This design comes from an exercise in tuning for small area, a short achievable clock period and few clock cycles on the open sky130 flow, not from production work.
RTL that was checked went through simulation tests only; none was proved equivalent to the original.
The series may have gaps, and a smaller design here may also do less where the tests do not look.
For runs 2, 3, 7 and 8, only the layout was checked, not whether the RTL still works.
No activity file was given, so power comes from the tool's default toggle rates.

## flow/config.mk

```make
export PLATFORM = sky130hd
export DESIGN_NAME = RNN
export DESIGN_NICKNAME = RNN
export VERILOG_FILES = /design/flow/design.v
export SDC_FILE = /design/flow/constraint.sdc
export NUM_CORES = 4
export LEC_CHECK = 0
export CAP_MARGIN = 20
export CORE_MARGIN = 2
export CORE_UTILIZATION = 40
export SLEW_MARGIN = 20
```

## flow/constraint.sdc

```tcl
create_clock -name core_clock -period 5.0 [get_ports {clk}]
set_input_delay 1.0000 -clock core_clock [delete_from_list [all_inputs] [get_ports {clk}]]
set_output_delay 1.0000 -clock core_clock [all_outputs]
set_load 0.01 [all_outputs]
```

## flow/design.v

```verilog
module RNN(clk,reset,busy,ready,i_en,idata,mdata_w,mce,mdata_r,maddr,msel);
input           clk, reset;
input           ready;
input    [31:0] idata;
input    [19:0] mdata_r;
output          busy;
output          i_en;
output          mce;
output   [16:0] maddr;
output   [19:0] mdata_w;
output    [2:0] msel;
integer i;
reg signed [18-1:0] h_old[0:63];
reg signed [18-1:0] h_tmp[0:62];
reg signed [43-1:0] h_new;
reg signed [20:0] adder_d[0:8];
reg signed [23:0] adder_00, adder_01, adder_02, adder_03;
reg signed [20:0] adder_04;
reg signed [28:0] adder_10;
reg signed [28:0] adder_11;
reg signed [20:0] adder_12;
reg signed [37:0] adder_20;
reg signed [20:0] adder_21;
reg signed [38:0] adder_30;
reg signed [39:0] adder_40;
reg signed [19:0] add_data;
reg signed [43-1-16:0] h_round;
reg signed [37-1:0] mul_tmp, mul_tmp1, mul_tmp2, mul_tmp3;
reg mul_on;
reg [8:0] single;
reg [8:0] double;
reg [8:0] neg;
reg signed [19:0] mul_data0,mul_data2;
reg signed [17:0] mul_data1;
reg [31:0] x_data;
reg busy_sig;
reg reset_sig;
reg i_en_sig;
reg [19:0] mdata_w_sig;
reg [2:0] msel_sig;
reg [16:0] maddr_sig;
reg [5:0] address, last_address;
reg [10:0] t_offset;
reg [5:0] h_offset;
reg inited;
reg [2:0] last_stage;
reg [2:0] stage;
reg [10:0] t_count;
reg has_t_count;
reg can_mul;
reg carry_bit;
assign busy = busy_sig;
assign i_en = i_en_sig;
assign mce = busy_sig;
assign mdata_w = mdata_w_sig;
assign msel = msel_sig;
assign maddr = maddr_sig;
always @(posedge clk ) begin
    if (busy_sig&&!has_t_count) begin
        has_t_count <= 1;
        t_count <= mdata_r;
    end
    reset_sig <= reset;
    busy_sig <= inited & !reset_sig & (ready | busy_sig);
    h_new <= h_new + adder_40;
    if ((|h_round[43-2-16:16])&!h_round[43-1-16]) begin
        mdata_w_sig <= 20'h10000;
    end else if ((|(~h_round[43-2-16:16]))&h_round[43-1-16]) begin
        mdata_w_sig <= 20'hf0000;
    end else begin
        mdata_w_sig <= h_round[19:0];
    end
    h_round <= $signed(h_new[43-1:16]) + $signed(adder_40[39:16]) + $signed(add_data) + $signed({1'd0,carry_bit});
    adder_40 <= adder_30 + $signed({add_data,16'd0});
    if (can_mul) begin
        adder_30 <= adder_20 + $signed({adder_21,16'd0});
    end else begin
        adder_30 <=0;
    end
    adder_20 <= adder_10 + $signed({adder_11,8'd0});
    adder_21 <= adder_12;
    adder_10 <= adder_00 + $signed({adder_01,4'd0});
    adder_11 <= adder_02 + $signed({adder_03,4'd0});
    adder_12 <= adder_04;
    adder_00 <= adder_d[0] + $signed({adder_d[1],2'd0});
    adder_01 <= adder_d[2] + $signed({adder_d[3],2'd0});
    adder_02 <= adder_d[4] + $signed({adder_d[5],2'd0});
    adder_03 <= adder_d[6] + $signed({adder_d[7],2'd0});
    adder_04 <= adder_d[8];
    for (i = 0; i < 9; i = i + 1) begin
        adder_d[i] <= (single[i] ? $signed({(neg[i]?-mul_data2:mul_data2)     }) : double[i] ? $signed({(neg[i]?-mul_data2:mul_data2),1'd0}) : $signed(0) );
    end
    neg[0] <= mul_data1[1];
    neg[1] <= mul_data1[3];
    neg[2] <= mul_data1[5];
    neg[3] <= mul_data1[7];
    neg[4] <= mul_data1[9];
    neg[5] <= mul_data1[11];
    neg[6] <= mul_data1[13];
    neg[7] <= mul_data1[15];
    neg[8] <= mul_data1[17];
    single[0] <= 0 ^ mul_data1[0];
    single[1] <= mul_data1[1] ^ mul_data1[2];
    single[2] <= mul_data1[3] ^ mul_data1[4];
    single[3] <= mul_data1[5] ^ mul_data1[6];
    single[4] <= mul_data1[7] ^ mul_data1[8];
    single[5] <= mul_data1[9] ^ mul_data1[10];
    single[6] <= mul_data1[11] ^ mul_data1[12];
    single[7] <= mul_data1[13] ^ mul_data1[14];
    single[8] <= mul_data1[15] ^ mul_data1[16];
    double[0] <= (0 == mul_data1[0]) & (mul_data1[0] ^ mul_data1[1]);
    double[1] <= (mul_data1[1] == mul_data1[2]) & (mul_data1[2] ^ mul_data1[3]);
    double[2] <= (mul_data1[3] == mul_data1[4]) & (mul_data1[4] ^ mul_data1[5]);
    double[3] <= (mul_data1[5] == mul_data1[6]) & (mul_data1[6] ^ mul_data1[7]);
    double[4] <= (mul_data1[7] == mul_data1[8]) & (mul_data1[8] ^ mul_data1[9]);
    double[5] <= (mul_data1[9] == mul_data1[10]) & (mul_data1[10] ^ mul_data1[11]);
    double[6] <= (mul_data1[11] == mul_data1[12]) & (mul_data1[12] ^ mul_data1[13]);
    double[7] <= (mul_data1[13] == mul_data1[14]) & (mul_data1[14] ^ mul_data1[15]);
    double[8] <= (mul_data1[15] == mul_data1[16]) & (mul_data1[16] ^ mul_data1[17]);
    mul_data2 <= mul_data0;
    if (mul_on) begin
        mul_data1 <= h_old[last_address];
    end else begin
        mul_data1 <= 0;
    end
    mul_data0 <= mdata_r;
    add_data <= 0;
    carry_bit <= h_new[15];
    x_data <= idata;
    if(t_count==t_offset) begin
        inited <= 0;
    end
    last_address <= address;
    if (stage == 0) begin
        address <= address + 1;
    end else if(stage == 2) begin
        address <= 32 | (address + 1);
    end else begin
        address <= 0;
    end
    case (last_stage)
        0 : begin
        end
        1 : begin
            add_data <= $signed(mdata_r);
        end
        2 : begin
            if (x_data[last_address[4:0]]) begin
                add_data <= $signed(mdata_r);
            end
        end
        3 : begin
            add_data <= $signed(mdata_r);
        end
        4,5,6 : begin
        end
        7 : begin
            if(h_offset==0) begin
                for (i = 0; i < 63; i = i + 1) begin
                    h_old[i] <= h_tmp[i];
                end
            end
            h_new <= 0;
        end
    endcase
    i_en_sig <= 0;
    case (stage)
        0 : begin
            can_mul <= 1;
            mul_on <= 1;
            msel_sig <= 3'b010;
            maddr_sig <= {h_offset,address};
        end
        1 : begin
            mul_on <= 0;
            if (busy_sig) begin
                msel_sig <= 3'b001;
                maddr_sig <= h_offset;
                if(h_offset == 0) begin
                    i_en_sig <= 1;
                end
            end
        end
        2 : begin
            msel_sig <= 3'b000;
            maddr_sig <= {h_offset,address[4:0]};
        end
        3 : begin
            msel_sig <= 3'b011;
            maddr_sig <= h_offset;
        end
        4,5,6 : begin
        end
        7 : begin
            msel_sig <= 3'b101;
            maddr_sig <= {t_offset,h_offset};
            if((&h_offset)) begin
                t_offset <= t_offset + 1;
                h_old[63] <= mdata_w_sig;
            end else begin
                h_tmp[h_offset] <= mdata_w_sig;
            end
            h_offset <= h_offset + 1;
        end
    endcase
    if (busy_sig) begin
        last_stage <= stage;
        if (stage == 7 && t_offset == 0 && !(&h_offset) ) begin
            stage <= 1;
        end else if (stage[0] || stage[2] || &address[5:0]) begin
            stage <= stage + 1;
        end
    end
    if (reset_sig) begin
        inited <= 1;
        has_t_count <= 0;
        t_count <= -1;
        last_stage <= 0;
        stage <= 1;
        address <= 0;
        msel_sig <= 3'b100;
        maddr_sig <= 0;
        t_offset <= 0;
        h_offset <= 0;
        h_new <= 0;
        mul_on <= 0;
        can_mul <= 0;
        adder_40 <= 0;
    end
end
endmodule
```

## flow/run.sh

```bash
#!/bin/bash
# synth_recipe.tcl (not shown) runs the flow's synth.tcl, then flattens the netlist and writes it again
# the make line also repeats each setting of config.mk as NAME=value (left out here)
make -C /OpenROAD-flow-scripts/flow DESIGN_CONFIG=/design/flow/config.mk WORK_HOME=/design/flow/orfs CLKGATE_MAP_FILE= SYNTH_SCRIPT=/design/flow/synth_recipe.tcl finish
```

==> run_1/cts_layout.png <==
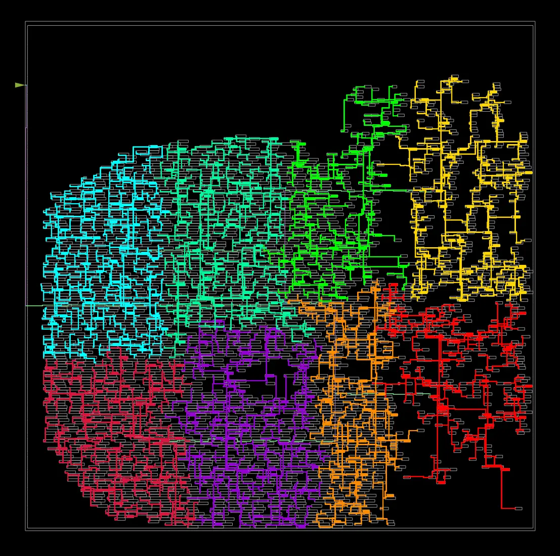
FF+latch count: 3110
clock buffers created by TritonCTS: 318
clk sink count: 3110

==> run_1/wire_density.png <==
Scale bar: 200 um. The die is cut into 27 by 27 equal tiles; white is low, dark blue is high, scaled to the fullest tile. Values are wire area over tile area, all layers added.
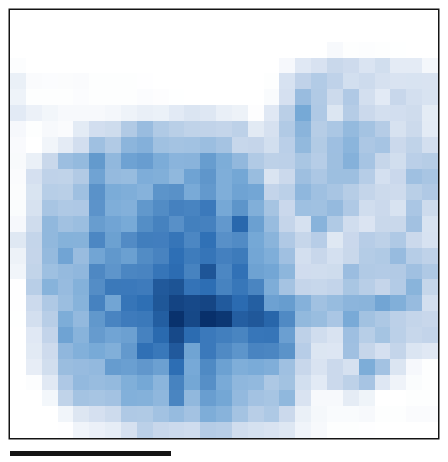
The mean over all tiles is 0.23. 20% of the tiles are over half the peak. 22% of the tiles are nearly empty. The fullest tile reaches 0.77.

==> run_1/metal_stack.png <==
Scale bar: 200 um. Two of the layers only.
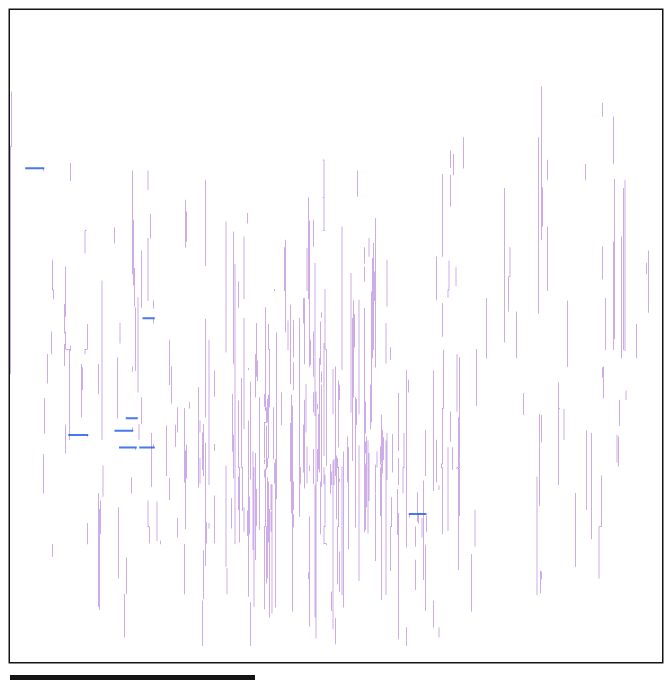
Key: blue = met5 [wire length 95.7 um]; purple = met4 [wire length 16300 um]
overall track demand over capacity in global routing: 25.4%
total wire length after detailed routing: 369000 um
detailed-route wire length per cell: 32.2 um
routed via count: 66900

==> run_1/final_all.png <==
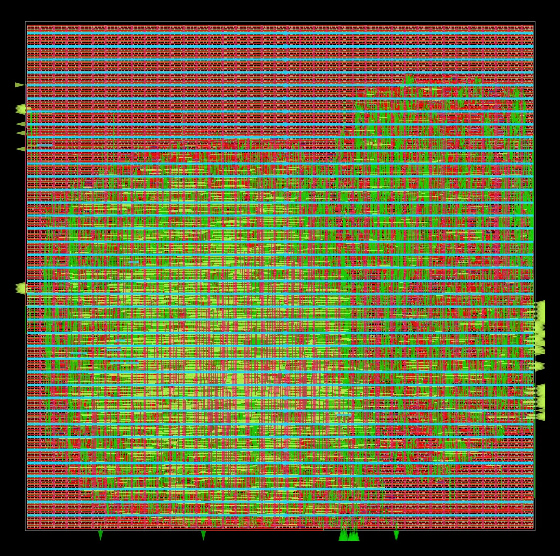
chip height: 532 um
count of pins on the block boundary: 98
die area: 283000 um^2
non-filler instance count after layout: 11500

==> parameters.txt, run 1 <==
Parameter                              Value

Status
  Status    finished clean

Setup path
  End point of the critical path    mul_data1[16]$_SDFF_PN0_
  Nature of the critical path endpoint    flip-flop
  Worst flop-to-flop path startpoint    last_address[4]$_DFF_P_
  Number of cells on the critical path    8
  Worst R2R End    mul_data1[16]$_SDFF_PN0_
  Launch point of the worst path    last_address[4]$_DFF_P_
  Crit-path max cell delay    roughly 930 ps
  Critical path type    reg2reg
  Dominant delay contributor by cell family on the critical path    simple AND/OR/NAND/NOR gates
  Worst path required time    5620 ps

Floorplan
  Width of the die    532 um
  Standard-cell row count    193
  Starting Density    40.3%
  Placeable core area    277000 um^2

Logic synthesis
  Net count after synthesis    7383
  Library cell with the highest instance count after synthesis    edfxtp_1
  Syn_area_per_cell    ~16 um^2
  Count of unique library cells instantiated by Yosys    73
  Multiplexer share of the synthesized area    0.485%
  Xor/xnor share of the synthesized area    3.22%
  Fraction of the mapped netlist area in simple logic gates    under 10%
  Fraction of the mapped netlist area in adder cells    roughly 3.9%
  Post-synth top area cell    edfxtp_1
  Top area cells in the synthesized netlist    edfxtp_1 (62%), dfxtp_1 (15%), ha_1 (3.2%)
  Synthesized cell area    112000 um^2
  Flops & latches, synth    approximately 3100
  Synth warn    3
  Count of flip-flops with a built-in enable after synthesis    2286

Power and ir drop
  Pwr dens    slightly below 500 nW/um^2
  Internal power    46.1 mW
  Gate power share    12.7%
  Switching power of the nets    16.3 mW
  Design Power    approximately 62 mW
  Biggest consumer    registers
  Share of total power in the clock network    37.8%
  LEAKAGE    45.1 nW

CTS
  Clock transition at the registers of the reported paths    60 ps
  CTS hold repair buffers    0
  Htree depth    5
  Clock root buffer    clkbuf_16
  Worst-Skew Late Latency    920 ps
  Number of gates resized after cts    0
  Post-CTS setup repair buffer count    0

Timing
  Crit path setup slack, layout    628 ps
  Final critical-path share of the clock period    between 80% and 90%
  Maximum clock rate    229 MHz
  Total negative setup slack    0 ps
  Unrepaired setup endpoints after global routing    false
  Final clock skew    just under 100 ps

Finish
  Final-layout fill cell count    23500
  Final Util    46.9%
  Multi-input combinational cell area    around 26000 um^2
  Finished Cell Area    130000 um^2
  Most frequent standard cell in the layout excluding fill and tap cells    edfxtp_1
  Area added between synthesis and finish    16.5%
  Ratio of cells with drive above 1 in the final layout    12.4%

GRT
  Antenna violations before repair    43
  Gr busiest metal    met2
  Maximum number of pins on one net before global-route repair    66
  Global-route wire length before repair    503000 um
  Vias in the first global route    approximately 63000
  Met2 track utilization from global routing    38.9%
  Total gr overflow    0

Route
  Uppermost layer routed    met5
  Remaining number of nets flagged by the antenna check after routing    0
  Routed metal-1 wire length    142000 um
  Total length of routed met3 wires    approximately 46000 um
  Detailed Route Iter0 Violations    9970
  DRC viols    0

Place
  Final weighted congestion in routability-driven placement    0.926
  Final HPWL from detailed placement    245000 um
  Post-Place Setup Slack    670 ps

Job
  Maximum Capacitance Violations    0
Testbench counts for the RTL of run 1, summed over its fixed seeds: cycles 531,888.
-- run 1: area by class of cell --
type,instances,share of cell area [%]
well taps,3705,3.57
clock buffers,420,6.85
repair buffers,403,2.85
multi-input cells,3595,19.8
clock inverters,149,1.09
diodes,10,0.0193
inverters,73,0.211
flip-flops and latches,3110,65.6
-- run 1: registers in the layout, summed over array words and instances, names as in the netlist, 32 cells and up --
| register | count |
|---|---|
| adder_20 | 38 |
| adder_30 | 39 |
| h_tmp | 1134 |
| x_data | 32 |
| adder_d | 189 |
| adder_40 | 40 |
| h_new | 43 |
| h_old | 1152 |
-- run 1: how the worst min path moves through the flow --
stage / cells after the start / startpoint / end / slack, ps
floorplan: 0 / adder_d[0][0]$_SDFF_PN0_ / adder_00[0]$_DFF_P_ / 310
global placement: 0 / adder_12[15]$_DFF_P_ / adder_21[15]$_DFF_P_ / 310
detailed placement: 0 / adder_d[2][0]$_SDFF_PN0_ / adder_01[0]$_DFF_P_ / 310
CTS: 0 / adder_12[3]$_DFF_P_ / adder_21[3]$_DFF_P_ / 300
global route: 0 / adder_12[3]$_DFF_P_ / adder_21[3]$_DFF_P_ / 310
finish: 0 / adder_12[3]$_DFF_P_ / adder_21[3]$_DFF_P_ / 300
==> run_1/cell_classes.png <==
Fill, decap, tap and diode cells in grey.
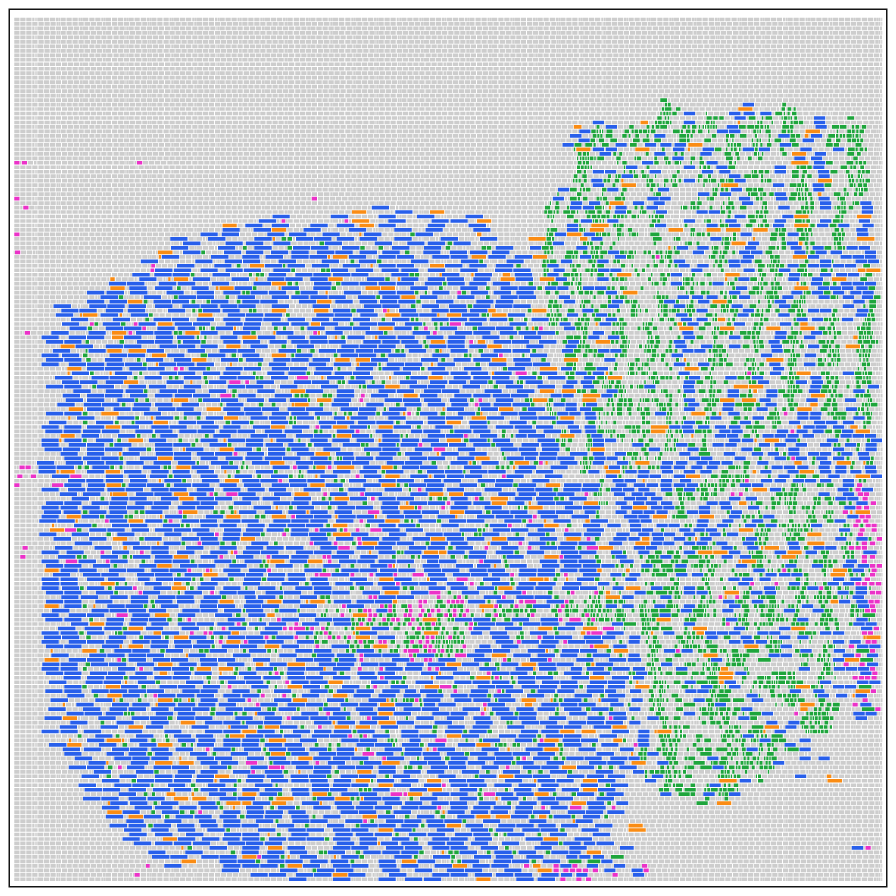

## Run 2: files that changed since run 1, shown whole
==> flow/design.v <==
module RNN(clk,reset,busy,ready,i_en,idata,mdata_w,mce,mdata_r,maddr,msel);
input           clk, reset;
input           ready;
input    [31:0] idata;
input    [19:0] mdata_r;
output          busy;
output          i_en;
output          mce;
output   [16:0] maddr;
output   [19:0] mdata_w;
output    [2:0] msel;
localparam AW = 43;
localparam OP_NONE = 3'd0, OP_WS = 3'd1, OP_BIH = 3'd2, OP_BHH = 3'd3,
           OP_WIH = 3'd4, OP_WHH = 3'd5, OP_PAD = 3'd6;
localparam ST_IDLE = 3'd0, ST_START = 3'd1, ST_RUN = 3'd2, ST_DRAIN = 3'd3,
           ST_DONE = 3'd4;
reg  [2:0]  st;
reg  [2:0]  op;           
reg         last_r;       
reg  [5:0]  ph;           
reg  [5:0]  j;            
reg  [5:0]  n;            
reg  [5:0]  kcnt;         
reg  [1:0]  scnt;
reg  [31:0] mask;         
reg  [10:0] tcnt, tlast;
reg         tpos;         
reg         busy_r, ien_r, mce_r;
reg  [2:0]  msel_r;
reg  [16:0] maddr_r;
reg  [3:0]  pc0, pc1, pc2, pc3;
reg  [5:0]  pop;
wire [5:0]  kp = pop + 6'd9;      
reg  [17:0] H;
reg  [5:0]  jH;
reg         hv, hnew;
reg l0, l1, l2, la, lf1;
reg f0, f1, f2;
wire wr_now = mce_r & (msel_r == 3'b101);
wire wpend  = lf1 | (hv & ~wr_now);
wire [5:0] ph1 = ph + 6'd1;
wire [5:0] wj  = lf1 ? ph1 : jH;
wire inflight = l0 | l1 | l2 | la | lf1;
reg  [4:0] ctz;
integer b;
always @* begin
    ctz = 5'd0;
    for (b = 31; b >= 0; b = b - 1)
        if (mask[b]) ctz = b;
end
wire [31:0] mask_nx = mask & (mask - 32'd1);
wire        mask_nz = |mask;
wire        mask_nx_nz = |mask_nx;
reg  [2:0]  n_st, n_op;
reg         n_last, n_busy, n_ien, n_mce, n_tpos;
reg  [2:0]  n_msel;
reg  [16:0] n_maddr;
reg  [5:0]  n_j, n_n, n_k;
reg  [1:0]  n_scnt;
reg  [31:0] n_mask;
reg  [10:0] n_tcnt;
always @* begin
    n_st = st; n_op = OP_NONE; n_last = 1'b0; n_busy = busy_r; n_ien = 1'b0;
    n_mce = 1'b0; n_msel = 3'b110; n_maddr = maddr_r; n_tpos = tpos;
    n_j = j; n_n = n; n_k = kcnt; n_scnt = scnt; n_mask = mask; n_tcnt = tcnt;
    if (op == OP_WS) n_mask = idata;
    case (st)
    ST_IDLE: begin
        n_mce = 1'b1; n_msel = 3'b100;
        if (ready) begin
            n_busy = 1'b1; n_ien = 1'b1; n_st = ST_START; n_scnt = 2'd0;
            n_mce = 1'b1; n_msel = 3'b100;
        end
    end
    ST_START: begin
        n_scnt = scnt + 2'd1;
        if (scnt == 2'd2) begin
            n_st = ST_RUN; n_op = OP_WS; n_j = ph + kp; n_n = 6'd0;
        end
    end
    ST_RUN: begin
        if (last_r || op == OP_PAD) begin
            if (op != OP_PAD && n == 6'd63) begin
                n_st = ST_DRAIN;
                if (wpend) begin
                    n_mce = 1'b1; n_msel = 3'b101; n_maddr = {tcnt, wj};
                end
            end else if (op != OP_PAD && pop[0]) begin
                n_op = OP_PAD;
            end else begin
                n_op = OP_WS; n_j = ph + kp; n_n = n + 6'd1;
                if (wpend) begin
                    n_mce = 1'b1; n_msel = 3'b101; n_maddr = {tcnt, wj};
                end
            end
        end else begin
            case (op)
            OP_WS: begin
                n_op = OP_BIH; n_mce = 1'b1; n_msel = 3'b001; n_maddr = {11'd0, j};
                if (n == 6'd63 && tcnt != tlast) n_ien = 1'b1;
            end
            OP_BIH: begin
                n_op = OP_BHH; n_mce = 1'b1; n_msel = 3'b011; n_maddr = {11'd0, j};
                n_last = ~tpos & ~mask_nz;
            end
            default: begin  
                n_mce = 1'b1;
                if (mask_nz) begin
                    n_op = OP_WIH; n_msel = 3'b000; n_maddr = {6'd0, j, ctz};
                    n_mask = mask_nx; n_last = ~tpos & ~mask_nx_nz;
                end else begin
                    n_op = OP_WHH; n_msel = 3'b010; n_maddr = {5'd0, j, ph1};
                    n_k = (op == OP_WHH) ? kcnt + 6'd1 : 6'd0;
                    n_last = (op == OP_WHH) && (kcnt == 6'd62);
                end
            end
            endcase
        end
    end
    ST_DRAIN: begin
        if (wpend) begin
            n_mce = 1'b1; n_msel = 3'b101; n_maddr = {tcnt, wj};
        end
        if (!inflight && !(hv && !wr_now)) begin
            if (tcnt == tlast) begin
                n_st = ST_DONE; n_busy = 1'b0;
            end else begin
                n_st = ST_RUN; n_tcnt = tcnt + 11'd1; n_tpos = 1'b1;
                n_op = OP_WS; n_j = ph + kp; n_n = 6'd0;
            end
        end
    end
    default: begin  
        n_busy = 1'b0;
    end
    endcase
end
always @(posedge clk) begin
    ph <= ph1;
    pc0 <= idata[0]+idata[1]+idata[2]+idata[3]+idata[4]+idata[5]+idata[6]+idata[7];
    pc1 <= idata[8]+idata[9]+idata[10]+idata[11]+idata[12]+idata[13]+idata[14]+idata[15];
    pc2 <= idata[16]+idata[17]+idata[18]+idata[19]+idata[20]+idata[21]+idata[22]+idata[23];
    pc3 <= idata[24]+idata[25]+idata[26]+idata[27]+idata[28]+idata[29]+idata[30]+idata[31];
    pop <= pc0 + pc1 + pc2 + pc3;
    if (st == ST_START && scnt == 2'd0) tlast <= mdata_r[10:0] - 11'd1;
    st <= n_st; op <= n_op; last_r <= n_last; busy_r <= n_busy; ien_r <= n_ien;
    mce_r <= n_mce; msel_r <= n_msel; maddr_r <= n_maddr; tpos <= n_tpos;
    j <= n_j; n <= n_n; kcnt <= n_k; scnt <= n_scnt; mask <= n_mask; tcnt <= n_tcnt;
    if (reset) begin
        ph <= 6'd0;
        st <= ST_IDLE; op <= OP_NONE; last_r <= 1'b0; busy_r <= 1'b0; ien_r <= 1'b0;
        mce_r <= 1'b1; msel_r <= 3'b100; tpos <= 1'b0; tcnt <= 11'd0;
    end
end
reg  [18*64-1:0] ra, rb;
wire [17:0] hsel = tcnt[0] ? ra[17:0] : rb[17:0];
always @(posedge clk) begin
    ra <= {(hnew & ~tcnt[0]) ? H : ra[17:0], ra[18*64-1:18]};
    rb <= {(hnew &  tcnt[0]) ? H : rb[17:0], rb[18*64-1:18]};
end
wire [17:0] hval = (op == OP_WHH) ? hsel :
                   (op == OP_BIH || op == OP_BHH || op == OP_WIH) ? 18'h10000 : 18'd0;
wire [18:0] hx = {hval, 1'b0};
reg  [26:0] bth_n;
integer d;
always @* begin
    for (d = 0; d < 9; d = d + 1) begin
        bth_n[3*d]   = hx[2*d+1] ^ hx[2*d];                                    
        bth_n[3*d+1] = hx[2*d+2] ? (~hx[2*d+1] & ~hx[2*d]) : (hx[2*d+1] & hx[2*d]);  
        bth_n[3*d+2] = hx[2*d+2];                                              
    end
end
reg [19:0] md;
reg [26:0] bth;
always @(posedge clk) begin
    md <= mdata_r;
    bth <= bth_n;
    l0 <= last_r & ~reset;
    f0 <= (op == OP_BIH);
end
wire [AW-1:0] pp [0:9];
genvar gi;
generate
for (gi = 0; gi < 9; gi = gi + 1) begin : G_PP
    wire one = bth[3*gi], two = bth[3*gi+1], ng = bth[3*gi+2];
    wire [20:0] sel = one ? {md[19], md} : two ? {md, 1'b0} : 21'd0;
    wire [20:0] v = sel ^ {21{ng}};
    wire [AW-1:0] row = {{(AW-21){1'b0}}, ~v[20], v[19:0]} << (2*gi);
    if (gi == 0) begin : G0
        assign pp[gi] = row;
    end else begin : GN
        assign pp[gi] = row | ({{(AW-1){1'b0}}, bth[3*(gi-1)+2]} << (2*gi-2));
    end
end
endgenerate
localparam [AW-1:0] CK = 43'h7eaaab00000;
assign pp[9] = CK | ({{(AW-1){1'b0}}, bth[26]} << 16);
wire [AW-1:0] a0 = ((pp[0])^(pp[1])^(pp[2])), a1 = ((((pp[0])&(pp[1]))|((pp[0])&(pp[2]))|((pp[1])&(pp[2]))) << 1);
wire [AW-1:0] a2 = ((pp[3])^(pp[4])^(pp[5])), a3 = ((((pp[3])&(pp[4]))|((pp[3])&(pp[5]))|((pp[4])&(pp[5]))) << 1);
wire [AW-1:0] a4 = ((pp[6])^(pp[7])^(pp[8])), a5 = ((((pp[6])&(pp[7]))|((pp[6])&(pp[8]))|((pp[7])&(pp[8]))) << 1);
wire [AW-1:0] a6 = pp[9];
wire [AW-1:0] b0 = ((a0)^(a1)^(a2)), b1 = ((((a0)&(a1))|((a0)&(a2))|((a1)&(a2))) << 1);
wire [AW-1:0] b2 = ((a3)^(a4)^(a5)), b3 = ((((a3)&(a4))|((a3)&(a5))|((a4)&(a5))) << 1);
wire [AW-1:0] b4 = a6;
reg [AW-1:0] q0, q1, q2, q3, q4;
always @(posedge clk) begin
    q0 <= b0; q1 <= b1; q2 <= b2; q3 <= b3; q4 <= b4;
    l1 <= l0 & ~reset; f1 <= f0;
end
wire [AW-1:0] c0 = ((q0)^(q1)^(q2)), c1 = ((((q0)&(q1))|((q0)&(q2))|((q1)&(q2))) << 1);
wire [AW-1:0] c2 = q3, c3 = q4;
wire [AW-1:0] d0 = ((c0)^(c1)^(c2)), d1 = ((((c0)&(c1))|((c0)&(c2))|((c1)&(c2))) << 1);
wire [AW-1:0] d2 = c3;
wire [AW-1:0] e0 = ((d0)^(d1)^(d2)), e1 = ((((d0)&(d1))|((d0)&(d2))|((d1)&(d2))) << 1);
reg [AW-1:0] ps, pcy;
always @(posedge clk) begin
    ps <= e0; pcy <= e1;
    l2 <= l1 & ~reset; f2 <= f1;
end
reg  [AW-1:0] as, ac;
wire [AW-1:0] ai0 = f2 ? 43'h8000 : as;
wire [AW-1:0] ai1 = f2 ? 43'd0 : ac;
wire [AW-1:0] x0 = ((ai0)^(ai1)^(ps)), x1 = ((((ai0)&(ai1))|((ai0)&(ps))|((ai1)&(ps))) << 1);
wire [AW-1:0] y0 = ((x0)^(x1)^(pcy)), y1 = ((((x0)&(x1))|((x0)&(pcy))|((x1)&(pcy))) << 1);
always @(posedge clk) begin
    as <= y0; ac <= y1;
    la <= l2 & ~reset;
end
wire [22:0] lo = as[21:0] + ac[21:0];
reg  [6:0]  lo_r;
reg  [20:0] hs, hc;
always @(posedge clk) begin
    lo_r <= lo[22:16];
    hs <= as[42:22]; hc <= ac[42:22];
    lf1 <= la & ~reset;
end
wire [20:0] hi = hs + hc + {20'd0, lo_r[6]};
wire [26:0] r  = {hi, lo_r[5:0]};
wire sat_hi = ~r[26] & ((|r[25:17]) | (r[16] & (|r[15:0])));
wire sat_lo =  r[26] & ~(&r[25:16]);
wire [17:0] hres = sat_hi ? 18'h10000 : sat_lo ? 18'h30000 : r[17:0];
always @(posedge clk) begin
    if (lf1) begin
        H <= hres;
        jH <= ph1;
    end
    hnew <= lf1 & ~reset;
    hv <= reset ? 1'b0 : lf1 ? 1'b1 : wr_now ? 1'b0 : hv;
end
assign busy = busy_r;
assign i_en = ien_r;
assign mce = mce_r;
assign msel = msel_r;
assign maddr = maddr_r;
assign mdata_w = {{2{H[17]}}, H};
endmodule
==> run_2/cell_classes.png <==
Fill, decap, tap and diode cells in grey.
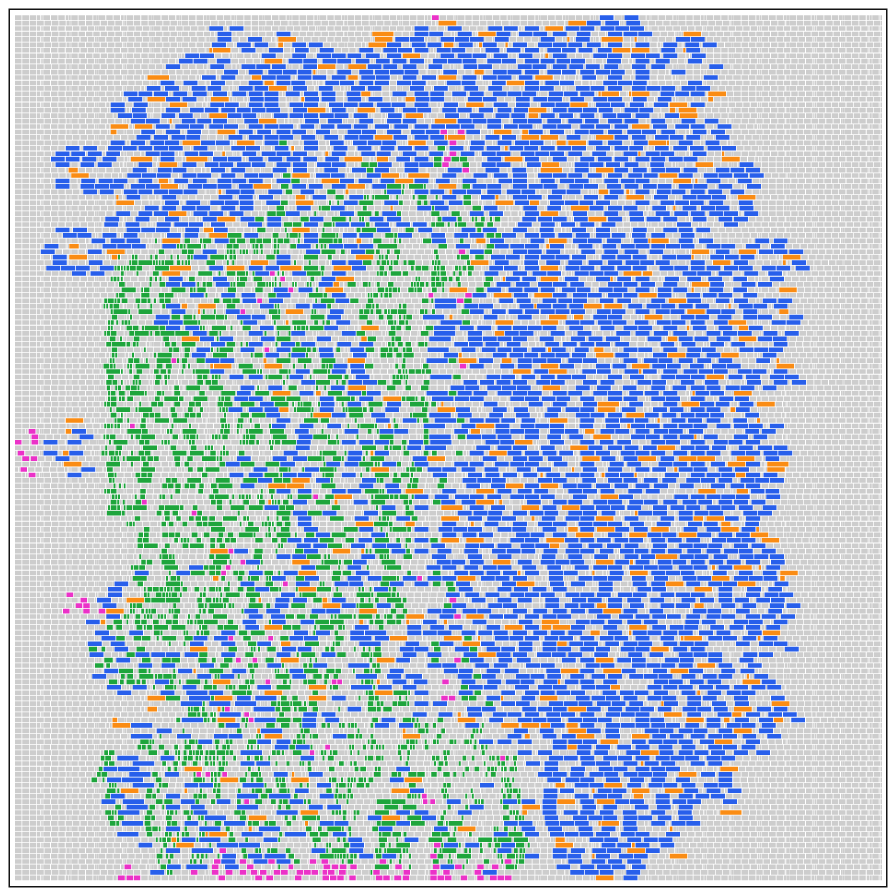
Key: magenta = other buffers and delay cells [cells 137, share of their area 1.5%]; green = all other logic [cells 2203, share of their area 20%]; orange = clock drivers and dummy loads [cells 481, share of their area 11%]; blue = flip-flops [cells 2831, share of their area 68%]

==> run_2/cts_layout.png <==
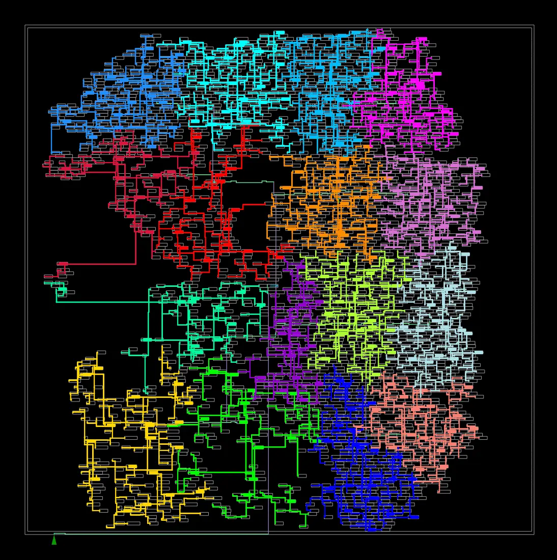
clk sink count: 2831
FF+latch count: 2831

==> run_2/final_all.png <==
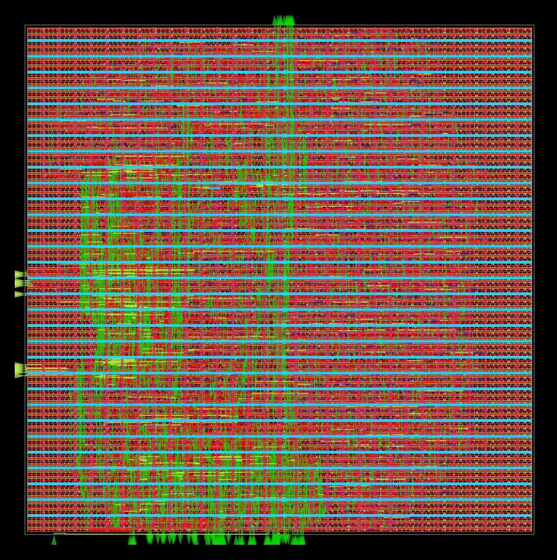
Finished Cell Area: 88000 um^2
width of the die: 438 um
chip height: 438 um
Final Util: 46.9%
die area: 192000 um^2

==> run_2/registers.png <==
Other sequential cells in the stronger grey, the rest of the logic in the fainter grey.
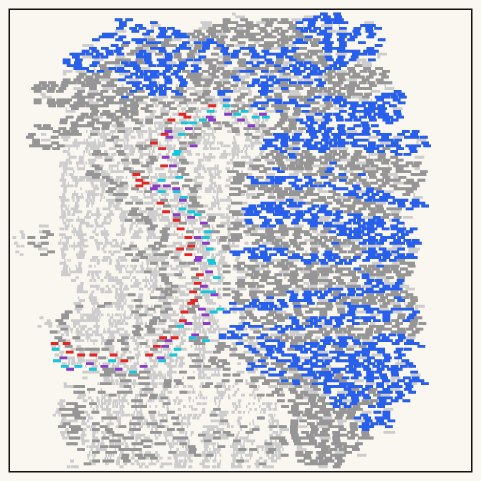
Key: purple = `ac` [placed flops 41]; blue = `ra` [placed flops 1152]; cyan = `as` [placed flops 43]; red = `ps` [placed flops 38]
Another 1557 sequential cells are not coloured.
register area: 57300 um^2
fraction of area in registers: 65.2%
power of the sequential group: 24.2 mW

==> run 2 against run 1 <==
  * Utilization about the same
  * Combinational power decreased by 36%
  * Sequential power fell by 22%
  * Final area down 32%
  * Fmax up 4.2%
  * Worst setup slack gained 170 ps
  * Sequential cell count decreased by 279
  * Count of clock-buffer cells in the layout decreased by 34
  * Total power down 21%
  * Largest cell class unchanged
  * Largest power group unchanged
==> parameters.txt, run 2 <==
Parameter                              Value

Status
  Status    finished clean

Route
  Detailed Route Iter0 Violations    2061
  Post-DR vias/cell    4.20
  Remaining number of nets flagged by the antenna check after routing    0
  Routed metal-1 wire length    59400 um
  Uppermost layer routed    met5
  Total wire length after detailed routing    121000 um
  Total length of routed met3 wires    6420 um
  DR pass1 iterations    7
  Routed via count    34300
  Total met2 wirelength after detailed routing    51400 um
  DRC viols    0
  Detailed-route wire length per cell    between 10 and 15 um

Floorplan
  Standard-cell row count    159
  Placeable core area    about 190000 um^2
  Count of pins on the block boundary    between 90 and 100
  Starting Density    40.1%

Job
  Maximum Capacitance Violations    0

CTS
  Clock transition at the registers of the reported paths    60 ps
  TritonCTS clock tree    built
  Post-CTS setup repair buffer count    0
  Number of gates resized after cts    0
  Clock buffers created by TritonCTS    281
  CTS hold repair buffers    0
  Clk buf depth    4
  Htree depth    5
  Clock root buffer    clkbuf_16
  Worst-Skew Late Latency    880 ps

Timing
  Unrepaired setup endpoints after global routing    false
  Max-slew violation total from the final report    0
  Setup violations, final    0
  Max transition margin    between 20% and 30%
  Final clock skew    47.3 ps
  Maximum clock rate    238 MHz
  Min Tclk post-route    between 4000 and 5000 ps
  Final critical-path share of the clock period    83.9%
  Total negative setup slack    0 ps
  Crit path setup slack, layout    803 ps

Logic synthesis
  Syn_area_per_cell    14.5 um^2
  Count of unique library cells instantiated by Yosys    80
  Count of flip-flops with a built-in enable after synthesis    66
  Post-synth top area cell    dfxtp_1
  Flops & latches, synth    2831
  Net count after synthesis    approximately 5700
  Top area cells in the synthesized netlist    dfxtp_1 (74%), fa_1 (5.9%), ha_1 (3.0%)
  Library cell with the highest instance count after synthesis    dfxtp_1
  Synthesized cell area    75200 um^2
  Synth warn    1
  Most common flop cell mapped by yosys    dfxtp_1
  Register area share after synthesis    76.2%
  Asr flop ratio synth    0%

GRT
  Met3 Resource Use GR    3.21%
  Vias in the first global route    35000
  Maximum number of pins on one net before global-route repair    84
  Total gr overflow    0
  Overall track demand over capacity in global routing    12.7%
  Global routing met1 resource utilization    between 10% and 20%
  Met2 track utilization from global routing    approximately a fifth
  Global-route wire length before repair    193000 um
  Gr busiest metal    met2
  Antenna violations before repair    1

Finish
  Area added between synthesis and finish    16.9%
  Non-filler instance count after layout    8147
  Most frequent standard cell in the layout excluding fill and tap cells    dfxtp_1
  Ratio of cells with drive above 1 in the final layout    about 10%
  Multi-input combinational cell area    16000 um^2
  Largest regs    ra x1152, rb x1152, as x43
  Final-layout fill cell count    16200
  Layout net count    a little under 6000
  N_diodes    0

Power and ir drop
  LEAKAGE    about 36 nW
  IR drop worst, VDD    0.343 mV
  Design Power    49.4 mW
  Pwr dens    561 nW/um^2

Hold path
  Type of the worst min-delay path    reg2reg
  Worst hold path endpoint    rb[1030]$_DFF_P_
  Beginning of the worst hold path    rb[1048]$_DFF_P_
  Hold Path Stages    0

Place
  Final weighted congestion in routability-driven placement    0.825
  Final HPWL from detailed placement    roughly 75000 um
  Post-Place Setup Slack    778 ps
  Cell area after placement    between 70000 and 80000 um^2
  Placed Cells    ~7700

Setup path
  Crit-path max cell delay    530 ps
  Crit path launch type    flip-flop
  Worst R2R End    H[16]$_SDFFCE_PP1P_
  Launch point of the worst path    lo_r[6]$_DFF_P_
  Critical path type    reg2reg
  Critical Path, Cell by Cell    inv_1 > fa_1 > inv_1 > fa_1 > a211oi_2 > o21ai_2 > a31oi_2 > mux2_4 > a2111oi_4 > nand2_1 > or4_1 > or4b_1 > buf_4 > a21bo_2
  End point of the critical path    H[16]$_SDFFCE_PP1P_
  Number of cells on the critical path    14
  Slack of the worst reg-to-reg path    800 ps
  Cell type of the slowest stage on the worst timing path    or4b_1
  Worst path required time    5630 ps
  Nature of the critical path endpoint    flip-flop
  Register-to-Register Path Depth    14
  Dominant delay contributor by cell family on the critical path    compound AO/OA/AOI/OAI gates
  Worst flop-to-flop path startpoint    lo_r[6]$_DFF_P_
  Crit path DAT    between 4000 and 5000 ps
  Highest fanout seen on the critical path    17
-- run 2: cell types whose count changed in the layout (fill, tap and decap cells not counted), moves of 105 or more --
cell / delta
edfxtp_1: -2220
dfxtp_1: +1957
inv_1: +264
a22oi_1: -252
buf_4: -231
fa_1: +184
a21oi_1: -177
nor2_1: -166
o22ai_1: -155
xor2_1: -150
a221oi_1: -122
nand4_1: -110
a22o_1: -108
ha_1: -105
-- run 2: cell families after synthesis --
group / count (synthesis) / share of synthesized area, %
mux: 85 / 1.23
simple gates: 656 / 4.09
fa+ha+maj: 405 / 8.93
flops: 2831 / 76.2
compound gates: 460 / 3.92
buf+inv: 503 / 2.58
xor+xnor: 260 / 3.03
-- run 2: report_power, final --
group	internal (mW)	total, mW	leakage (nW)	switching (mW)
Sequential	23.5	24.2	23.0	0.657
Clock	12.0	20.1	4.44	8.09
Combinational	2.15	5.04	9.01	2.89
-- run 2: final cells by class --
type | count | share of cell area [%]
Sequential cell | 2831 | 65.2
Multi-Input combinational cell | 1866 | 18.1
Clock buffer | 386 | 9.15
Tap cell | 2495 | 3.55
Timing Repair Buffer | 137 | 1.45
Inverter | 337 | 1.44
Clock inverter | 95 | 1.09
==> run_2/wire_density.png <==
Scale bar: 100 um. The die is cut into 22 by 22 equal tiles; white is low, dark blue is high, scaled to the fullest tile. Values are wire area over tile area, all layers added.
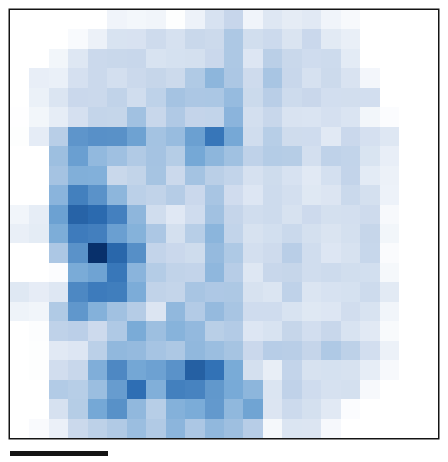

==> inputs of run 3 (changes only) <==
--- a/flow/config.mk
+++ b/flow/config.mk
@@ -5,7 +5,9 @@
 export SDC_FILE = /design/flow/constraint.sdc
 export NUM_CORES = 4
 export LEC_CHECK = 0
+export ABC_CLOCK_PERIOD_IN_PS = 2000
 export CAP_MARGIN = 20
 export CORE_MARGIN = 2
 export CORE_UTILIZATION = 40
+export SETUP_SLACK_MARGIN = 3.0
 export SLEW_MARGIN = 20
==> run_3/wire_density.png <==
Scale bar: 100 um. The die is cut into 22 by 22 equal tiles; white is low, dark blue is high, scaled to the fullest tile. Values are wire area over tile area, all layers added.
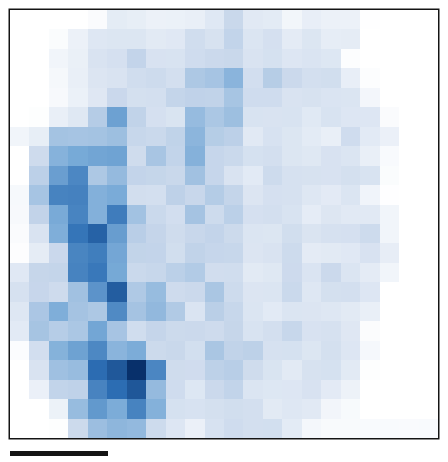
The mean over all tiles is 0.11. 7.0% of the tiles are over half the peak. 18% of the tiles are nearly empty. The fullest tile reaches 0.53.
total wire length after detailed routing: 130000 um
overall track demand over capacity in global routing: 13.5%
detailed-route wire length per cell: 15.4 um
routed via count: 35900

==> run_3/final_all.png <==
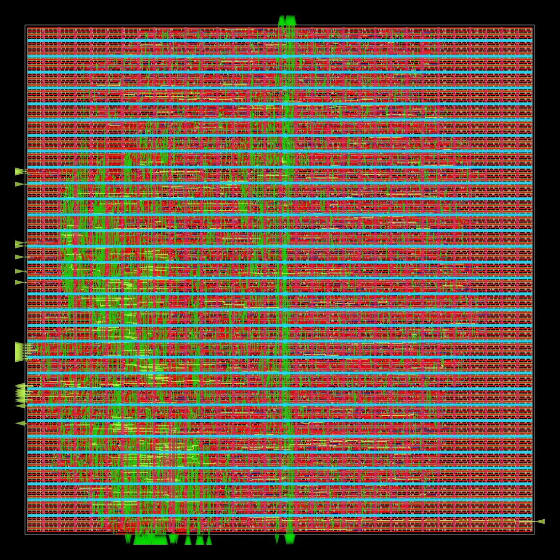
Finished Cell Area: 93500 um^2
Final Util: 49.9%
standard-cell row count: 159
non-filler instance count after layout: 8411

==> run_3/metal_stack.png <==
Scale bar: 100 um. Two of the layers only.
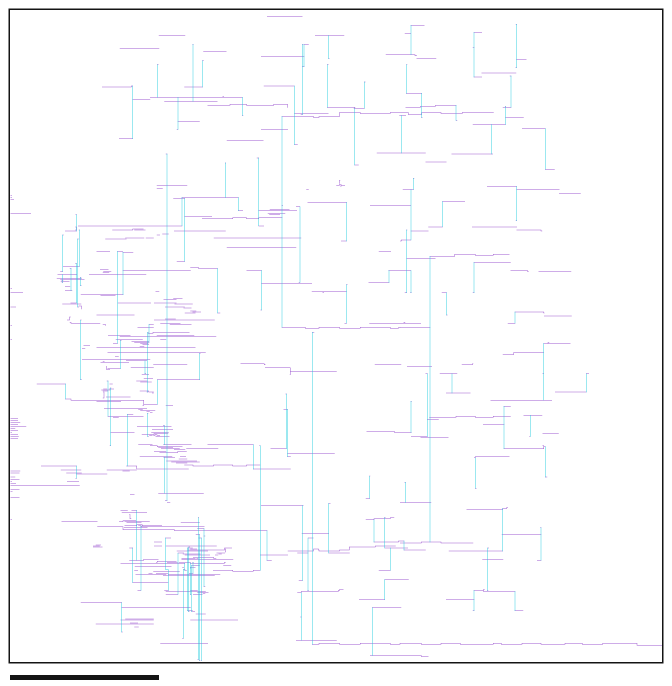
Key: purple = met3 [wire length 6680 um]; cyan = met4 [wire length 3880 um]

==> run_3/cell_classes.png <==
Fill, decap, tap and diode cells in grey.
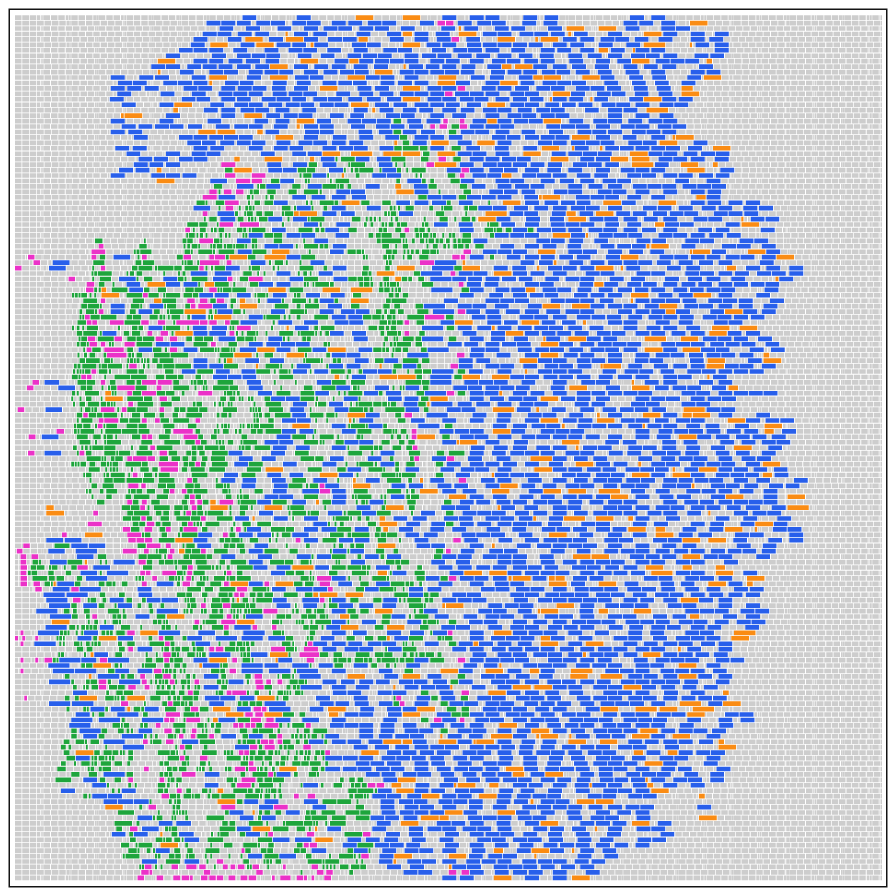
Key: orange = clock drivers and dummy loads [cells 481, share of their area 10%]; green = all other logic [cells 2210, share of their area 21%]; magenta = other buffers and delay cells [cells 392, share of their area 4.7%]; blue = flip-flops [cells 2831, share of their area 64%]

==> run 3 against run 2 <==
  * Register-to-register slack better by 530 ps
  * Worst hold slack better by 11 ps
  * Non-clock buffer count rose by 255
  * Fmax up 14%
  * Still clean
  * Total power grew 4.1%
  * Utilization is 2.9 points higher
  * Area after synthesis stayed put
  * Clock power grew 2%
  * Critical path depth shrank 1
  * First-iteration DRC count shrank 2.9%
  * Cell count up 3.2%
==> parameters.txt, run 3 <==
Parameter                              Value

Status
  Status    finished clean

Setup path
  Worst path required time    between 5000 and 6000 ps
  Cell type of the slowest stage on the worst timing path    or4b_4
  Nature of the critical path endpoint    flip-flop
  Crit-path max cell delay    between 500 and 600 ps
  Crit path DAT    between 4000 and 5000 ps
  Critical Path, Cell by Cell    inv_2 > fa_2 > inv_2 > fa_2 > a211oi_4 > o21ai_2 > a31oi_4 > mux2_4 > a2111oi_4 > nand2_1 > or4_1 > or4b_4 > a21bo_2
  Launch point of the worst path    hc[0]$_DFF_P_
  Dominant delay contributor by cell family on the critical path    compound AO/OA/AOI/OAI gates
  Worst flop-to-flop path startpoint    hc[0]$_DFF_P_
  End point of the critical path    H[16]$_SDFFCE_PP1P_
  Worst R2R End    H[16]$_SDFFCE_PP1P_
  Register-to-Register Path Depth    13
  Slack of the worst reg-to-reg path    1330 ps

Logic synthesis
  Register area share after synthesis    76.2%
  Synth warn    1
  Top area cells in the synthesized netlist    dfxtp_1 (74%), fa_1 (5.9%), ha_1 (3.0%)
  Synthesized cell area    75200 um^2
  Count of flip-flops with a built-in enable after synthesis    66
  Count of unique library cells instantiated by Yosys    80
  Post-synth top area cell    dfxtp_1
  Asr flop ratio synth    0%
  Flops & latches, synth    approximately 2800
  Library cell with the highest instance count after synthesis    dfxtp_1

Place
  Placed Cells    7650
  Final HPWL from detailed placement    ~75000 um
  Cell area after placement    79300 um^2
  Post-Place Setup Slack    842 ps

GRT
  Total gr overflow    0
  Maximum number of pins on one net before global-route repair    42
  Antenna violations before repair    2
  Vias in the first global route    36600

Hold path
  Beginning of the worst hold path    rb[1115]$_DFF_P_
  Hold Path Stages    0
  Type of the worst min-delay path    reg2reg

Finish
  Non-clock inverter total of the final layout    337
  Ratio of cells with drive above 1 in the final layout    a little under a quarter
  Area added between synthesis and finish    24.3%
  Non-clk bufs    roughly 400
  Register area    about 58000 um^2
  FF+latch count    2831
  Clock buffer and inverter area fraction after layout    9.83%
  Most frequent standard cell in the layout excluding fill and tap cells    dfxtp_1
  Largest cell class    flip-flops and latches
  Number of multi-input combinational cells in the layout    ~1900
  Layout net count    6170

Timing
  Max-slew violation total from the final report    0
  Maximum clock rate    273 MHz
  Final clock skew    48.5 ps
  Setup violations, final    0
  Final critical-path share of the clock period    73.4%
  Unrepaired setup endpoints after global routing    true
  Max transition margin    43.3%

Power and ir drop
  Internal power    38.9 mW
  LEAKAGE    between 30 and 40 nW
  IR drop worst, VDD    0.394 mV
  Proportion of power drawn by flip-flops and latches    a little under half
  Pwr dens    around 550 nW/um^2
  Gate power share    12.8%

CTS
  Clk sink count    2831
  Htree depth    5
  CTS hold repair buffers    0
  TritonCTS clock tree    built
  Clk buf depth    4
  Clock root buffer    clkbuf_16
  Post-CTS setup repair buffer count    173
  Worst-Skew Late Latency    890 ps

Floorplan
  Starting Density    around 40%
  Placeable core area    187000 um^2
  Count of pins on the block boundary    98
  Width of the die    438 um
  Well-Tap Cells    2495

Route
  Post-DR vias/cell    4.27
  DR pass1 iterations    5
  DRC viols    0
  Detailed Route Iter0 Violations    2002
==> run 3: cells by family (layout without fill, tap and decap cells) <==
kind of cell | Yosys count | in the layout | share of synthesized area, %
DFF | 2831 | 2831 | 76.2
and+or+nand+nor | 656 | 663 | 4.09
buffers and inverters | 503 | 1210 | 2.58
AOI/OAI and AO/OA | 460 | 460 | 3.92
adders and majority gates | 405 | 405 | 8.93
xor gates and xnor gates | 260 | 260 | 3.03
muxes | 85 | 85 | 1.23
other | 0 | 2 | 0
==> run 3: power by group through the flow <==
stage | registers [mW] | logic [mW] | clock network (mW)
final | 24.3 | 6.55 | 20.5
after global routing | 24.4 | 7.32 | 22.1
after CTS | 24.2 | 6.05 | 21.2
after detailed placement | 24.7 | 5.20 | 0
after global placement | 24.7 | 5.12 | 0
after floorplan | 24.4 | 4.01 | 0
==> run 3: layer usage <==
layer / GRT usage [%] / part of all wire (%)
met5: 0 / 0
met4: 5.01 / 3.0
met3: 3.08 / 5.2
met2: 20.4 / 43
met1: 19.0 / 49
==> run_3/registers.png <==
Other sequential cells in the stronger grey, the rest of the logic in the fainter grey.
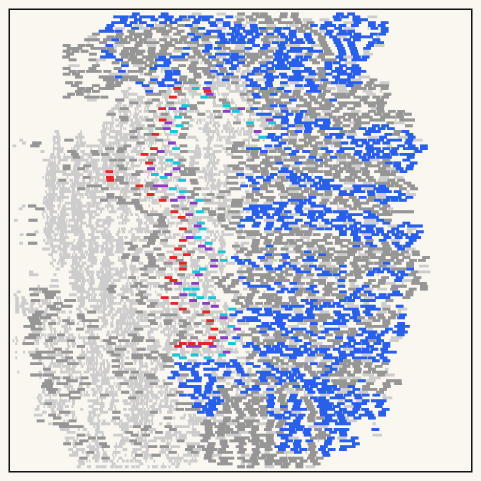

==> run 4: a larger rewrite; changed files in full <==
==> flow/design.v <==
module RNN(clk,reset,busy,ready,i_en,idata,mdata_w,mce,mdata_r,maddr,msel);
input           clk, reset;
input           ready;
input    [31:0] idata;
input    [19:0] mdata_r;
output          busy;
output          i_en;
output          mce;
output   [16:0] maddr;
output   [19:0] mdata_w;
output    [2:0] msel;
localparam AW = 43;
localparam OP_NONE = 3'd0, OP_WS = 3'd1, OP_BIH = 3'd2, OP_BHH = 3'd3,
           OP_WIH = 3'd4, OP_WHH = 3'd5, OP_PAD = 3'd6;
localparam ST_IDLE = 3'd0, ST_START = 3'd1, ST_RUN = 3'd2, ST_DRAIN = 3'd3,
           ST_DONE = 3'd4;
reg  [2:0]  st;
reg  [2:0]  op;           
reg         last_r;       
reg  [5:0]  ph;           
reg  [5:0]  j;            
reg  [5:0]  jb;           
reg  [5:0]  n;            
reg  [5:0]  kcnt;         
reg  [1:0]  scnt;
reg  [31:0] mask;         
reg  [10:0] tcnt, tlast;
reg         tpos;         
reg         busy_r, ien_r, mce_r;
reg  [2:0]  msel_r;
reg  [16:0] maddr_r;
reg  [23:0] pq;
reg  [4:0]  pr0, pr1;
reg  [5:0]  pop;
wire [5:0]  kp = pop + 6'd8;      
reg  [17:0] H;
reg  [5:0]  jH;
reg         hv, hnew;
reg l1, la, lf1, lf2;
reg f1;
wire wr_now = mce_r & (msel_r == 3'b101);
wire wpend  = lf2 | (hv & ~wr_now);
wire [5:0] ph1 = ph + 6'd1;
wire [5:0] wj  = lf2 ? ph1 : jH;
wire inflight = l1 | la | lf1 | lf2;
reg  [4:0] ctz;
integer b;
always @* begin
    ctz = 5'd0;
    for (b = 31; b >= 0; b = b - 1)
        if (mask[b]) ctz = b;
end
wire [31:0] mask_nx = mask & (mask - 32'd1);
wire        mask_nz = |mask;
wire        mask_nx_nz = |mask_nx;
reg  [2:0]  n_st, n_op;
reg         n_last, n_busy, n_ien, n_mce, n_tpos;
reg  [2:0]  n_msel;
reg  [16:0] n_maddr;
reg  [5:0]  n_j, n_jb, n_n, n_k;
wire [5:0]  cand = ph + kp;
reg  [1:0]  n_scnt;
reg  [31:0] n_mask;
reg  [10:0] n_tcnt;
always @* begin
    n_st = st; n_op = OP_NONE; n_last = 1'b0; n_busy = busy_r; n_ien = 1'b0;
    n_mce = 1'b0; n_msel = 3'b110; n_maddr = maddr_r; n_tpos = tpos;
    n_j = j; n_jb = jb; n_n = n; n_k = kcnt; n_scnt = scnt; n_mask = mask; n_tcnt = tcnt;
    if (op == OP_WS) n_mask = idata;
    case (st)
    ST_IDLE: begin
        n_mce = 1'b1; n_msel = 3'b100;
        if (ready) begin
            n_busy = 1'b1; n_ien = 1'b1; n_st = ST_START; n_scnt = 2'd0;
            n_mce = 1'b1; n_msel = 3'b100;
        end
    end
    ST_START: begin
        n_scnt = scnt + 2'd1;
        if (scnt == 2'd3) begin
            n_st = ST_RUN; n_op = OP_WS; n_j = cand; n_jb = cand; n_n = 6'd0;
        end
    end
    ST_RUN: begin
        if (last_r || op == OP_PAD) begin
            if (op != OP_PAD && n == 6'd63) begin
                n_st = ST_DRAIN;
                if (wpend) begin
                    n_mce = 1'b1; n_msel = 3'b101; n_maddr = {tcnt, wj};
                end
            end else if (op != OP_PAD && cand == jb) begin
                n_op = OP_PAD;
                if (wpend) begin
                    n_mce = 1'b1; n_msel = 3'b101; n_maddr = {tcnt, wj};
                end
            end else begin
                n_op = OP_WS; n_j = cand; n_n = n + 6'd1;
                if (op == OP_PAD) n_jb = cand;
                if (wpend) begin
                    n_mce = 1'b1; n_msel = 3'b101; n_maddr = {tcnt, wj};
                end
            end
        end else begin
            case (op)
            OP_WS: begin
                n_op = OP_BIH; n_mce = 1'b1; n_msel = 3'b001; n_maddr = {11'd0, j};
                if (n == 6'd63 && tcnt != tlast) n_ien = 1'b1;
            end
            OP_BIH: begin
                n_op = OP_BHH; n_mce = 1'b1; n_msel = 3'b011; n_maddr = {11'd0, j};
                n_last = ~tpos & ~mask_nz;
            end
            default: begin  
                n_mce = 1'b1;
                if (mask_nz) begin
                    n_op = OP_WIH; n_msel = 3'b000; n_maddr = {6'd0, j, ctz};
                    n_mask = mask_nx; n_last = ~tpos & ~mask_nx_nz;
                end else begin
                    n_op = OP_WHH; n_msel = 3'b010; n_maddr = {5'd0, j, ph1};
                    n_k = (op == OP_WHH) ? kcnt + 6'd1 : 6'd0;
                    n_last = (op == OP_WHH) && (kcnt == 6'd62);
                end
            end
            endcase
        end
    end
    ST_DRAIN: begin
        if (wpend) begin
            n_mce = 1'b1; n_msel = 3'b101; n_maddr = {tcnt, wj};
        end
        if (!inflight && !(hv && !wr_now)) begin
            if (tcnt == tlast) begin
                n_st = ST_DONE; n_busy = 1'b0;
            end else begin
                n_st = ST_RUN; n_tcnt = tcnt + 11'd1; n_tpos = 1'b1;
                n_op = OP_WS; n_j = cand; n_jb = cand; n_n = 6'd0;
            end
        end
    end
    default: begin  
        n_busy = 1'b0;
    end
    endcase
end
always @(posedge clk) begin
    ph <= ph1;
    for (b = 0; b < 8; b = b + 1)
        pq[3*b +: 3] <= idata[4*b] + idata[4*b+1] + idata[4*b+2] + idata[4*b+3];
    pr0 <= pq[2:0] + pq[5:3] + pq[8:6] + pq[11:9];
    pr1 <= pq[14:12] + pq[17:15] + pq[20:18] + pq[23:21];
    pop <= pr0 + pr1;
    if (st == ST_START && scnt == 2'd0) tlast <= mdata_r[10:0] - 11'd1;
    st <= n_st; op <= n_op; last_r <= n_last; busy_r <= n_busy; ien_r <= n_ien;
    mce_r <= n_mce; msel_r <= n_msel; maddr_r <= n_maddr; tpos <= n_tpos;
    j <= n_j; jb <= n_jb; n <= n_n; kcnt <= n_k; scnt <= n_scnt; mask <= n_mask; tcnt <= n_tcnt;
    if (reset) begin
        ph <= 6'd0;
        st <= ST_IDLE; op <= OP_NONE; last_r <= 1'b0; busy_r <= 1'b0; ien_r <= 1'b0;
        mce_r <= 1'b1; msel_r <= 3'b100; tpos <= 1'b0; tcnt <= 11'd0;
    end
end
reg  [18*64-1:0] ra, rb;
wire [17:0] hnext = tcnt[0] ? ra[35:18] : rb[35:18];
always @(posedge clk) begin
    ra <= {(hnew & ~tcnt[0]) ? H : ra[17:0], ra[18*64-1:18]};
    rb <= {(hnew &  tcnt[0]) ? H : rb[17:0], rb[18*64-1:18]};
end
wire [17:0] hval = (n_op == OP_WHH) ? hnext : 18'h10000;
wire [18:0] hx = {hval, 1'b0};
reg  [26:0] bth_n;
integer d;
always @* begin
    for (d = 0; d < 9; d = d + 1) begin
        bth_n[3*d]   = hx[2*d+1] ^ hx[2*d];                                    
        bth_n[3*d+1] = hx[2*d+2] ? (~hx[2*d+1] & ~hx[2*d]) : (hx[2*d+1] & hx[2*d]);  
        bth_n[3*d+2] = hx[2*d+2];                                              
    end
end
reg [26:0] bth;
always @(posedge clk) bth <= bth_n;
wire [19:0] md = mdata_r;
wire [AW-1:0] pp [0:9];
genvar gi;
generate
for (gi = 0; gi < 9; gi = gi + 1) begin : G_PP
    wire one = bth[3*gi], two = bth[3*gi+1], ng = bth[3*gi+2];
    wire [20:0] sel = one ? {md[19], md} : two ? {md, 1'b0} : 21'd0;
    wire [20:0] v = sel ^ {21{ng}};
    wire [AW-1:0] row = {{(AW-21){1'b0}}, ~v[20], v[19:0]} << (2*gi);
    if (gi == 0) begin : G0
        assign pp[gi] = row;
    end else begin : GN
        assign pp[gi] = row | ({{(AW-1){1'b0}}, bth[3*(gi-1)+2]} << (2*gi-2));
    end
end
endgenerate
localparam [AW-1:0] CK = 43'h7eaaab00000;
assign pp[9] = CK | ({{(AW-1){1'b0}}, bth[26]} << 16);
wire [AW-1:0] a0 = ((pp[0])^(pp[1])^(pp[2])), a1 = ((((pp[0])&(pp[1]))|((pp[0])&(pp[2]))|((pp[1])&(pp[2]))) << 1);
wire [AW-1:0] a2 = ((pp[3])^(pp[4])^(pp[5])), a3 = ((((pp[3])&(pp[4]))|((pp[3])&(pp[5]))|((pp[4])&(pp[5]))) << 1);
wire [AW-1:0] a4 = ((pp[6])^(pp[7])^(pp[8])), a5 = ((((pp[6])&(pp[7]))|((pp[6])&(pp[8]))|((pp[7])&(pp[8]))) << 1);
wire [AW-1:0] a6 = pp[9];
wire [AW-1:0] b0 = ((a0)^(a1)^(a2)), b1 = ((((a0)&(a1))|((a0)&(a2))|((a1)&(a2))) << 1);
wire [AW-1:0] b2 = ((a3)^(a4)^(a5)), b3 = ((((a3)&(a4))|((a3)&(a5))|((a4)&(a5))) << 1);
wire [AW-1:0] b4 = a6;
wire [AW-1:0] c0 = ((b0)^(b1)^(b2)), c1 = ((((b0)&(b1))|((b0)&(b2))|((b1)&(b2))) << 1);
wire [AW-1:0] c2 = ((b3)^(b4)^(43'd0)), c3 = ((((b3)&(b4))|((b3)&(43'd0))|((b4)&(43'd0))) << 1);
reg [AW-1:0] q0, q1, q2, q3;
always @(posedge clk) begin
    q0 <= c0; q1 <= c1; q2 <= c2; q3 <= c3;
    l1 <= last_r & ~reset; f1 <= (op == OP_BIH);
end
reg  [AW-1:0] as, ac;
wire [AW-1:0] ai0 = f1 ? 43'h8000 : as;
wire [AW-1:0] ai1 = f1 ? 43'd0 : ac;
wire [AW-1:0] x0 = ((q0)^(q1)^(q2)), x1 = ((((q0)&(q1))|((q0)&(q2))|((q1)&(q2))) << 1);
wire [AW-1:0] x2 = ((q3)^(ai0)^(ai1)), x3 = ((((q3)&(ai0))|((q3)&(ai1))|((ai0)&(ai1))) << 1);
wire [AW-1:0] y0 = ((x0)^(x1)^(x2)), y1 = ((((x0)&(x1))|((x0)&(x2))|((x1)&(x2))) << 1);
wire [AW-1:0] z0 = ((y0)^(y1)^(x3)), z1 = ((((y0)&(y1))|((y0)&(x3))|((y1)&(x3))) << 1);
always @(posedge clk) begin
    as <= z0; ac <= z1;
    la <= l1 & ~reset;
end
wire [22:0] lo = as[21:0] + ac[21:0];
reg  [6:0]  lo_r;
reg  [20:0] hs, hc;
always @(posedge clk) begin
    lo_r <= lo[22:16];
    hs <= as[42:22]; hc <= ac[42:22];
    lf1 <= la & ~reset;
end
wire [20:0] hi = hs + hc + {20'd0, lo_r[6]};
reg  [26:0] r;
always @(posedge clk) begin
    r <= {hi, lo_r[5:0]};
    lf2 <= lf1 & ~reset;
end
wire sat_hi = ~r[26] & ((|r[25:17]) | (r[16] & (|r[15:0])));
wire sat_lo =  r[26] & ~(&r[25:16]);
wire [17:0] hres = sat_hi ? 18'h10000 : sat_lo ? 18'h30000 : r[17:0];
always @(posedge clk) begin
    if (lf2) begin
        H <= hres;
        jH <= ph1;
    end
    hnew <= lf2 & ~reset;
    hv <= reset ? 1'b0 : lf2 ? 1'b1 : wr_now ? 1'b0 : hv;
end
assign busy = busy_r;
assign i_en = ien_r;
assign mce = mce_r;
assign msel = msel_r;
assign maddr = maddr_r;
assign mdata_w = {{2{H[17]}}, H};
endmodule
==> flow/config.mk <==
export PLATFORM = sky130hd
export DESIGN_NAME = RNN
export DESIGN_NICKNAME = RNN
export VERILOG_FILES = /design/flow/design.v
export SDC_FILE = /design/flow/constraint.sdc
export NUM_CORES = 4
export LEC_CHECK = 0
export ABC_CLOCK_PERIOD_IN_PS = 2400
export CAP_MARGIN = 20
export CORE_MARGIN = 2
export CORE_UTILIZATION = 40
export SETUP_SLACK_MARGIN = 2.6
export SLEW_MARGIN = 20
==> run_4/registers.png <==
Other sequential cells in the stronger grey, the rest of the logic in the fainter grey.
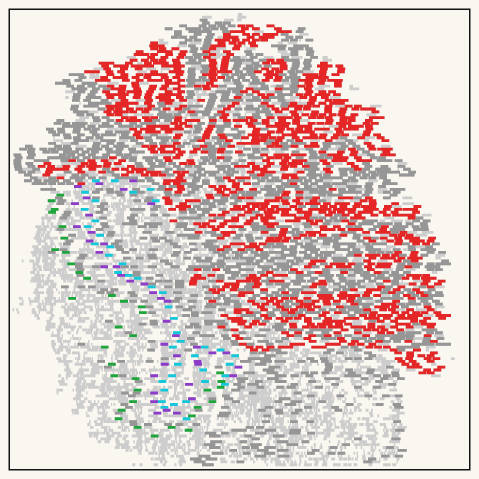
Key: green = `q0` [placed flops 37]; cyan = `as` [placed flops 43]; purple = `ac` [placed flops 41]; red = `ra` [placed flops 1152]
Another 1506 sequential cells are not coloured.
Final Util: 50.0%
fraction of area in registers: 61.1%

==> run_4/cts_layout.png <==
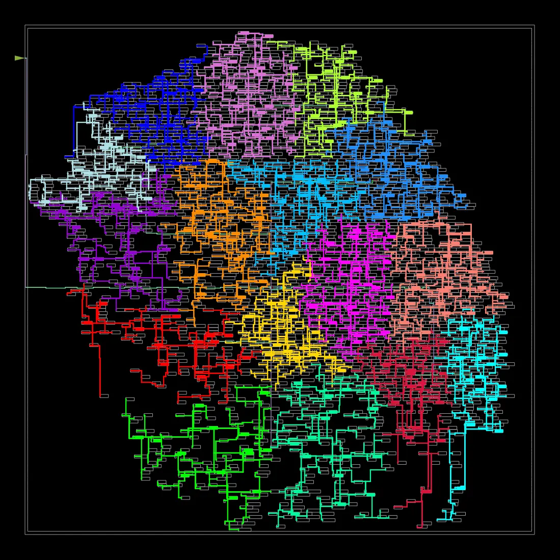
clock buffers created by TritonCTS: 279
clock root buffer: clkbuf_16
htree depth: 5
FF+latch count: 2779

==> run_4/cell_classes.png <==
Fill, decap, tap and diode cells in grey.
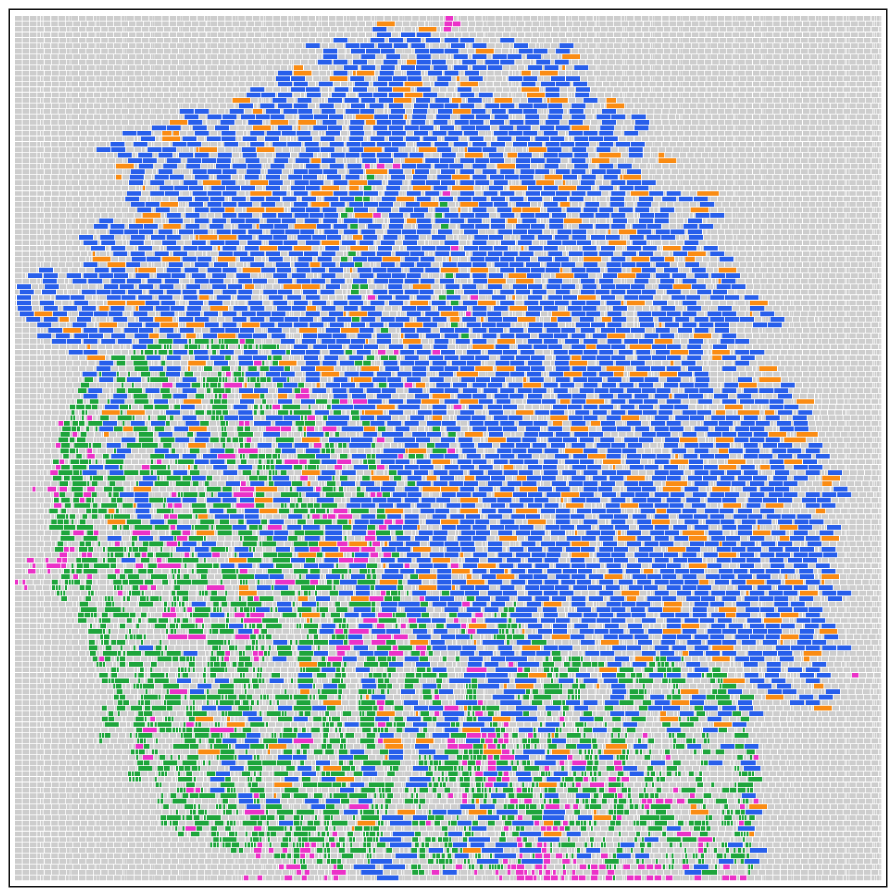
Key: blue = flip-flops [cells 2779, share of their area 63%]; magenta = other buffers and delay cells [cells 379, share of their area 4.7%]; green = all other logic [cells 2214, share of their area 22%]; orange = clock drivers and dummy loads [cells 470, share of their area 10%]

==> run_4/wire_density.png <==
Scale bar: 100 um. The die is cut into 22 by 22 equal tiles; white is low, dark blue is high, scaled to the fullest tile. Values are wire area over tile area, all layers added.
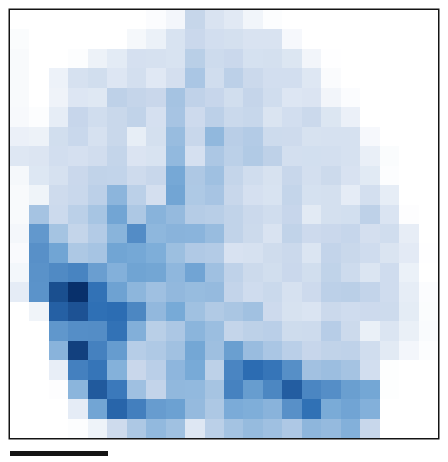
21% of the tiles are nearly empty. The emptiest ninth of the die: north-east. The fullest tile reaches 0.46. The densest ninth of the die: south. 13% of the tiles are over half the peak. The mean over all tiles is 0.11.
overall track demand over capacity in global routing: 13.9%
routed via count: 35600
total wire length after detailed routing: 134000 um

==> run 4 against run 3 <==
  * Non-clock buffer count decreased by 13
  * Count of clock-buffer cells in the layout increased by 29
  * Critical path depth decreased by 4
  * Cell count decreased by 1.0%
  * Worst setup slack improved by 700 ps
  * Synthesized cell count decreased by 0.88%
==> parameters.txt, run 4 <==
Parameter                              Value

Power and ir drop
  Switching power of the nets    11.7 mW
  Pwr dens    546 nW/um^2
  Power of the sequential group    between 20 and 25 mW
  Clk. pwr    20.5 mW
  Internal power    38.8 mW
  Proportion of power drawn by flip-flops and latches    between 40% and 50%
  Share of total power in the clock network    40.6%

Route
  DRC viols    0
  Detailed Route Iter0 Violations    1830
  Detailed-route wire length per cell    16.1 um
  Post-DR vias/cell    between 4 and 5

Logic synthesis
  Syn_area_per_cell    around 14 um^2
  Library cell with the highest instance count after synthesis    dfxtp_1
  Top area cells in the synthesized netlist    dfxtp_1 (73%), fa_1 (6.2%), ha_1 (3.1%)
  Net count after synthesis    about 5600

Setup path
  Critical Path, Cell by Cell    or3b_4 > or3_1 > a2111o_1 > a221o_1 > a2111oi_4 > o2111ai_2 > inv_1 > a21oi_2 > o311ai_2
  Register-to-Register Path Depth    9
  Worst path required time    5760 ps
  Crit path launch type    flip-flop
  Highest fanout seen on the critical path    12
  Worst R2R End    last_r$_SDFF_PP0_
  Crit path DAT    3730 ps

Status
  Status    finished clean

Finish
  Largest regs    ra x1152, rb x1152, as x43
  Non-clock inverter total of the final layout    317
  Number of multi-input combinational cells in the layout    1897
  N_diodes    4
  Fraction of area in multi-input gates    19.7%
  Non-clk bufs    ~380
  Clock buffer and inverter area fraction after layout    9.97%
  Finished Cell Area    92500 um^2
  Most frequent standard cell in the layout excluding fill and tap cells    dfxtp_1

Timing
  Final clock skew    between 70 and 80 ps
  Maximum clock rate    336 MHz
  Unrepaired setup endpoints after global routing    true
  Setup violations, final    0

Floorplan
  Standard-cell row count    158
  Starting Density    40.2%
  Die area    189000 um^2

GRT
  Vias in the first global route    around 36000
  Total gr overflow    0
  Maximum number of pins on one net before global-route repair    36

Place
  Final weighted congestion in routability-driven placement    about 0.83
  Cell area after placement    78900 um^2

CTS
  CTS hold repair buffers    0
  Clock transition at the registers of the reported paths    60 ps
  Clk buf depth    4
  TritonCTS clock tree    built

Hold path
  Type of the worst min-delay path    reg2reg

Job
  Maximum Capacitance Violations    0
Testbench counts for the RTL of run 4, summed over its fixed seeds: cycles 424,831.
[run 4: cell count changes after synthesis, moves of 35 or more]
cell / previous run / this run
nand2b_1: 81 / 15
nand2_1: 280 / 316
xor2_1: 92 / 137
xnor2_1: 168 / 133
dfxtp_1: 2765 / 2707
nor2b_1: 29 / 105
[run 4: metrics by stage]
step                      total power [mW]  instances  hold WS (ps)  worst slack, ps
after floorplan                       28.0       5154           310             1770
after global placement                29.2       7622           309              694
after detailed placement              29.3       7622           312              673
after CTS                             50.6       8220           263             2040
after global routing                  52.9       8322           263             1910
final                                 50.5       8326           258             2030
[run 4: metal layers]
metal	track usage, %	wire length, um	part of all wire, %	vias up
li1	-	-	-	17400
met1	19.4	64500	48	17100
met3	3.04	6550	4.9	280
met5	0	0	0	-
met2	21.0	58700	44	764
met4	5.38	4340	3.2	0
[run 4: cell families after synthesis]
group / count (synthesis) / synth area share [%]
compound gates: 420 / 3.55
mux: 81 / 1.18
flops: 2779 / 75.8
fa+ha+maj: 418 / 9.33
xor+xnor: 270 / 3.18
buf+inv: 482 / 2.47
simple gates: 704 / 4.53
==> run_4/final_all.png <==
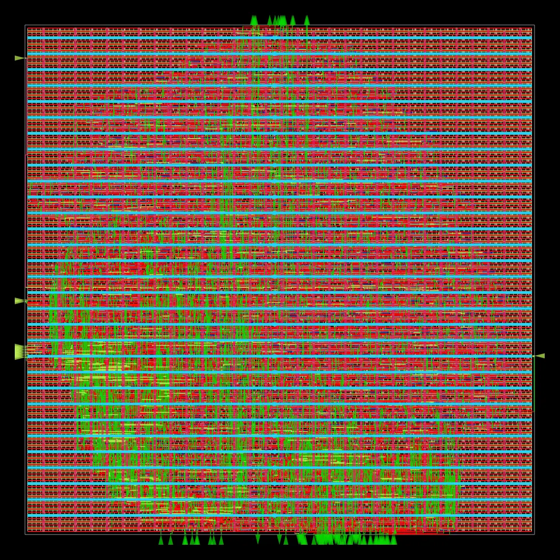

==> inputs of run 5 (changes only) <==
--- a/flow/config.mk
+++ b/flow/config.mk
@@ -9,5 +9,8 @@
 export CAP_MARGIN = 20
 export CORE_MARGIN = 2
 export CORE_UTILIZATION = 40
+export CTS_BUF_LIST = sky130_fd_sc_hd__clkbuf_8 sky130_fd_sc_hd__clkbuf_16
+export CTS_CLUSTER_DIAMETER = 60
+export CTS_CLUSTER_SIZE = 40
 export SETUP_SLACK_MARGIN = 2.6
 export SLEW_MARGIN = 20
==> run_5/final_all.png <==
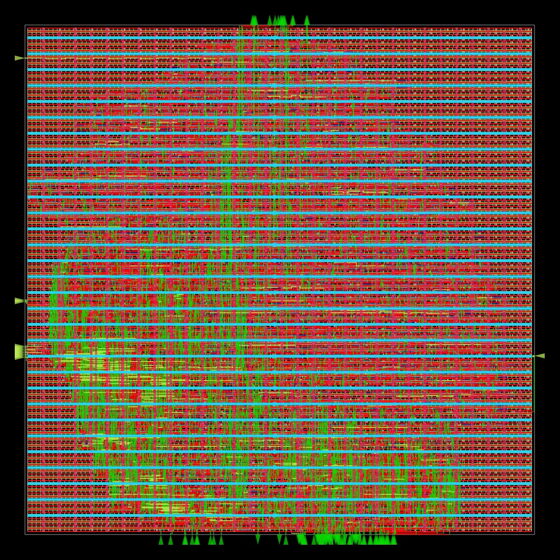
Final Util: 47.8%
Finished Cell Area: 88400 um^2
width of the die: 435 um
total wire length after detailed routing: 129000 um

==> run_5/wire_density.png <==
Scale bar: 100 um. The die is cut into 22 by 22 equal tiles; white is low, dark blue is high, scaled to the fullest tile. Values are wire area over tile area, all layers added.
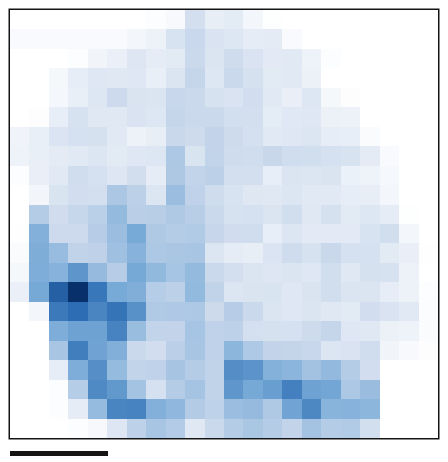
The mean over all tiles is 0.11. The fullest tile reaches 0.56. 22% of the tiles are nearly empty.
overall track demand over capacity in global routing: 13.6%
routed via count: 34500

==> run_5/metal_stack.png <==
Scale bar: 100 um. Two of the layers only.
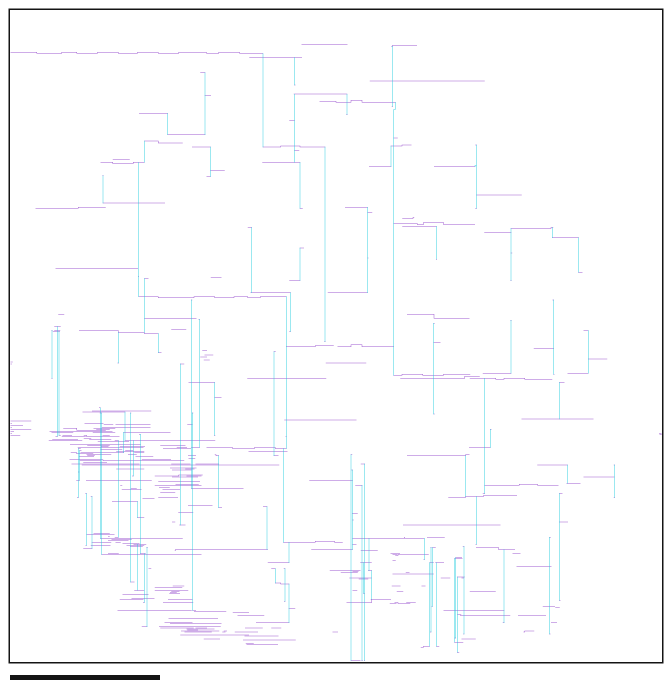
Key: purple = met3 [wire length 5550 um]; cyan = met4 [wire length 4360 um]
detailed-route wire length per cell: 15.9 um

==> run_5/registers.png <==
Other sequential cells in the stronger grey, the rest of the logic in the fainter grey.
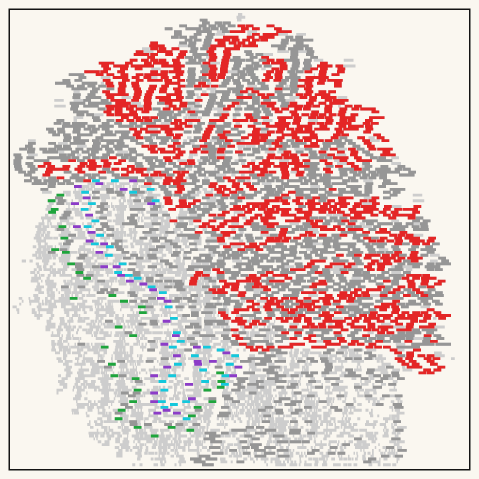
Key: green = `q0` [placed flops 37]; cyan = `as` [placed flops 43]; purple = `ac` [placed flops 41]; red = `ra` [placed flops 1152]
Another 1506 sequential cells are not coloured.
power of the sequential group: 24.0 mW
register area: 56500 um^2
fraction of area in registers: 63.9%

==> run 5 against run 4 <==
  * Critical path depth increased by 3
  * Cell count shrank 2.8%
  * Area after synthesis unchanged
  * Fmax increased by 0.30%
  * Final area is 4.4% lower
==> parameters.txt, run 5 <==
Parameter                              Value

Logic synthesis
  Top area cells in the synthesized netlist    dfxtp_1 (73%), fa_1 (6.2%), ha_1 (3.1%)
  Synthesized cell area    74400 um^2
  Post-synthesis instance total    5154
  Library cell with the highest instance count after synthesis    dfxtp_1
  Most common flop cell mapped by yosys    dfxtp_1
  Count of unique library cells instantiated by Yosys    79
  Syn_area_per_cell    14.4 um^2
  Count of flip-flops with a built-in enable after synthesis    72
  Net count after synthesis    between 5000 and 6000
  Register area share after synthesis    about 76%
  Synth warn    1
  Post-synth top area cell    dfxtp_1
  Flops & latches, synth    ~2800
  Asr flop ratio synth    0%
  Leading cell types by count after synthesis    dfxtp_1 (2707), inv_1 (316), nand2_1 (316)
  Synth top area share    around 73%

GRT
  Gr busiest metal    met2
  Maximum number of pins on one net before global-route repair    41
  Antenna violations before repair    3
  Met3 Resource Use GR    between 2 and 2.5%
  Met2 track utilization from global routing    between 20% and 30%
  Total gr overflow    0
  Global routing met1 resource utilization    19.6%
  Global-route wire length before repair    between 200000 and 250000 um
  Vias in the first global route    roughly 35000

Route
  Detailed Route Iter0 Violations    around 2100
  Total length of routed met3 wires    roughly 5500 um
  DR pass1 iterations    5
  Routed metal-1 wire length    63600 um
  Remaining number of nets flagged by the antenna check after routing    0
  Uppermost layer routed    met4
  Post-DR vias/cell    4.27
  DRC viols    0
  Total met2 wirelength after detailed routing    about 56000 um

Timing
  Max-slew violation total from the final report    0
  Max transition margin    approximately 33%
  Total count of hold-check failures in the final report    0
  Unrepaired setup endpoints after global routing    true
  Crit path setup slack, layout    2040 ps
  Final clock skew    66.2 ps
  Total negative setup slack    0 ps
  Min Tclk post-route    2960 ps
  Maximum clock rate    approximately 340 MHz
  Hold Slack    296 ps
  Tightest Pin Transition    1000 ps
  Setup violations, final    0
  Final critical-path share of the clock period    about three fifths

Setup path
  Nature of the critical path endpoint    flip-flop
  Dominant delay contributor by cell family on the critical path    simple AND/OR/NAND/NOR gates
  Worst path required time    ~5700 ps
  Number of buffer and inverter stages on the critical path    2
  Critical path type    reg2reg
  Highest fanout seen on the critical path    7
  Crit path launch type    flip-flop
  Cell type of the slowest stage on the worst timing path    or4_4
  Crit-path max cell delay    570 ps
  Critical Path, Cell by Cell    or4_4 > nor4_4 > buf_6 > nand3_4 > a21oi_2 > o21a_1 > nand2b_4 > nand2_8 > nor2_4 > inv_2 > ha_4 > mux2_4
  Crit path DAT    around 3700 ps

CTS
  Clock transition at the registers of the reported paths    120 ps
  Clock root buffer    clkbuf_16
  Post-CTS setup repair buffer count    151
  Clock buffers created by TritonCTS    135
  Worst-Skew Late Latency    820 ps
  Htree depth    4
  Clk buf depth    3
  TritonCTS clock tree    built
  Number of gates resized after cts    700
  Clk sink count    2779
  CTS hold repair buffers    0

Power and ir drop
  Biggest consumer    registers
  Switching power of the nets    11.5 mW
  Clk. pwr    13.7 mW
  Share of total power in the clock network    31.4%
  LEAKAGE    36.2 nW
  Internal power    32.0 mW
  Gate power share    13.5%
  Proportion of power drawn by flip-flops and latches    between 50% and 60%
  IR drop worst, VDD    0.322 mV
  Pwr dens    492 nW/um^2
  Total combinational power    5.86 mW
  Switch share    26.4%
  Design Power    43.5 mW

Floorplan
  Die area    189000 um^2
  Starting Density    40.2%
  Standard-cell row count    158
  Count of pins on the block boundary    98
  Placeable core area    185000 um^2

Place
  Cell area after placement    78900 um^2
  Placed Cells    7622
  Post-Place Setup Slack    673 ps
  Final weighted congestion in routability-driven placement    0.827
  Final HPWL from detailed placement    between 70000 and 80000 um
  Port-buffer cells    97

Finish
  Non-filler instance count after layout    a little over 8000
  Layout net count    5976
  Ratio of cells with drive above 1 in the final layout    approximately a fifth
  Largest regs    ra x1152, rb x1152, as x43
  Top library cells by usage in the layout, fill and taps aside    dfxtp_1 (2651), inv_1 (272), nand2_1 (270)
  Area added between synthesis and finish    18.8%
  Most frequent standard cell in the layout excluding fill and tap cells    dfxtp_1

Hold path
  Type of the worst min-delay path    reg2reg

Status
  Status    finished clean

Job
  Maximum Capacitance Violations    0
==> run 5: cell counts after synthesis <==
No cell type changed its count.
==> run 5: cell type report <==
cell class              instances  area (um^2)
fillers                     16000        96600
flip-flops and latches       2779        56500
inverters                     317         1220
repair buffers                374         4130
clock inverters               104         1630
multi-input cells            1897        18300
diodes                          2         5.00
repair inverters                1         16.3
well taps                    2480         3100
clock buffers                 141         3480
==> run 5: path summary, 6_finish.rpt <==
| kind | startpoint | endpoint | slack, ps | depth (start not counted) |
|---|---|---|---|---|
| max | mask[6]$_DFF_P_ | bth[7]$_DFF_P_ | 2040 | 12 |
| min | ra[520]$_DFF_P_ | ra[502]$_DFF_P_ | 300 | 0 |
| max reg2reg | mask[6]$_DFF_P_ | bth[7]$_DFF_P_ | 2040 | 12 |
| min reg2reg | ra[520]$_DFF_P_ | ra[502]$_DFF_P_ | 300 | 0 |
==> run 5: cells by family (layout without fill, tap and decap cells) <==
logic type,Yosys count,count (layout),share of synthesized area [%]
DFF,2779,2779,75.8
and+or+nand+nor,704,708,4.53
buffers and inverters,482,937,2.47
AOI/OAI and AO/OA,420,420,3.55
adders and majority gates,418,418,9.33
xor gates and xnor gates,270,270,3.18
muxes,81,81,1.18
other,0,2,0
==> run_5/cell_classes.png <==
Fill, decap, tap and diode cells in grey.
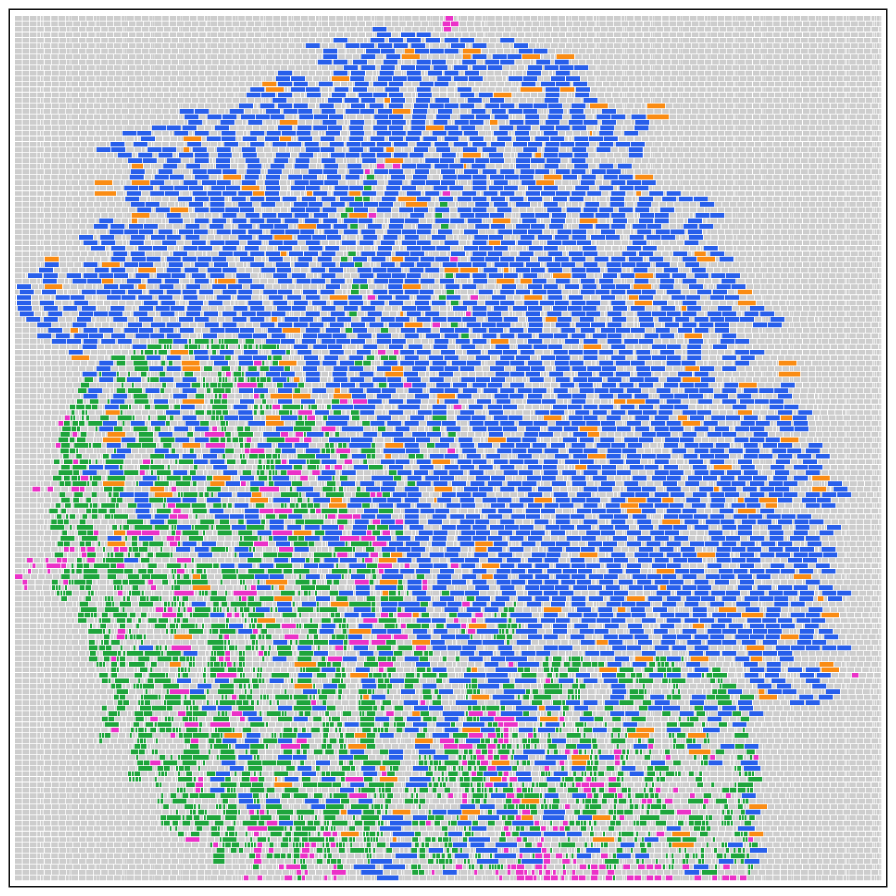

==> inputs of run 6 (changes only) <==
--- a/flow/config.mk
+++ b/flow/config.mk
@@ -10,7 +10,7 @@
 export CORE_MARGIN = 2
 export CORE_UTILIZATION = 40
 export CTS_BUF_LIST = sky130_fd_sc_hd__clkbuf_8 sky130_fd_sc_hd__clkbuf_16
-export CTS_CLUSTER_DIAMETER = 60
-export CTS_CLUSTER_SIZE = 40
+export CTS_CLUSTER_DIAMETER = 50
+export CTS_CLUSTER_SIZE = 30
 export SETUP_SLACK_MARGIN = 2.6
 export SLEW_MARGIN = 20
==> run_6/cell_classes.png <==
Fill, decap, tap and diode cells in grey.
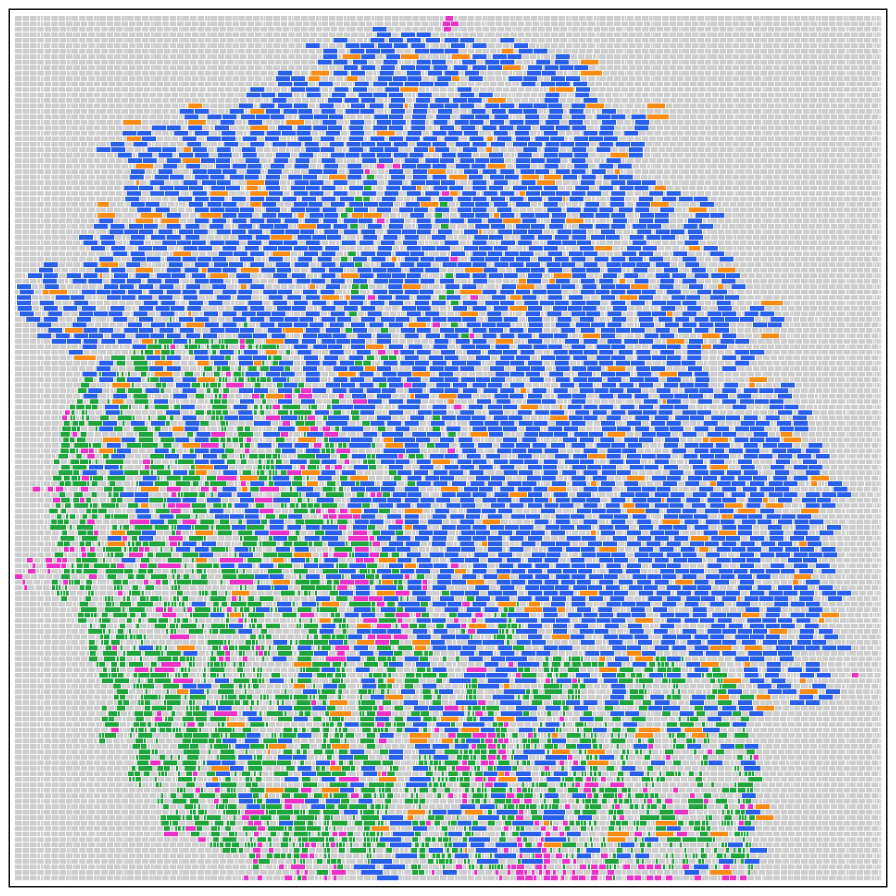
Key: orange = clock drivers and dummy loads [cells 310, share of their area 7.2%]; green = all other logic [cells 2214, share of their area 23%]; magenta = other buffers and delay cells [cells 387, share of their area 5.0%]; blue = flip-flops [cells 2779, share of their area 65%]

==> run_6/cts_layout.png <==
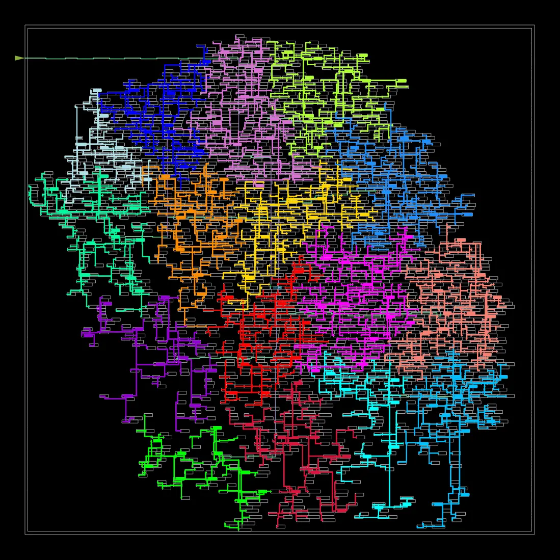
clk sink count: 2779
htree depth: 4
clock buffers created by TritonCTS: 169

==> run_6/wire_density.png <==
Scale bar: 100 um. The die is cut into 22 by 22 equal tiles; white is low, dark blue is high, scaled to the fullest tile. Values are wire area over tile area, all layers added.
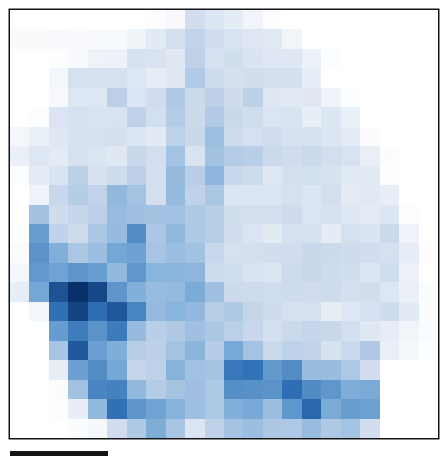
The mean over all tiles is 0.11. The emptiest ninth of the die: north-east. 22% of the tiles are nearly empty. The fullest tile reaches 0.48. The densest ninth of the die: south.

==> run_6/registers.png <==
Other sequential cells in the stronger grey, the rest of the logic in the fainter grey.
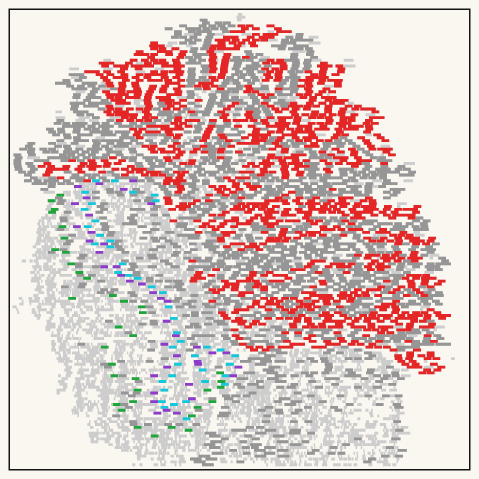
Key: red = `ra` [placed flops 1152]; cyan = `as` [placed flops 43]; green = `q0` [placed flops 37]; purple = `ac` [placed flops 41]
Another 1506 sequential cells are not coloured.

==> run 6 against run 5 <==
  * Sequential cell count unchanged
  * First-iteration DRC count is 8.1% lower
  * Count of clock-buffer cells in the layout grew 33
  * Synthesized cell count unchanged
  * Area after synthesis is the same
  * Largest cell class unchanged
  * Die area unchanged
  * Sequential power about the same
  * Non-clock buffer count up 13
  * Fmax shrank 2.2%
  * Worst setup slack got worse by 66 ps
  * Worst hold slack got worse by 3.0 ps
  * Final area is 1.4% higher
==> parameters.txt, run 6 <==
Parameter                              Value

Logic synthesis
  Register area share after synthesis    around three quarters
  Net count after synthesis    5625
  Count of unique library cells instantiated by Yosys    79
  Syn_area_per_cell    14.4 um^2
  Synth top area share    72.8%
  Most common flop cell mapped by yosys    dfxtp_1
  Leading cell types by count after synthesis    dfxtp_1 (2707), inv_1 (316), nand2_1 (316)
  Count of flip-flops with a built-in enable after synthesis    72

Timing
  Setup violations, final    0
  Max-slew violation total from the final report    0
  Tightest Pin Transition    1000 ps
  Final clock skew    between 50 and 60 ps
  Unrepaired setup endpoints after global routing    true
  Total count of hold-check failures in the final report    0
  Total negative setup slack    0 ps

Route
  Routed metal-1 wire length    63900 um
  Total met2 wirelength after detailed routing    57200 um
  Post-DR vias/cell    between 4 and 5
  Routed via count    34900
  Uppermost layer routed    met4
  DR pass1 iterations    6
  Remaining number of nets flagged by the antenna check after routing    0
  Detailed-route wire length per cell    16.0 um
  Total wire length after detailed routing    131000 um

CTS
  Clk buf depth    3
  Clock root buffer    clkbuf_16
  Clock transition at the registers of the reported paths    90 ps
  Worst-Skew Late Latency    810 ps

Power and ir drop
  Share of total power in the clock network    34.1%
  Clk. pwr    roughly 15 mW
  Design Power    45.1 mW
  Internal power    33.3 mW

Setup path
  Critical path type    reg2reg
  Launch point of the worst path    mask[6]$_DFF_P_
  Crit path DAT    3720 ps
  Highest fanout seen on the critical path    6
  End point of the critical path    bth[16]$_DFF_P_
  Worst flop-to-flop path startpoint    mask[6]$_DFF_P_

Floorplan
  Count of pins on the block boundary    between 90 and 100
  Starting Density    40.2%
  Standard-cell row count    158
  Die area    189000 um^2
  Chip height    ~440 um

Finish
  Finished Cell Area    around 90000 um^2
  Area added between synthesis and finish    20.5%

GRT
  Gr busiest metal    met2
  Global routing met1 resource utilization    19.5%
  Maximum number of pins on one net before global-route repair    36
  Total gr overflow    0

Place
  Post-Place Setup Slack    ~670 ps
  Port-buffer cells    97
  Final HPWL from detailed placement    75900 um

Status
  Status    finished clean

Job
  Maximum Capacitance Violations    0
==> run 6: logic make-up after synthesis <==
family / synth area share [%]
compound gates: 3.55
xor+xnor: 3.18
fa+ha+maj: 9.33
buf+inv: 2.47
flops: 75.8
mux: 1.18
simple gates: 4.53
==> run 6: worst max-delay path, stage by stage (launching register included) <==
cell,delay [ps]
dfxtp_4,370
or4_4,570
nor4_4,290
buf_6,170
nand3_4,110
a21oi_2,190
o21a_1,180
nand2b_4,160
nand2_8,80
buf_12,170
nor2_4,160
inv_2,60
ha_4,140
mux2_4,240
==> run 6: final cells by class <==
cell class / instances / area [um^2] / share of cell area, %
Multi-Input combinational cell: 1896 / 18300 / 20.4
Inverter: 317 / 1220 / 1.36
Timing Repair Buffer: 387 / 4340 / 4.84
Clock buffer: 174 / 4320 / 4.82
Antenna cell: 2 / 5.00 / 0.00559
Tap cell: 2480 / 3100 / 3.46
Timing Repair inverter: 1 / 16.3 / 0.0182
Clock inverter: 136 / 1860 / 2.08
Sequential cell: 2779 / 56500 / 63.0
==> run 6: per-stage QoR <==
stage                     hold WS (ps)  std cells
after floorplan                    310       5154
after global placement             309       7622
after detailed placement           312       7622
after CTS                          292       8104
after global routing               299       8170
final                              293       8172
==> run_6/final_all.png <==
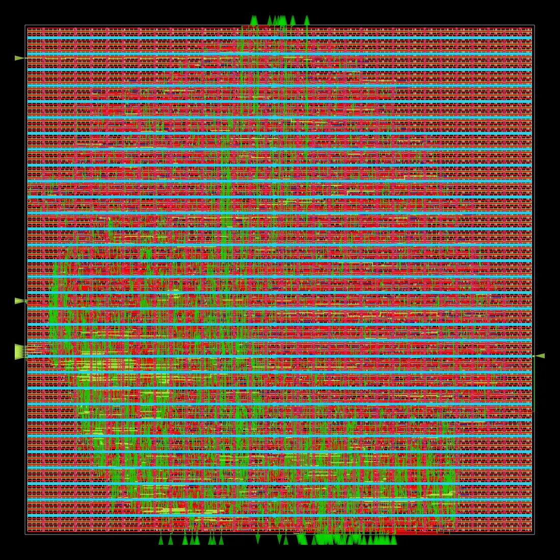

--- run 7 (changed files replaced; the others as in run 6) ---
==> flow/design.v <==
module RNN(clk,reset,busy,ready,i_en,idata,mdata_w,mce,mdata_r,maddr,msel);
input           clk, reset;
input           ready;
input    [31:0] idata;
input    [19:0] mdata_r;
output          busy;
output          i_en;
output          mce;
output   [16:0] maddr;
output   [19:0] mdata_w;
output    [2:0] msel;
localparam AW = 43;
localparam OP_NONE = 3'd0, OP_WS = 3'd1, OP_BIH = 3'd2, OP_BHH = 3'd3,
           OP_WIH = 3'd4, OP_WHH = 3'd5, OP_PAD = 3'd6, OP_T = 3'd7;
localparam ST_IDLE = 3'd0, ST_START = 3'd1, ST_RUN = 3'd2, ST_DRAIN = 3'd3,
           ST_DONE = 3'd4;
reg  [2:0]  st;
reg  [2:0]  opA;          
reg         lastA;        
reg  [4:0]  widxA;        
reg         busyA;
reg  [5:0]  ph;           
reg  [5:0]  j;            
reg  [5:0]  jb;           
reg  [5:0]  n;            
reg  [5:0]  kcnt;         
reg  [1:0]  scnt;
reg  [31:0] mask;         
reg  [10:0] tcnt, tlast;
reg         tpos;         
reg  [2:0]  op;           
reg         last_r;
reg         busy_r, ien_r, mce_r, wr_r;
reg  [2:0]  msel_r;
reg  [16:0] maddr_r;
reg  [17:0] wd;
reg  [23:0] pq;
reg  [4:0]  pr0, pr1;
reg  [5:0]  pop;
wire [5:0]  cand = ph + pop + 6'd9;
reg  [17:0] H;
reg  [5:0]  jH;
reg         hv, hnew;
wire [17:0] hres;
reg l1, l2, la, lf1;
reg f1, f2;
wire [5:0] ph1 = ph + 6'd1;
wire wpend  = lf1 | (hv & ~wr_r);
wire [5:0] wj  = lf1 ? ph1 : jH;
wire inflight = last_r | l1 | l2 | la | lf1;
reg  [4:0] ctz;
integer b;
always @* begin
    ctz = 5'd0;
    for (b = 31; b >= 0; b = b - 1)
        if (mask[b]) ctz = b;
end
wire [31:0] mask_nx = mask & (mask - 32'd1);
wire        mask_nz = |mask;
wire        mask_nx_nz = |mask_nx;
reg  [2:0]  n_st, n_op;
reg         n_last, n_busy, n_tpos;
reg  [4:0]  n_widx;
reg  [5:0]  n_j, n_jb, n_n, n_k;
reg  [1:0]  n_scnt;
reg  [31:0] n_mask;
reg  [10:0] n_tcnt;
always @* begin
    n_st = st; n_op = OP_NONE; n_last = 1'b0; n_busy = busyA; n_tpos = tpos;
    n_widx = widxA; n_j = j; n_jb = jb; n_n = n; n_k = kcnt; n_scnt = scnt;
    n_mask = mask; n_tcnt = tcnt;
    if (opA == OP_WS) n_mask = idata;
    case (st)
    ST_IDLE: begin
        n_op = OP_T;
        if (ready) begin
            n_busy = 1'b1; n_st = ST_START; n_scnt = 2'd0; n_op = OP_NONE;
        end
    end
    ST_START: begin
        n_scnt = scnt + 2'd1;
        if (scnt == 2'd3) begin
            n_st = ST_RUN; n_op = OP_WS; n_j = cand; n_jb = cand; n_n = 6'd0;
        end
    end
    ST_RUN: begin
        if (lastA || opA == OP_PAD) begin
            if (opA != OP_PAD && n == 6'd63) begin
                n_st = ST_DRAIN; n_op = OP_PAD;
            end else if (opA != OP_PAD && cand == jb) begin
                n_op = OP_PAD;
            end else begin
                n_op = OP_WS; n_j = cand; n_n = n + 6'd1;
                if (opA == OP_PAD) n_jb = cand;
            end
        end else begin
            case (opA)
            OP_WS: n_op = OP_BIH;
            OP_BIH: begin
                n_op = OP_BHH; n_last = ~tpos & (pop == 6'd0);
            end
            default: begin  
                if (mask_nz) begin
                    n_op = OP_WIH; n_widx = ctz;
                    n_mask = mask_nx; n_last = ~tpos & ~mask_nx_nz;
                end else begin
                    n_op = OP_WHH;
                    n_k = (opA == OP_WHH) ? kcnt + 6'd1 : 6'd0;
                    n_last = (opA == OP_WHH) && (kcnt == 6'd62);
                end
            end
            endcase
        end
    end
    ST_DRAIN: begin
        n_op = OP_PAD;
        if (!inflight) begin
            if (tcnt == tlast) begin
                n_st = ST_DONE; n_op = OP_NONE; n_busy = 1'b0;
            end else begin
                n_st = ST_RUN; n_tcnt = tcnt + 11'd1; n_tpos = 1'b1;
                n_op = OP_WS; n_j = cand; n_jb = cand; n_n = 6'd0;
            end
        end
    end
    default: begin  
        n_busy = 1'b0;
    end
    endcase
end
wire slot = (opA == OP_WS) | (opA == OP_PAD);
wire wr_next = slot & wpend;
reg  [2:0]  p_msel;
reg  [16:0] p_maddr;
reg         p_mce;
always @* begin
    p_mce = 1'b1; p_msel = 3'b110; p_maddr = {11'd0, j};
    case (opA)
    OP_BIH: p_msel = 3'b001;
    OP_BHH: p_msel = 3'b011;
    OP_WIH: begin p_msel = 3'b000; p_maddr = {6'd0, j, widxA}; end
    OP_WHH: begin p_msel = 3'b010; p_maddr = {5'd0, j, ph1}; end
    OP_T:   p_msel = 3'b100;
    default: p_mce = 1'b0;
    endcase
    if (wr_next) begin
        p_mce = 1'b1; p_msel = 3'b101; p_maddr = {tcnt, wj};
    end
end
always @(posedge clk) begin
    ph <= ph1;
    for (b = 0; b < 8; b = b + 1)
        pq[3*b +: 3] <= idata[4*b] + idata[4*b+1] + idata[4*b+2] + idata[4*b+3];
    pr0 <= pq[2:0] + pq[5:3] + pq[8:6] + pq[11:9];
    pr1 <= pq[14:12] + pq[17:15] + pq[20:18] + pq[23:21];
    pop <= pr0 + pr1;
    if (st == ST_START && scnt == 2'd0) tlast <= mdata_r[10:0] - 11'd1;
    st <= n_st; opA <= n_op; lastA <= n_last; widxA <= n_widx; busyA <= n_busy;
    tpos <= n_tpos; j <= n_j; jb <= n_jb; n <= n_n; kcnt <= n_k; scnt <= n_scnt;
    mask <= n_mask; tcnt <= n_tcnt;
    op <= opA; last_r <= lastA;
    mce_r <= p_mce; msel_r <= p_msel; maddr_r <= p_maddr; wr_r <= wr_next;
    if (wr_next) wd <= lf1 ? hres : H;
    busy_r <= (st == ST_IDLE) ? ready : busyA;
    ien_r <= (st == ST_IDLE) ? ready : (opA == OP_BIH && n == 6'd63 && tcnt != tlast);
    if (reset) begin
        ph <= 6'd0;
        st <= ST_IDLE; opA <= OP_T; lastA <= 1'b0; busyA <= 1'b0;
        tpos <= 1'b0; tcnt <= 11'd0;
        op <= OP_NONE; last_r <= 1'b0;
        mce_r <= 1'b1; msel_r <= 3'b100; wr_r <= 1'b0;
        busy_r <= 1'b0; ien_r <= 1'b0;
    end
end
reg  [18*64-1:0] ra, rb;
wire [17:0] hnext = tcnt[0] ? ra[35:18] : rb[35:18];
always @(posedge clk) begin
    ra <= {(hnew & ~tcnt[0]) ? H : ra[17:0], ra[18*64-1:18]};
    rb <= {(hnew &  tcnt[0]) ? H : rb[17:0], rb[18*64-1:18]};
end
wire [17:0] hval = (opA == OP_WHH) ? hnext : 18'h10000;
wire [18:0] hx = {hval, 1'b0};
reg  [26:0] bth_n;
integer d;
always @* begin
    for (d = 0; d < 9; d = d + 1) begin
        bth_n[3*d]   = hx[2*d+1] ^ hx[2*d];                                    
        bth_n[3*d+1] = hx[2*d+2] ? (~hx[2*d+1] & ~hx[2*d]) : (hx[2*d+1] & hx[2*d]);  
        bth_n[3*d+2] = hx[2*d+2];                                              
    end
end
reg [26:0] bth;
always @(posedge clk) bth <= bth_n;
wire [19:0] md = mdata_r;
wire [AW-1:0] pp [0:9];
genvar gi;
generate
for (gi = 0; gi < 9; gi = gi + 1) begin : G_PP
    wire one = bth[3*gi], two = bth[3*gi+1], ng = bth[3*gi+2];
    wire [20:0] sel = one ? {md[19], md} : two ? {md, 1'b0} : 21'd0;
    wire [20:0] v = sel ^ {21{ng}};
    wire [AW-1:0] row = {{(AW-21){1'b0}}, ~v[20], v[19:0]} << (2*gi);
    if (gi == 0) begin : G0
        assign pp[gi] = row;
    end else begin : GN
        assign pp[gi] = row | ({{(AW-1){1'b0}}, bth[3*(gi-1)+2]} << (2*gi-2));
    end
end
endgenerate
localparam [AW-1:0] CK = 43'h7eaaab00000;
assign pp[9] = CK | ({{(AW-1){1'b0}}, bth[26]} << 16);
wire [AW-1:0] a0 = ((pp[0])^(pp[1])^(pp[2])), a1 = ((((pp[0])&(pp[1]))|((pp[0])&(pp[2]))|((pp[1])&(pp[2]))) << 1);
wire [AW-1:0] a2 = ((pp[3])^(pp[4])^(pp[5])), a3 = ((((pp[3])&(pp[4]))|((pp[3])&(pp[5]))|((pp[4])&(pp[5]))) << 1);
wire [AW-1:0] a4 = ((pp[6])^(pp[7])^(pp[8])), a5 = ((((pp[6])&(pp[7]))|((pp[6])&(pp[8]))|((pp[7])&(pp[8]))) << 1);
wire [AW-1:0] a6 = pp[9];
wire [AW-1:0] b0 = ((a0)^(a1)^(a2)), b1 = ((((a0)&(a1))|((a0)&(a2))|((a1)&(a2))) << 1);
wire [AW-1:0] b2 = ((a3)^(a4)^(a5)), b3 = ((((a3)&(a4))|((a3)&(a5))|((a4)&(a5))) << 1);
wire [AW-1:0] b4 = a6;
reg [AW-1:0] q0, q1, q2, q3, q4;
always @(posedge clk) begin
    q0 <= b0; q1 <= b1; q2 <= b2; q3 <= b3; q4 <= b4;
    l1 <= last_r & ~reset; f1 <= (op == OP_BIH);
end
wire [AW-1:0] c0 = ((q0)^(q1)^(q2)), c1 = ((((q0)&(q1))|((q0)&(q2))|((q1)&(q2))) << 1);
wire [AW-1:0] c2 = q3, c3 = q4;
wire [AW-1:0] d0 = ((c0)^(c1)^(c2)), d1 = ((((c0)&(c1))|((c0)&(c2))|((c1)&(c2))) << 1);
wire [AW-1:0] d2 = c3;
wire [AW-1:0] e0 = ((d0)^(d1)^(d2)), e1 = ((((d0)&(d1))|((d0)&(d2))|((d1)&(d2))) << 1);
reg [AW-1:0] ps, pcy;
always @(posedge clk) begin
    ps <= e0; pcy <= e1;
    l2 <= l1 & ~reset; f2 <= f1;
end
reg  [AW-1:0] as, ac;
wire [AW-1:0] ai0 = f2 ? 43'h8000 : as;
wire [AW-1:0] ai1 = f2 ? 43'd0 : ac;
wire [AW-1:0] x0 = ((ai0)^(ai1)^(ps)), x1 = ((((ai0)&(ai1))|((ai0)&(ps))|((ai1)&(ps))) << 1);
wire [AW-1:0] y0 = ((x0)^(x1)^(pcy)), y1 = ((((x0)&(x1))|((x0)&(pcy))|((x1)&(pcy))) << 1);
always @(posedge clk) begin
    as <= y0; ac <= y1;
    la <= l2 & ~reset;
end
wire [22:0] lo  = as[21:0] + ac[21:0];
wire [21:0] hi0 = as[42:22] + ac[42:22];
wire [21:0] hi1 = {as[42:22], 1'b1} + {ac[42:22], 1'b1};
reg  [6:0]  lo_r;
reg  [20:0] h0, h1;
always @(posedge clk) begin
    lo_r <= lo[22:16];
    h0 <= hi0[20:0]; h1 <= hi1[21:1];
    lf1 <= la & ~reset;
end
wire [26:0] r  = {lo_r[6] ? h1 : h0, lo_r[5:0]};
wire sat_hi = ~r[26] & ((|r[25:17]) | (r[16] & (|r[15:0])));
wire sat_lo =  r[26] & ~(&r[25:16]);
assign hres = sat_hi ? 18'h10000 : sat_lo ? 18'h30000 : r[17:0];
always @(posedge clk) begin
    if (lf1) begin
        H <= hres;
        jH <= ph1;
    end
    hnew <= lf1 & ~reset;
    hv <= reset ? 1'b0 : lf1 ? 1'b1 : wr_r ? 1'b0 : hv;
end
assign busy = busy_r;
assign i_en = ien_r;
assign mce = mce_r;
assign msel = msel_r;
assign maddr = maddr_r;
assign mdata_w = {{2{wd[17]}}, wd};
endmodule
==> run_7/final_all.png <==
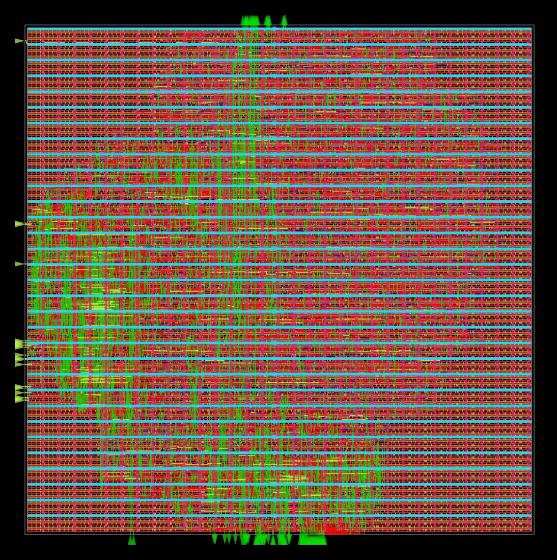
Finished Cell Area: 88600 um^2
total wire length after detailed routing: 124000 um
standard-cell row count: 160
die area: 195000 um^2
non-filler instance count after layout: 8251

==> run_7/cts_layout.png <==
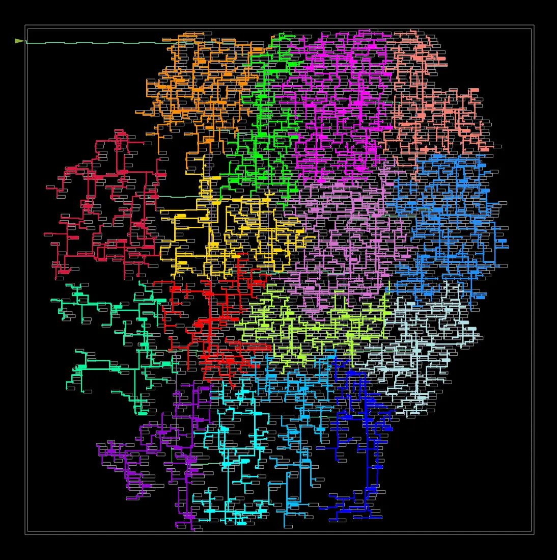
clock buffers created by TritonCTS: 167
FF+latch count: 2862
clk sink count: 2862

==> run 7 against run 6 <==
  * Cell count is 0.97% higher
  * Synthesized cell count is 4.8% higher
  * Still clean
  * Worst hold slack better by 11 ps
  * Critical path depth is 1 lower
  * Sequential power is 3% higher
  * Fmax is 11% higher
  * Clock power is 3% higher
  * Utilization is 1.8 points lower
  * Die area is 2.7% higher
  * Via count is 0.62% higher
  * Clock skew is 24 ps lower
  * Count of clock-buffer cells in the layout is 1 higher
==> parameters.txt, run 7 <==
Parameter                              Value

Timing
  Tightest Pin Transition    921 ps
  Max transition margin    38.6%
  Total negative setup slack    0 ps
  Maximum clock rate    367 MHz

Logic synthesis
  Synth warn    1
  Syn_area_per_cell    between 10 and 15 um^2
  Main combinational cell family by area after synthesis    adder cells
  Net count after synthesis    5869
  Register area share after synthesis    75.7%
  Synthesized cell area    76500 um^2
  Fraction of the mapped netlist area in simple logic gates    between 4 and 5%
  Count of unique library cells instantiated by Yosys    76

GRT
  Overall track demand over capacity in global routing    between 10% and 20%
  Antenna violations before repair    3
  Maximum number of pins on one net before global-route repair    84
  Global-route wire length before repair    196000 um

Power and ir drop
  Switch share    between 20% and 30%
  Power of the sequential group    around 25 mW
  Total combinational power    5.94 mW
  Proportion of power drawn by flip-flops and latches    53.3%
  Pwr dens    524 nW/um^2
  Switching power of the nets    12.5 mW
  IR drop worst, VDD    0.304 mV
  Share of total power in the clock network    33.9%
  Biggest consumer    registers
  Design Power    ~46 mW

Setup path
  Register-to-Register Path Depth    12
  Crit path DAT    3260 ps
  Nature of the critical path endpoint    flip-flop
  Worst flop-to-flop path startpoint    pop[1]$_DFF_P_
  Number of cells on the critical path    12
  Number of buffer and inverter stages on the critical path    2
  Worst path required time    5530 ps
  Slack of the worst reg-to-reg path    2270 ps
  Crit path launch type    flip-flop
  Crit-path max cell delay    between 400 and 500 ps
  Critical path type    reg2reg

Place
  Cell area after placement    80500 um^2
  Final HPWL from detailed placement    between 70000 and 80000 um
  Placed Cells    7863

Floorplan
  Starting Density    40.2%
  Count of pins on the block boundary    98
  Width of the die    441 um
  Chip height    441 um

Route
  Remaining number of nets flagged by the antenna check after routing    0
  Detailed-route wire length per cell    15.0 um
  Detailed Route Iter0 Violations    approximately 1900

CTS
  Clk buf depth    3
  Clock root buffer    clkbuf_16
  Worst-Skew Late Latency    830 ps
  Htree depth    4
  TritonCTS clock tree    built
  CTS hold repair buffers    0

Finish
  Layout net count    between 6000 and 7000

Hold path
  Worst hold path endpoint    ra[291]$_DFF_P_

Status
  Status    finished clean
==> run_7/registers.png <==
Other sequential cells in the stronger grey, the rest of the logic in the fainter grey.
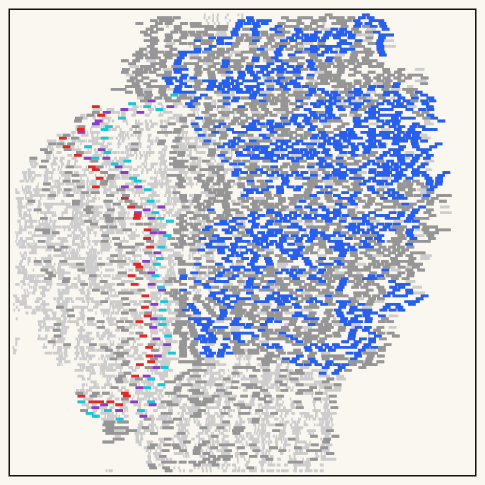
Key: blue = `ra` [placed flops 1152]; purple = `ac` [placed flops 41]; red = `ps` [placed flops 38]; cyan = `as` [placed flops 43]
Another 1588 sequential cells are not coloured.

==> run_7/cell_classes.png <==
Fill, decap, tap and diode cells in grey.
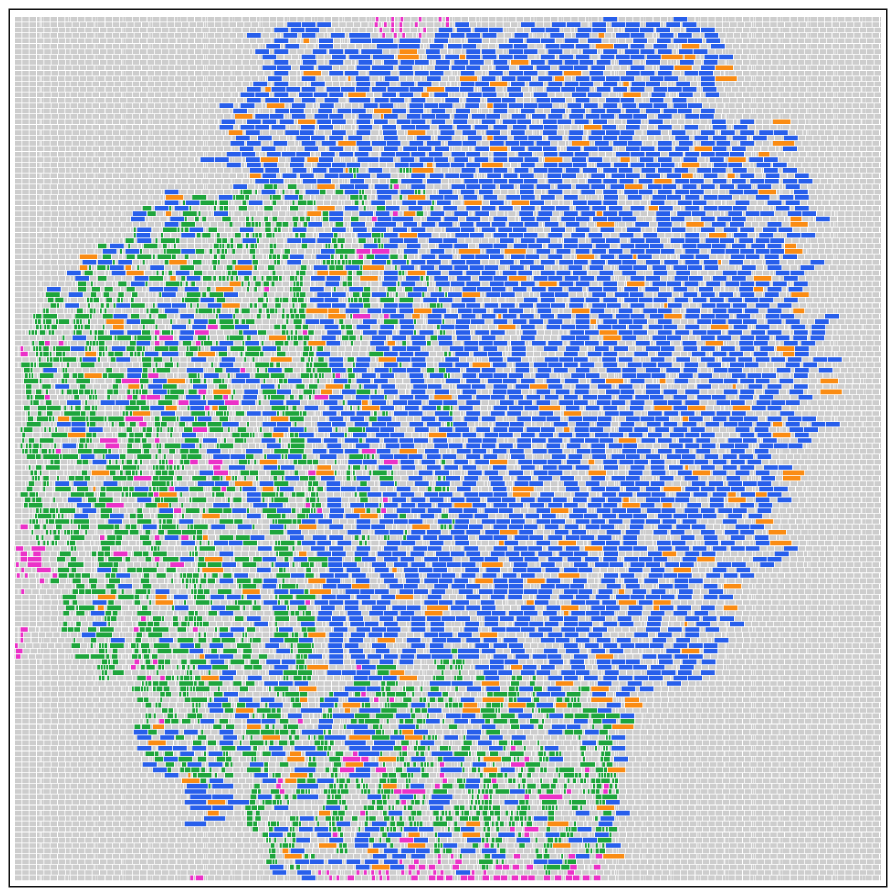
Key: orange = clock drivers and dummy loads [cells 302, share of their area 7.5%]; green = all other logic [cells 2356, share of their area 22%]; magenta = other buffers and delay cells [cells 216, share of their area 2.5%]; blue = flip-flops [cells 2862, share of their area 68%]
fraction of area in registers: 65.5%
Final Util: 46.6%
placeable core area: 190000 um^2

## run 7: changes by cell type in the layout (fill, tap and decap cells not counted), sizes merged, moves of 28 or more
cell	before	now
buf	336	161
dfxtp	2707	2802
nand2b	15	90
nor2b	105	32
xnor2	133	187
o21ai	172	214
inv	383	424
xor2	137	103
mux2	54	26
## run 7: metal layers
metal  wire length (um)  GRT usage, %  up-vias
li1                   -             -    17500
met1              61400          18.1    16800
met2              53200          19.3      592
met3               5100          2.31      251
met4               4470          5.57        0
met5                  0             0        -
## run 7: cell type report
cell class              count  area (um^2)  area share, %
flip-flops and latches   2862        58000           65.5
multi-input cells        1978        17500           19.7
clock buffers             175         4310           4.87
well taps                2511         3140           3.55
repair buffers            216         2130           2.41
clock inverters           127         2070           2.34
inverters                 377         1430           1.61
diodes                      4         10.0         0.0113
repair inverters            1         7.51        0.00848
## run 7: timing repair
| action | in CTS | in global routing |
|---|---|---|
| gates resized for setup | 353 | 114 |
| setup endpoints to repair | 336 | 171 |
| pin swaps | 22 | 62 |
| buffers inserted | 32 | 36 |
| cloned | 7 | 7 |
==> run_7/metal_stack.png <==
Scale bar: 100 um. Two of the layers only.
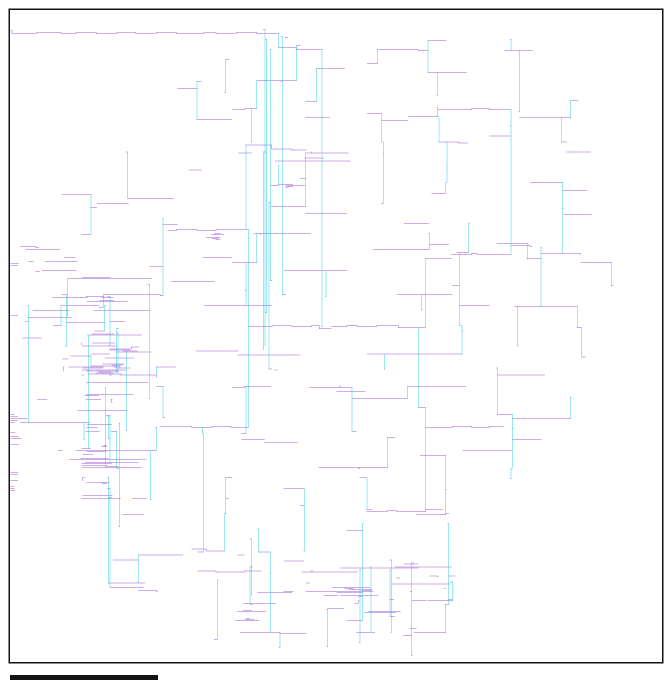

==> inputs of run 8 (changes only) <==
--- a/flow/design.v
+++ b/flow/design.v
@@ -24,7 +24,7 @@
 reg  [5:0]  jb;           
 reg  [5:0]  n;            
 reg  [5:0]  kcnt;         
-reg  [1:0]  scnt;
+reg  [2:0]  scnt;
 reg  [31:0] mask;         
 reg  [10:0] tcnt, tlast;
 reg         tpos;         
@@ -37,7 +37,9 @@
 reg  [23:0] pq;
 reg  [4:0]  pr0, pr1;
 reg  [5:0]  pop;
-wire [5:0]  cand = ph + pop + 6'd9;
+reg  [5:0]  kq;           
+reg  [5:0]  cand;         
+reg  [5:0]  wcnt;         
 reg  [17:0] H;
 reg  [5:0]  jH;
 reg         hv, hnew;
@@ -56,30 +58,30 @@
         if (mask[b]) ctz = b;
 end
 wire [31:0] mask_nx = mask & (mask - 32'd1);
-wire        mask_nz = |mask;
-wire        mask_nx_nz = |mask_nx;
 reg  [2:0]  n_st, n_op;
 reg         n_last, n_busy, n_tpos;
 reg  [4:0]  n_widx;
-reg  [5:0]  n_j, n_jb, n_n, n_k;
-reg  [1:0]  n_scnt;
+reg  [5:0]  n_j, n_jb, n_n, n_k, n_wcnt;
+reg  [2:0]  n_scnt;
 reg  [31:0] n_mask;
 reg  [10:0] n_tcnt;
 always @* begin
     n_st = st; n_op = OP_NONE; n_last = 1'b0; n_busy = busyA; n_tpos = tpos;
     n_widx = widxA; n_j = j; n_jb = jb; n_n = n; n_k = kcnt; n_scnt = scnt;
-    n_mask = mask; n_tcnt = tcnt;
-    if (opA == OP_WS) n_mask = idata;
+    n_mask = mask; n_tcnt = tcnt; n_wcnt = wcnt;
+    if (opA == OP_WS) begin
+        n_mask = idata; n_wcnt = pop;
+    end
     case (st)
     ST_IDLE: begin
         n_op = OP_T;
         if (ready) begin
-            n_busy = 1'b1; n_st = ST_START; n_scnt = 2'd0; n_op = OP_NONE;
+            n_busy = 1'b1; n_st = ST_START; n_scnt = 3'd0; n_op = OP_NONE;
         end
     end
     ST_START: begin
-        n_scnt = scnt + 2'd1;
-        if (scnt == 2'd3) begin
+        n_scnt = scnt + 3'd1;
+        if (scnt == 3'd5) begin
             n_st = ST_RUN; n_op = OP_WS; n_j = cand; n_jb = cand; n_n = 6'd0;
         end
     end
@@ -100,9 +102,9 @@
                 n_op = OP_BHH; n_last = ~tpos & (pop == 6'd0);
             end
             default: begin  
-                if (mask_nz) begin
-                    n_op = OP_WIH; n_widx = ctz;
-                    n_mask = mask_nx; n_last = ~tpos & ~mask_nx_nz;
+                if (wcnt != 6'd0) begin
+                    n_op = OP_WIH; n_widx = ctz; n_wcnt = wcnt - 6'd1;
+                    n_mask = mask_nx; n_last = ~tpos & (wcnt == 6'd1);
                 end else begin
                     n_op = OP_WHH;
                     n_k = (opA == OP_WHH) ? kcnt + 6'd1 : 6'd0;
@@ -154,15 +156,17 @@
     pr0 <= pq[2:0] + pq[5:3] + pq[8:6] + pq[11:9];
     pr1 <= pq[14:12] + pq[17:15] + pq[20:18] + pq[23:21];
     pop <= pr0 + pr1;
-    if (st == ST_START && scnt == 2'd0) tlast <= mdata_r[10:0] - 11'd1;
+    kq <= pop + 6'd9;
+    cand <= ph1 + kq;
+    if (st == ST_START && scnt == 3'd0) tlast <= mdata_r[10:0] - 11'd1;
     st <= n_st; opA <= n_op; lastA <= n_last; widxA <= n_widx; busyA <= n_busy;
     tpos <= n_tpos; j <= n_j; jb <= n_jb; n <= n_n; kcnt <= n_k; scnt <= n_scnt;
-    mask <= n_mask; tcnt <= n_tcnt;
+    mask <= n_mask; tcnt <= n_tcnt; wcnt <= n_wcnt;
     op <= opA; last_r <= lastA;
     mce_r <= p_mce; msel_r <= p_msel; maddr_r <= p_maddr; wr_r <= wr_next;
-    if (wr_next) wd <= lf1 ? hres : H;
+    wd <= wr_next ? (lf1 ? hres : H) : 18'd0;
     busy_r <= (st == ST_IDLE) ? ready : busyA;
-    ien_r <= (st == ST_IDLE) ? ready : (opA == OP_BIH && n == 6'd63 && tcnt != tlast);
+    ien_r <= (st == ST_IDLE) ? ready : (opA == OP_WS && n == 6'd63 && tcnt != tlast);
     if (reset) begin
         ph <= 6'd0;
         st <= ST_IDLE; opA <= OP_T; lastA <= 1'b0; busyA <= 1'b0;
==> run_8/metal_stack.png <==
Scale bar: 100 um. Two of the layers only.
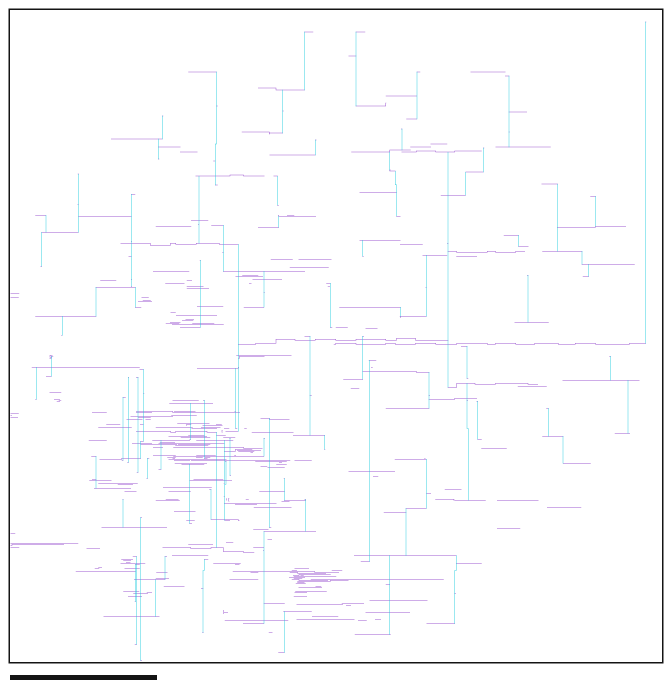
Key: cyan = met4 [wire length 3290 um]; purple = met3 [wire length 5830 um]
total wire length after detailed routing: 129000 um
detailed-route wire length per cell: 15.4 um
routed via count: 36100

==> run_8/cell_classes.png <==
Fill, decap, tap and diode cells in grey.
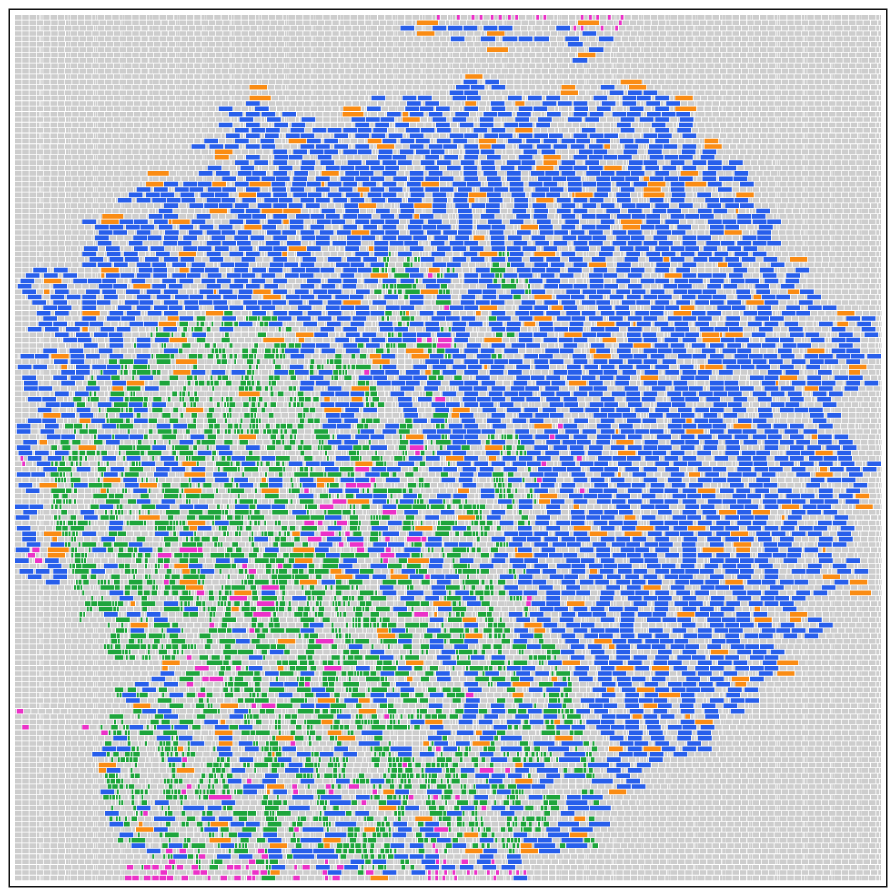
Key: magenta = other buffers and delay cells [cells 189, share of their area 2.2%]; green = all other logic [cells 2405, share of their area 22%]; orange = clock drivers and dummy loads [cells 346, share of their area 8.3%]; blue = flip-flops [cells 2881, share of their area 68%]

==> run_8/wire_density.png <==
Scale bar: 100 um. The die is cut into 22 by 22 equal tiles; white is low, dark blue is high, scaled to the fullest tile. Values are wire area over tile area, all layers added.
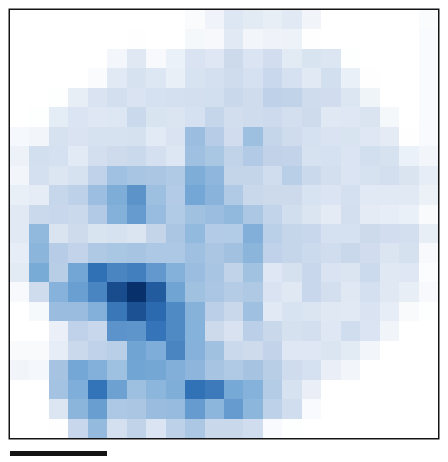
20% of the tiles are nearly empty. 7.2% of the tiles are over half the peak. The mean over all tiles is 0.10. The densest ninth of the die: south. The fullest tile reaches 0.49.
overall track demand over capacity in global routing: 13.1%

==> run_8/final_all.png <==
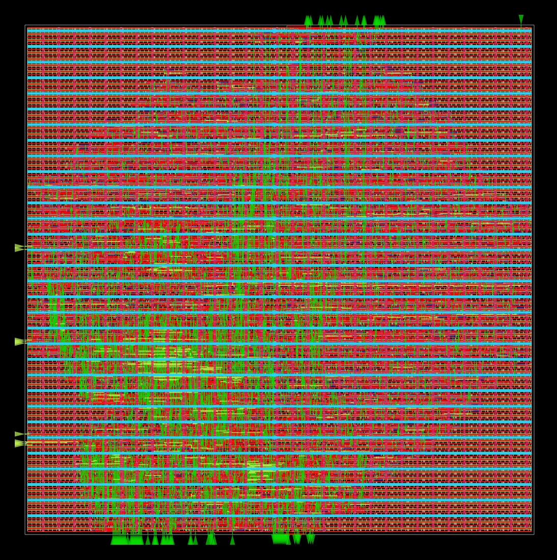
Final Util: 46.5%
non-filler instance count after layout: 8352

==> run 8 against run 7 <==
  * Cell count is 1.2% higher
  * Routed wire length is 3.7% higher
  * Largest cell class unchanged
  * Clock power is 8% higher
  * Still clean
  * Synthesized cell count is 1.4% higher
  * Critical path depth is 6 lower
  * Via count is 2.7% higher
  * Non-clock buffer count is 27 lower
  * Worst hold slack worse by 21 ps
  * Clock skew is 21 ps higher
  * Area after synthesis is 0.83% higher
  * Sequential power hardly changed
==> parameters.txt, run 8 <==
Parameter                              Value

Logic synthesis
  Synth warn    1
  Post-synth top area cell    dfxtp_1

Hold path
  Type of the worst min-delay path    reg2reg

GRT
  Total gr overflow    0

Power and ir drop
  Clk. pwr    ~17 mW
  LEAKAGE    36.9 nW

Route
  Total length of routed met3 wires    5830 um

Status
  Status    finished clean

CTS
  Clk buf depth    3
  TritonCTS clock tree    built
  Worst-Skew Late Latency    830 ps
  Number of gates resized after cts    around 310

Setup path
  Worst flop-to-flop path startpoint    la$_DFF_P_
  Worst path required time    5520 ps

Finish
  Clock buffer and inverter area fraction after layout    7.96%
  Ratio of cells with drive above 1 in the final layout    11.9%

Timing
  Max-slew violation total from the final report    0
[run 8: cell count changes in the layout (fill, tap and decap cells not counted), sizes merged, moves of 9 or more]
| cell | previous run | this run |
|---|---|---|
| clkbuf | 185 | 204 |
| nor2 | 140 | 118 |
| o21ai | 214 | 202 |
| dfxtp | 2802 | 2838 |
| o31ai | 5 | 16 |
| inv | 424 | 449 |
| xor2 | 103 | 120 |
| nand2 | 312 | 329 |
| xnor2 | 187 | 175 |
| nand3 | 19 | 28 |
| buf | 161 | 131 |
| edfxtp | 60 | 43 |
[run 8: how the worst max path moves through the flow]
stage | cells after the start | slack [ps] | startpoint | endpoint
after floorplan | 7 | 2310 | mdata_r[14] | q2[26]$_DFF_P_
after global placement | 8 | 960 | mdata_r[9] | q2[26]$_DFF_P_
after detailed placement | 8 | 1000 | mdata_r[9] | q2[26]$_DFF_P_
after CTS | 8 | 2590 | bth[15]$_DFF_P_ | q0[15]$_DFF_P_
after global routing | 6 | 2520 | la$_DFF_P_ | jb[5]$_DFFE_PP_
final | 6 | 2600 | la$_DFF_P_ | jb[5]$_DFFE_PP_

Check on run 8: ideal ports give 2.596 ns setup slack; a clkbuf_16 on the clock port and buf_2 on the inputs give 2.594 ns; moving port delays by the midpoint clock arrival (0.890 ns) as well gives 1.704 ns.
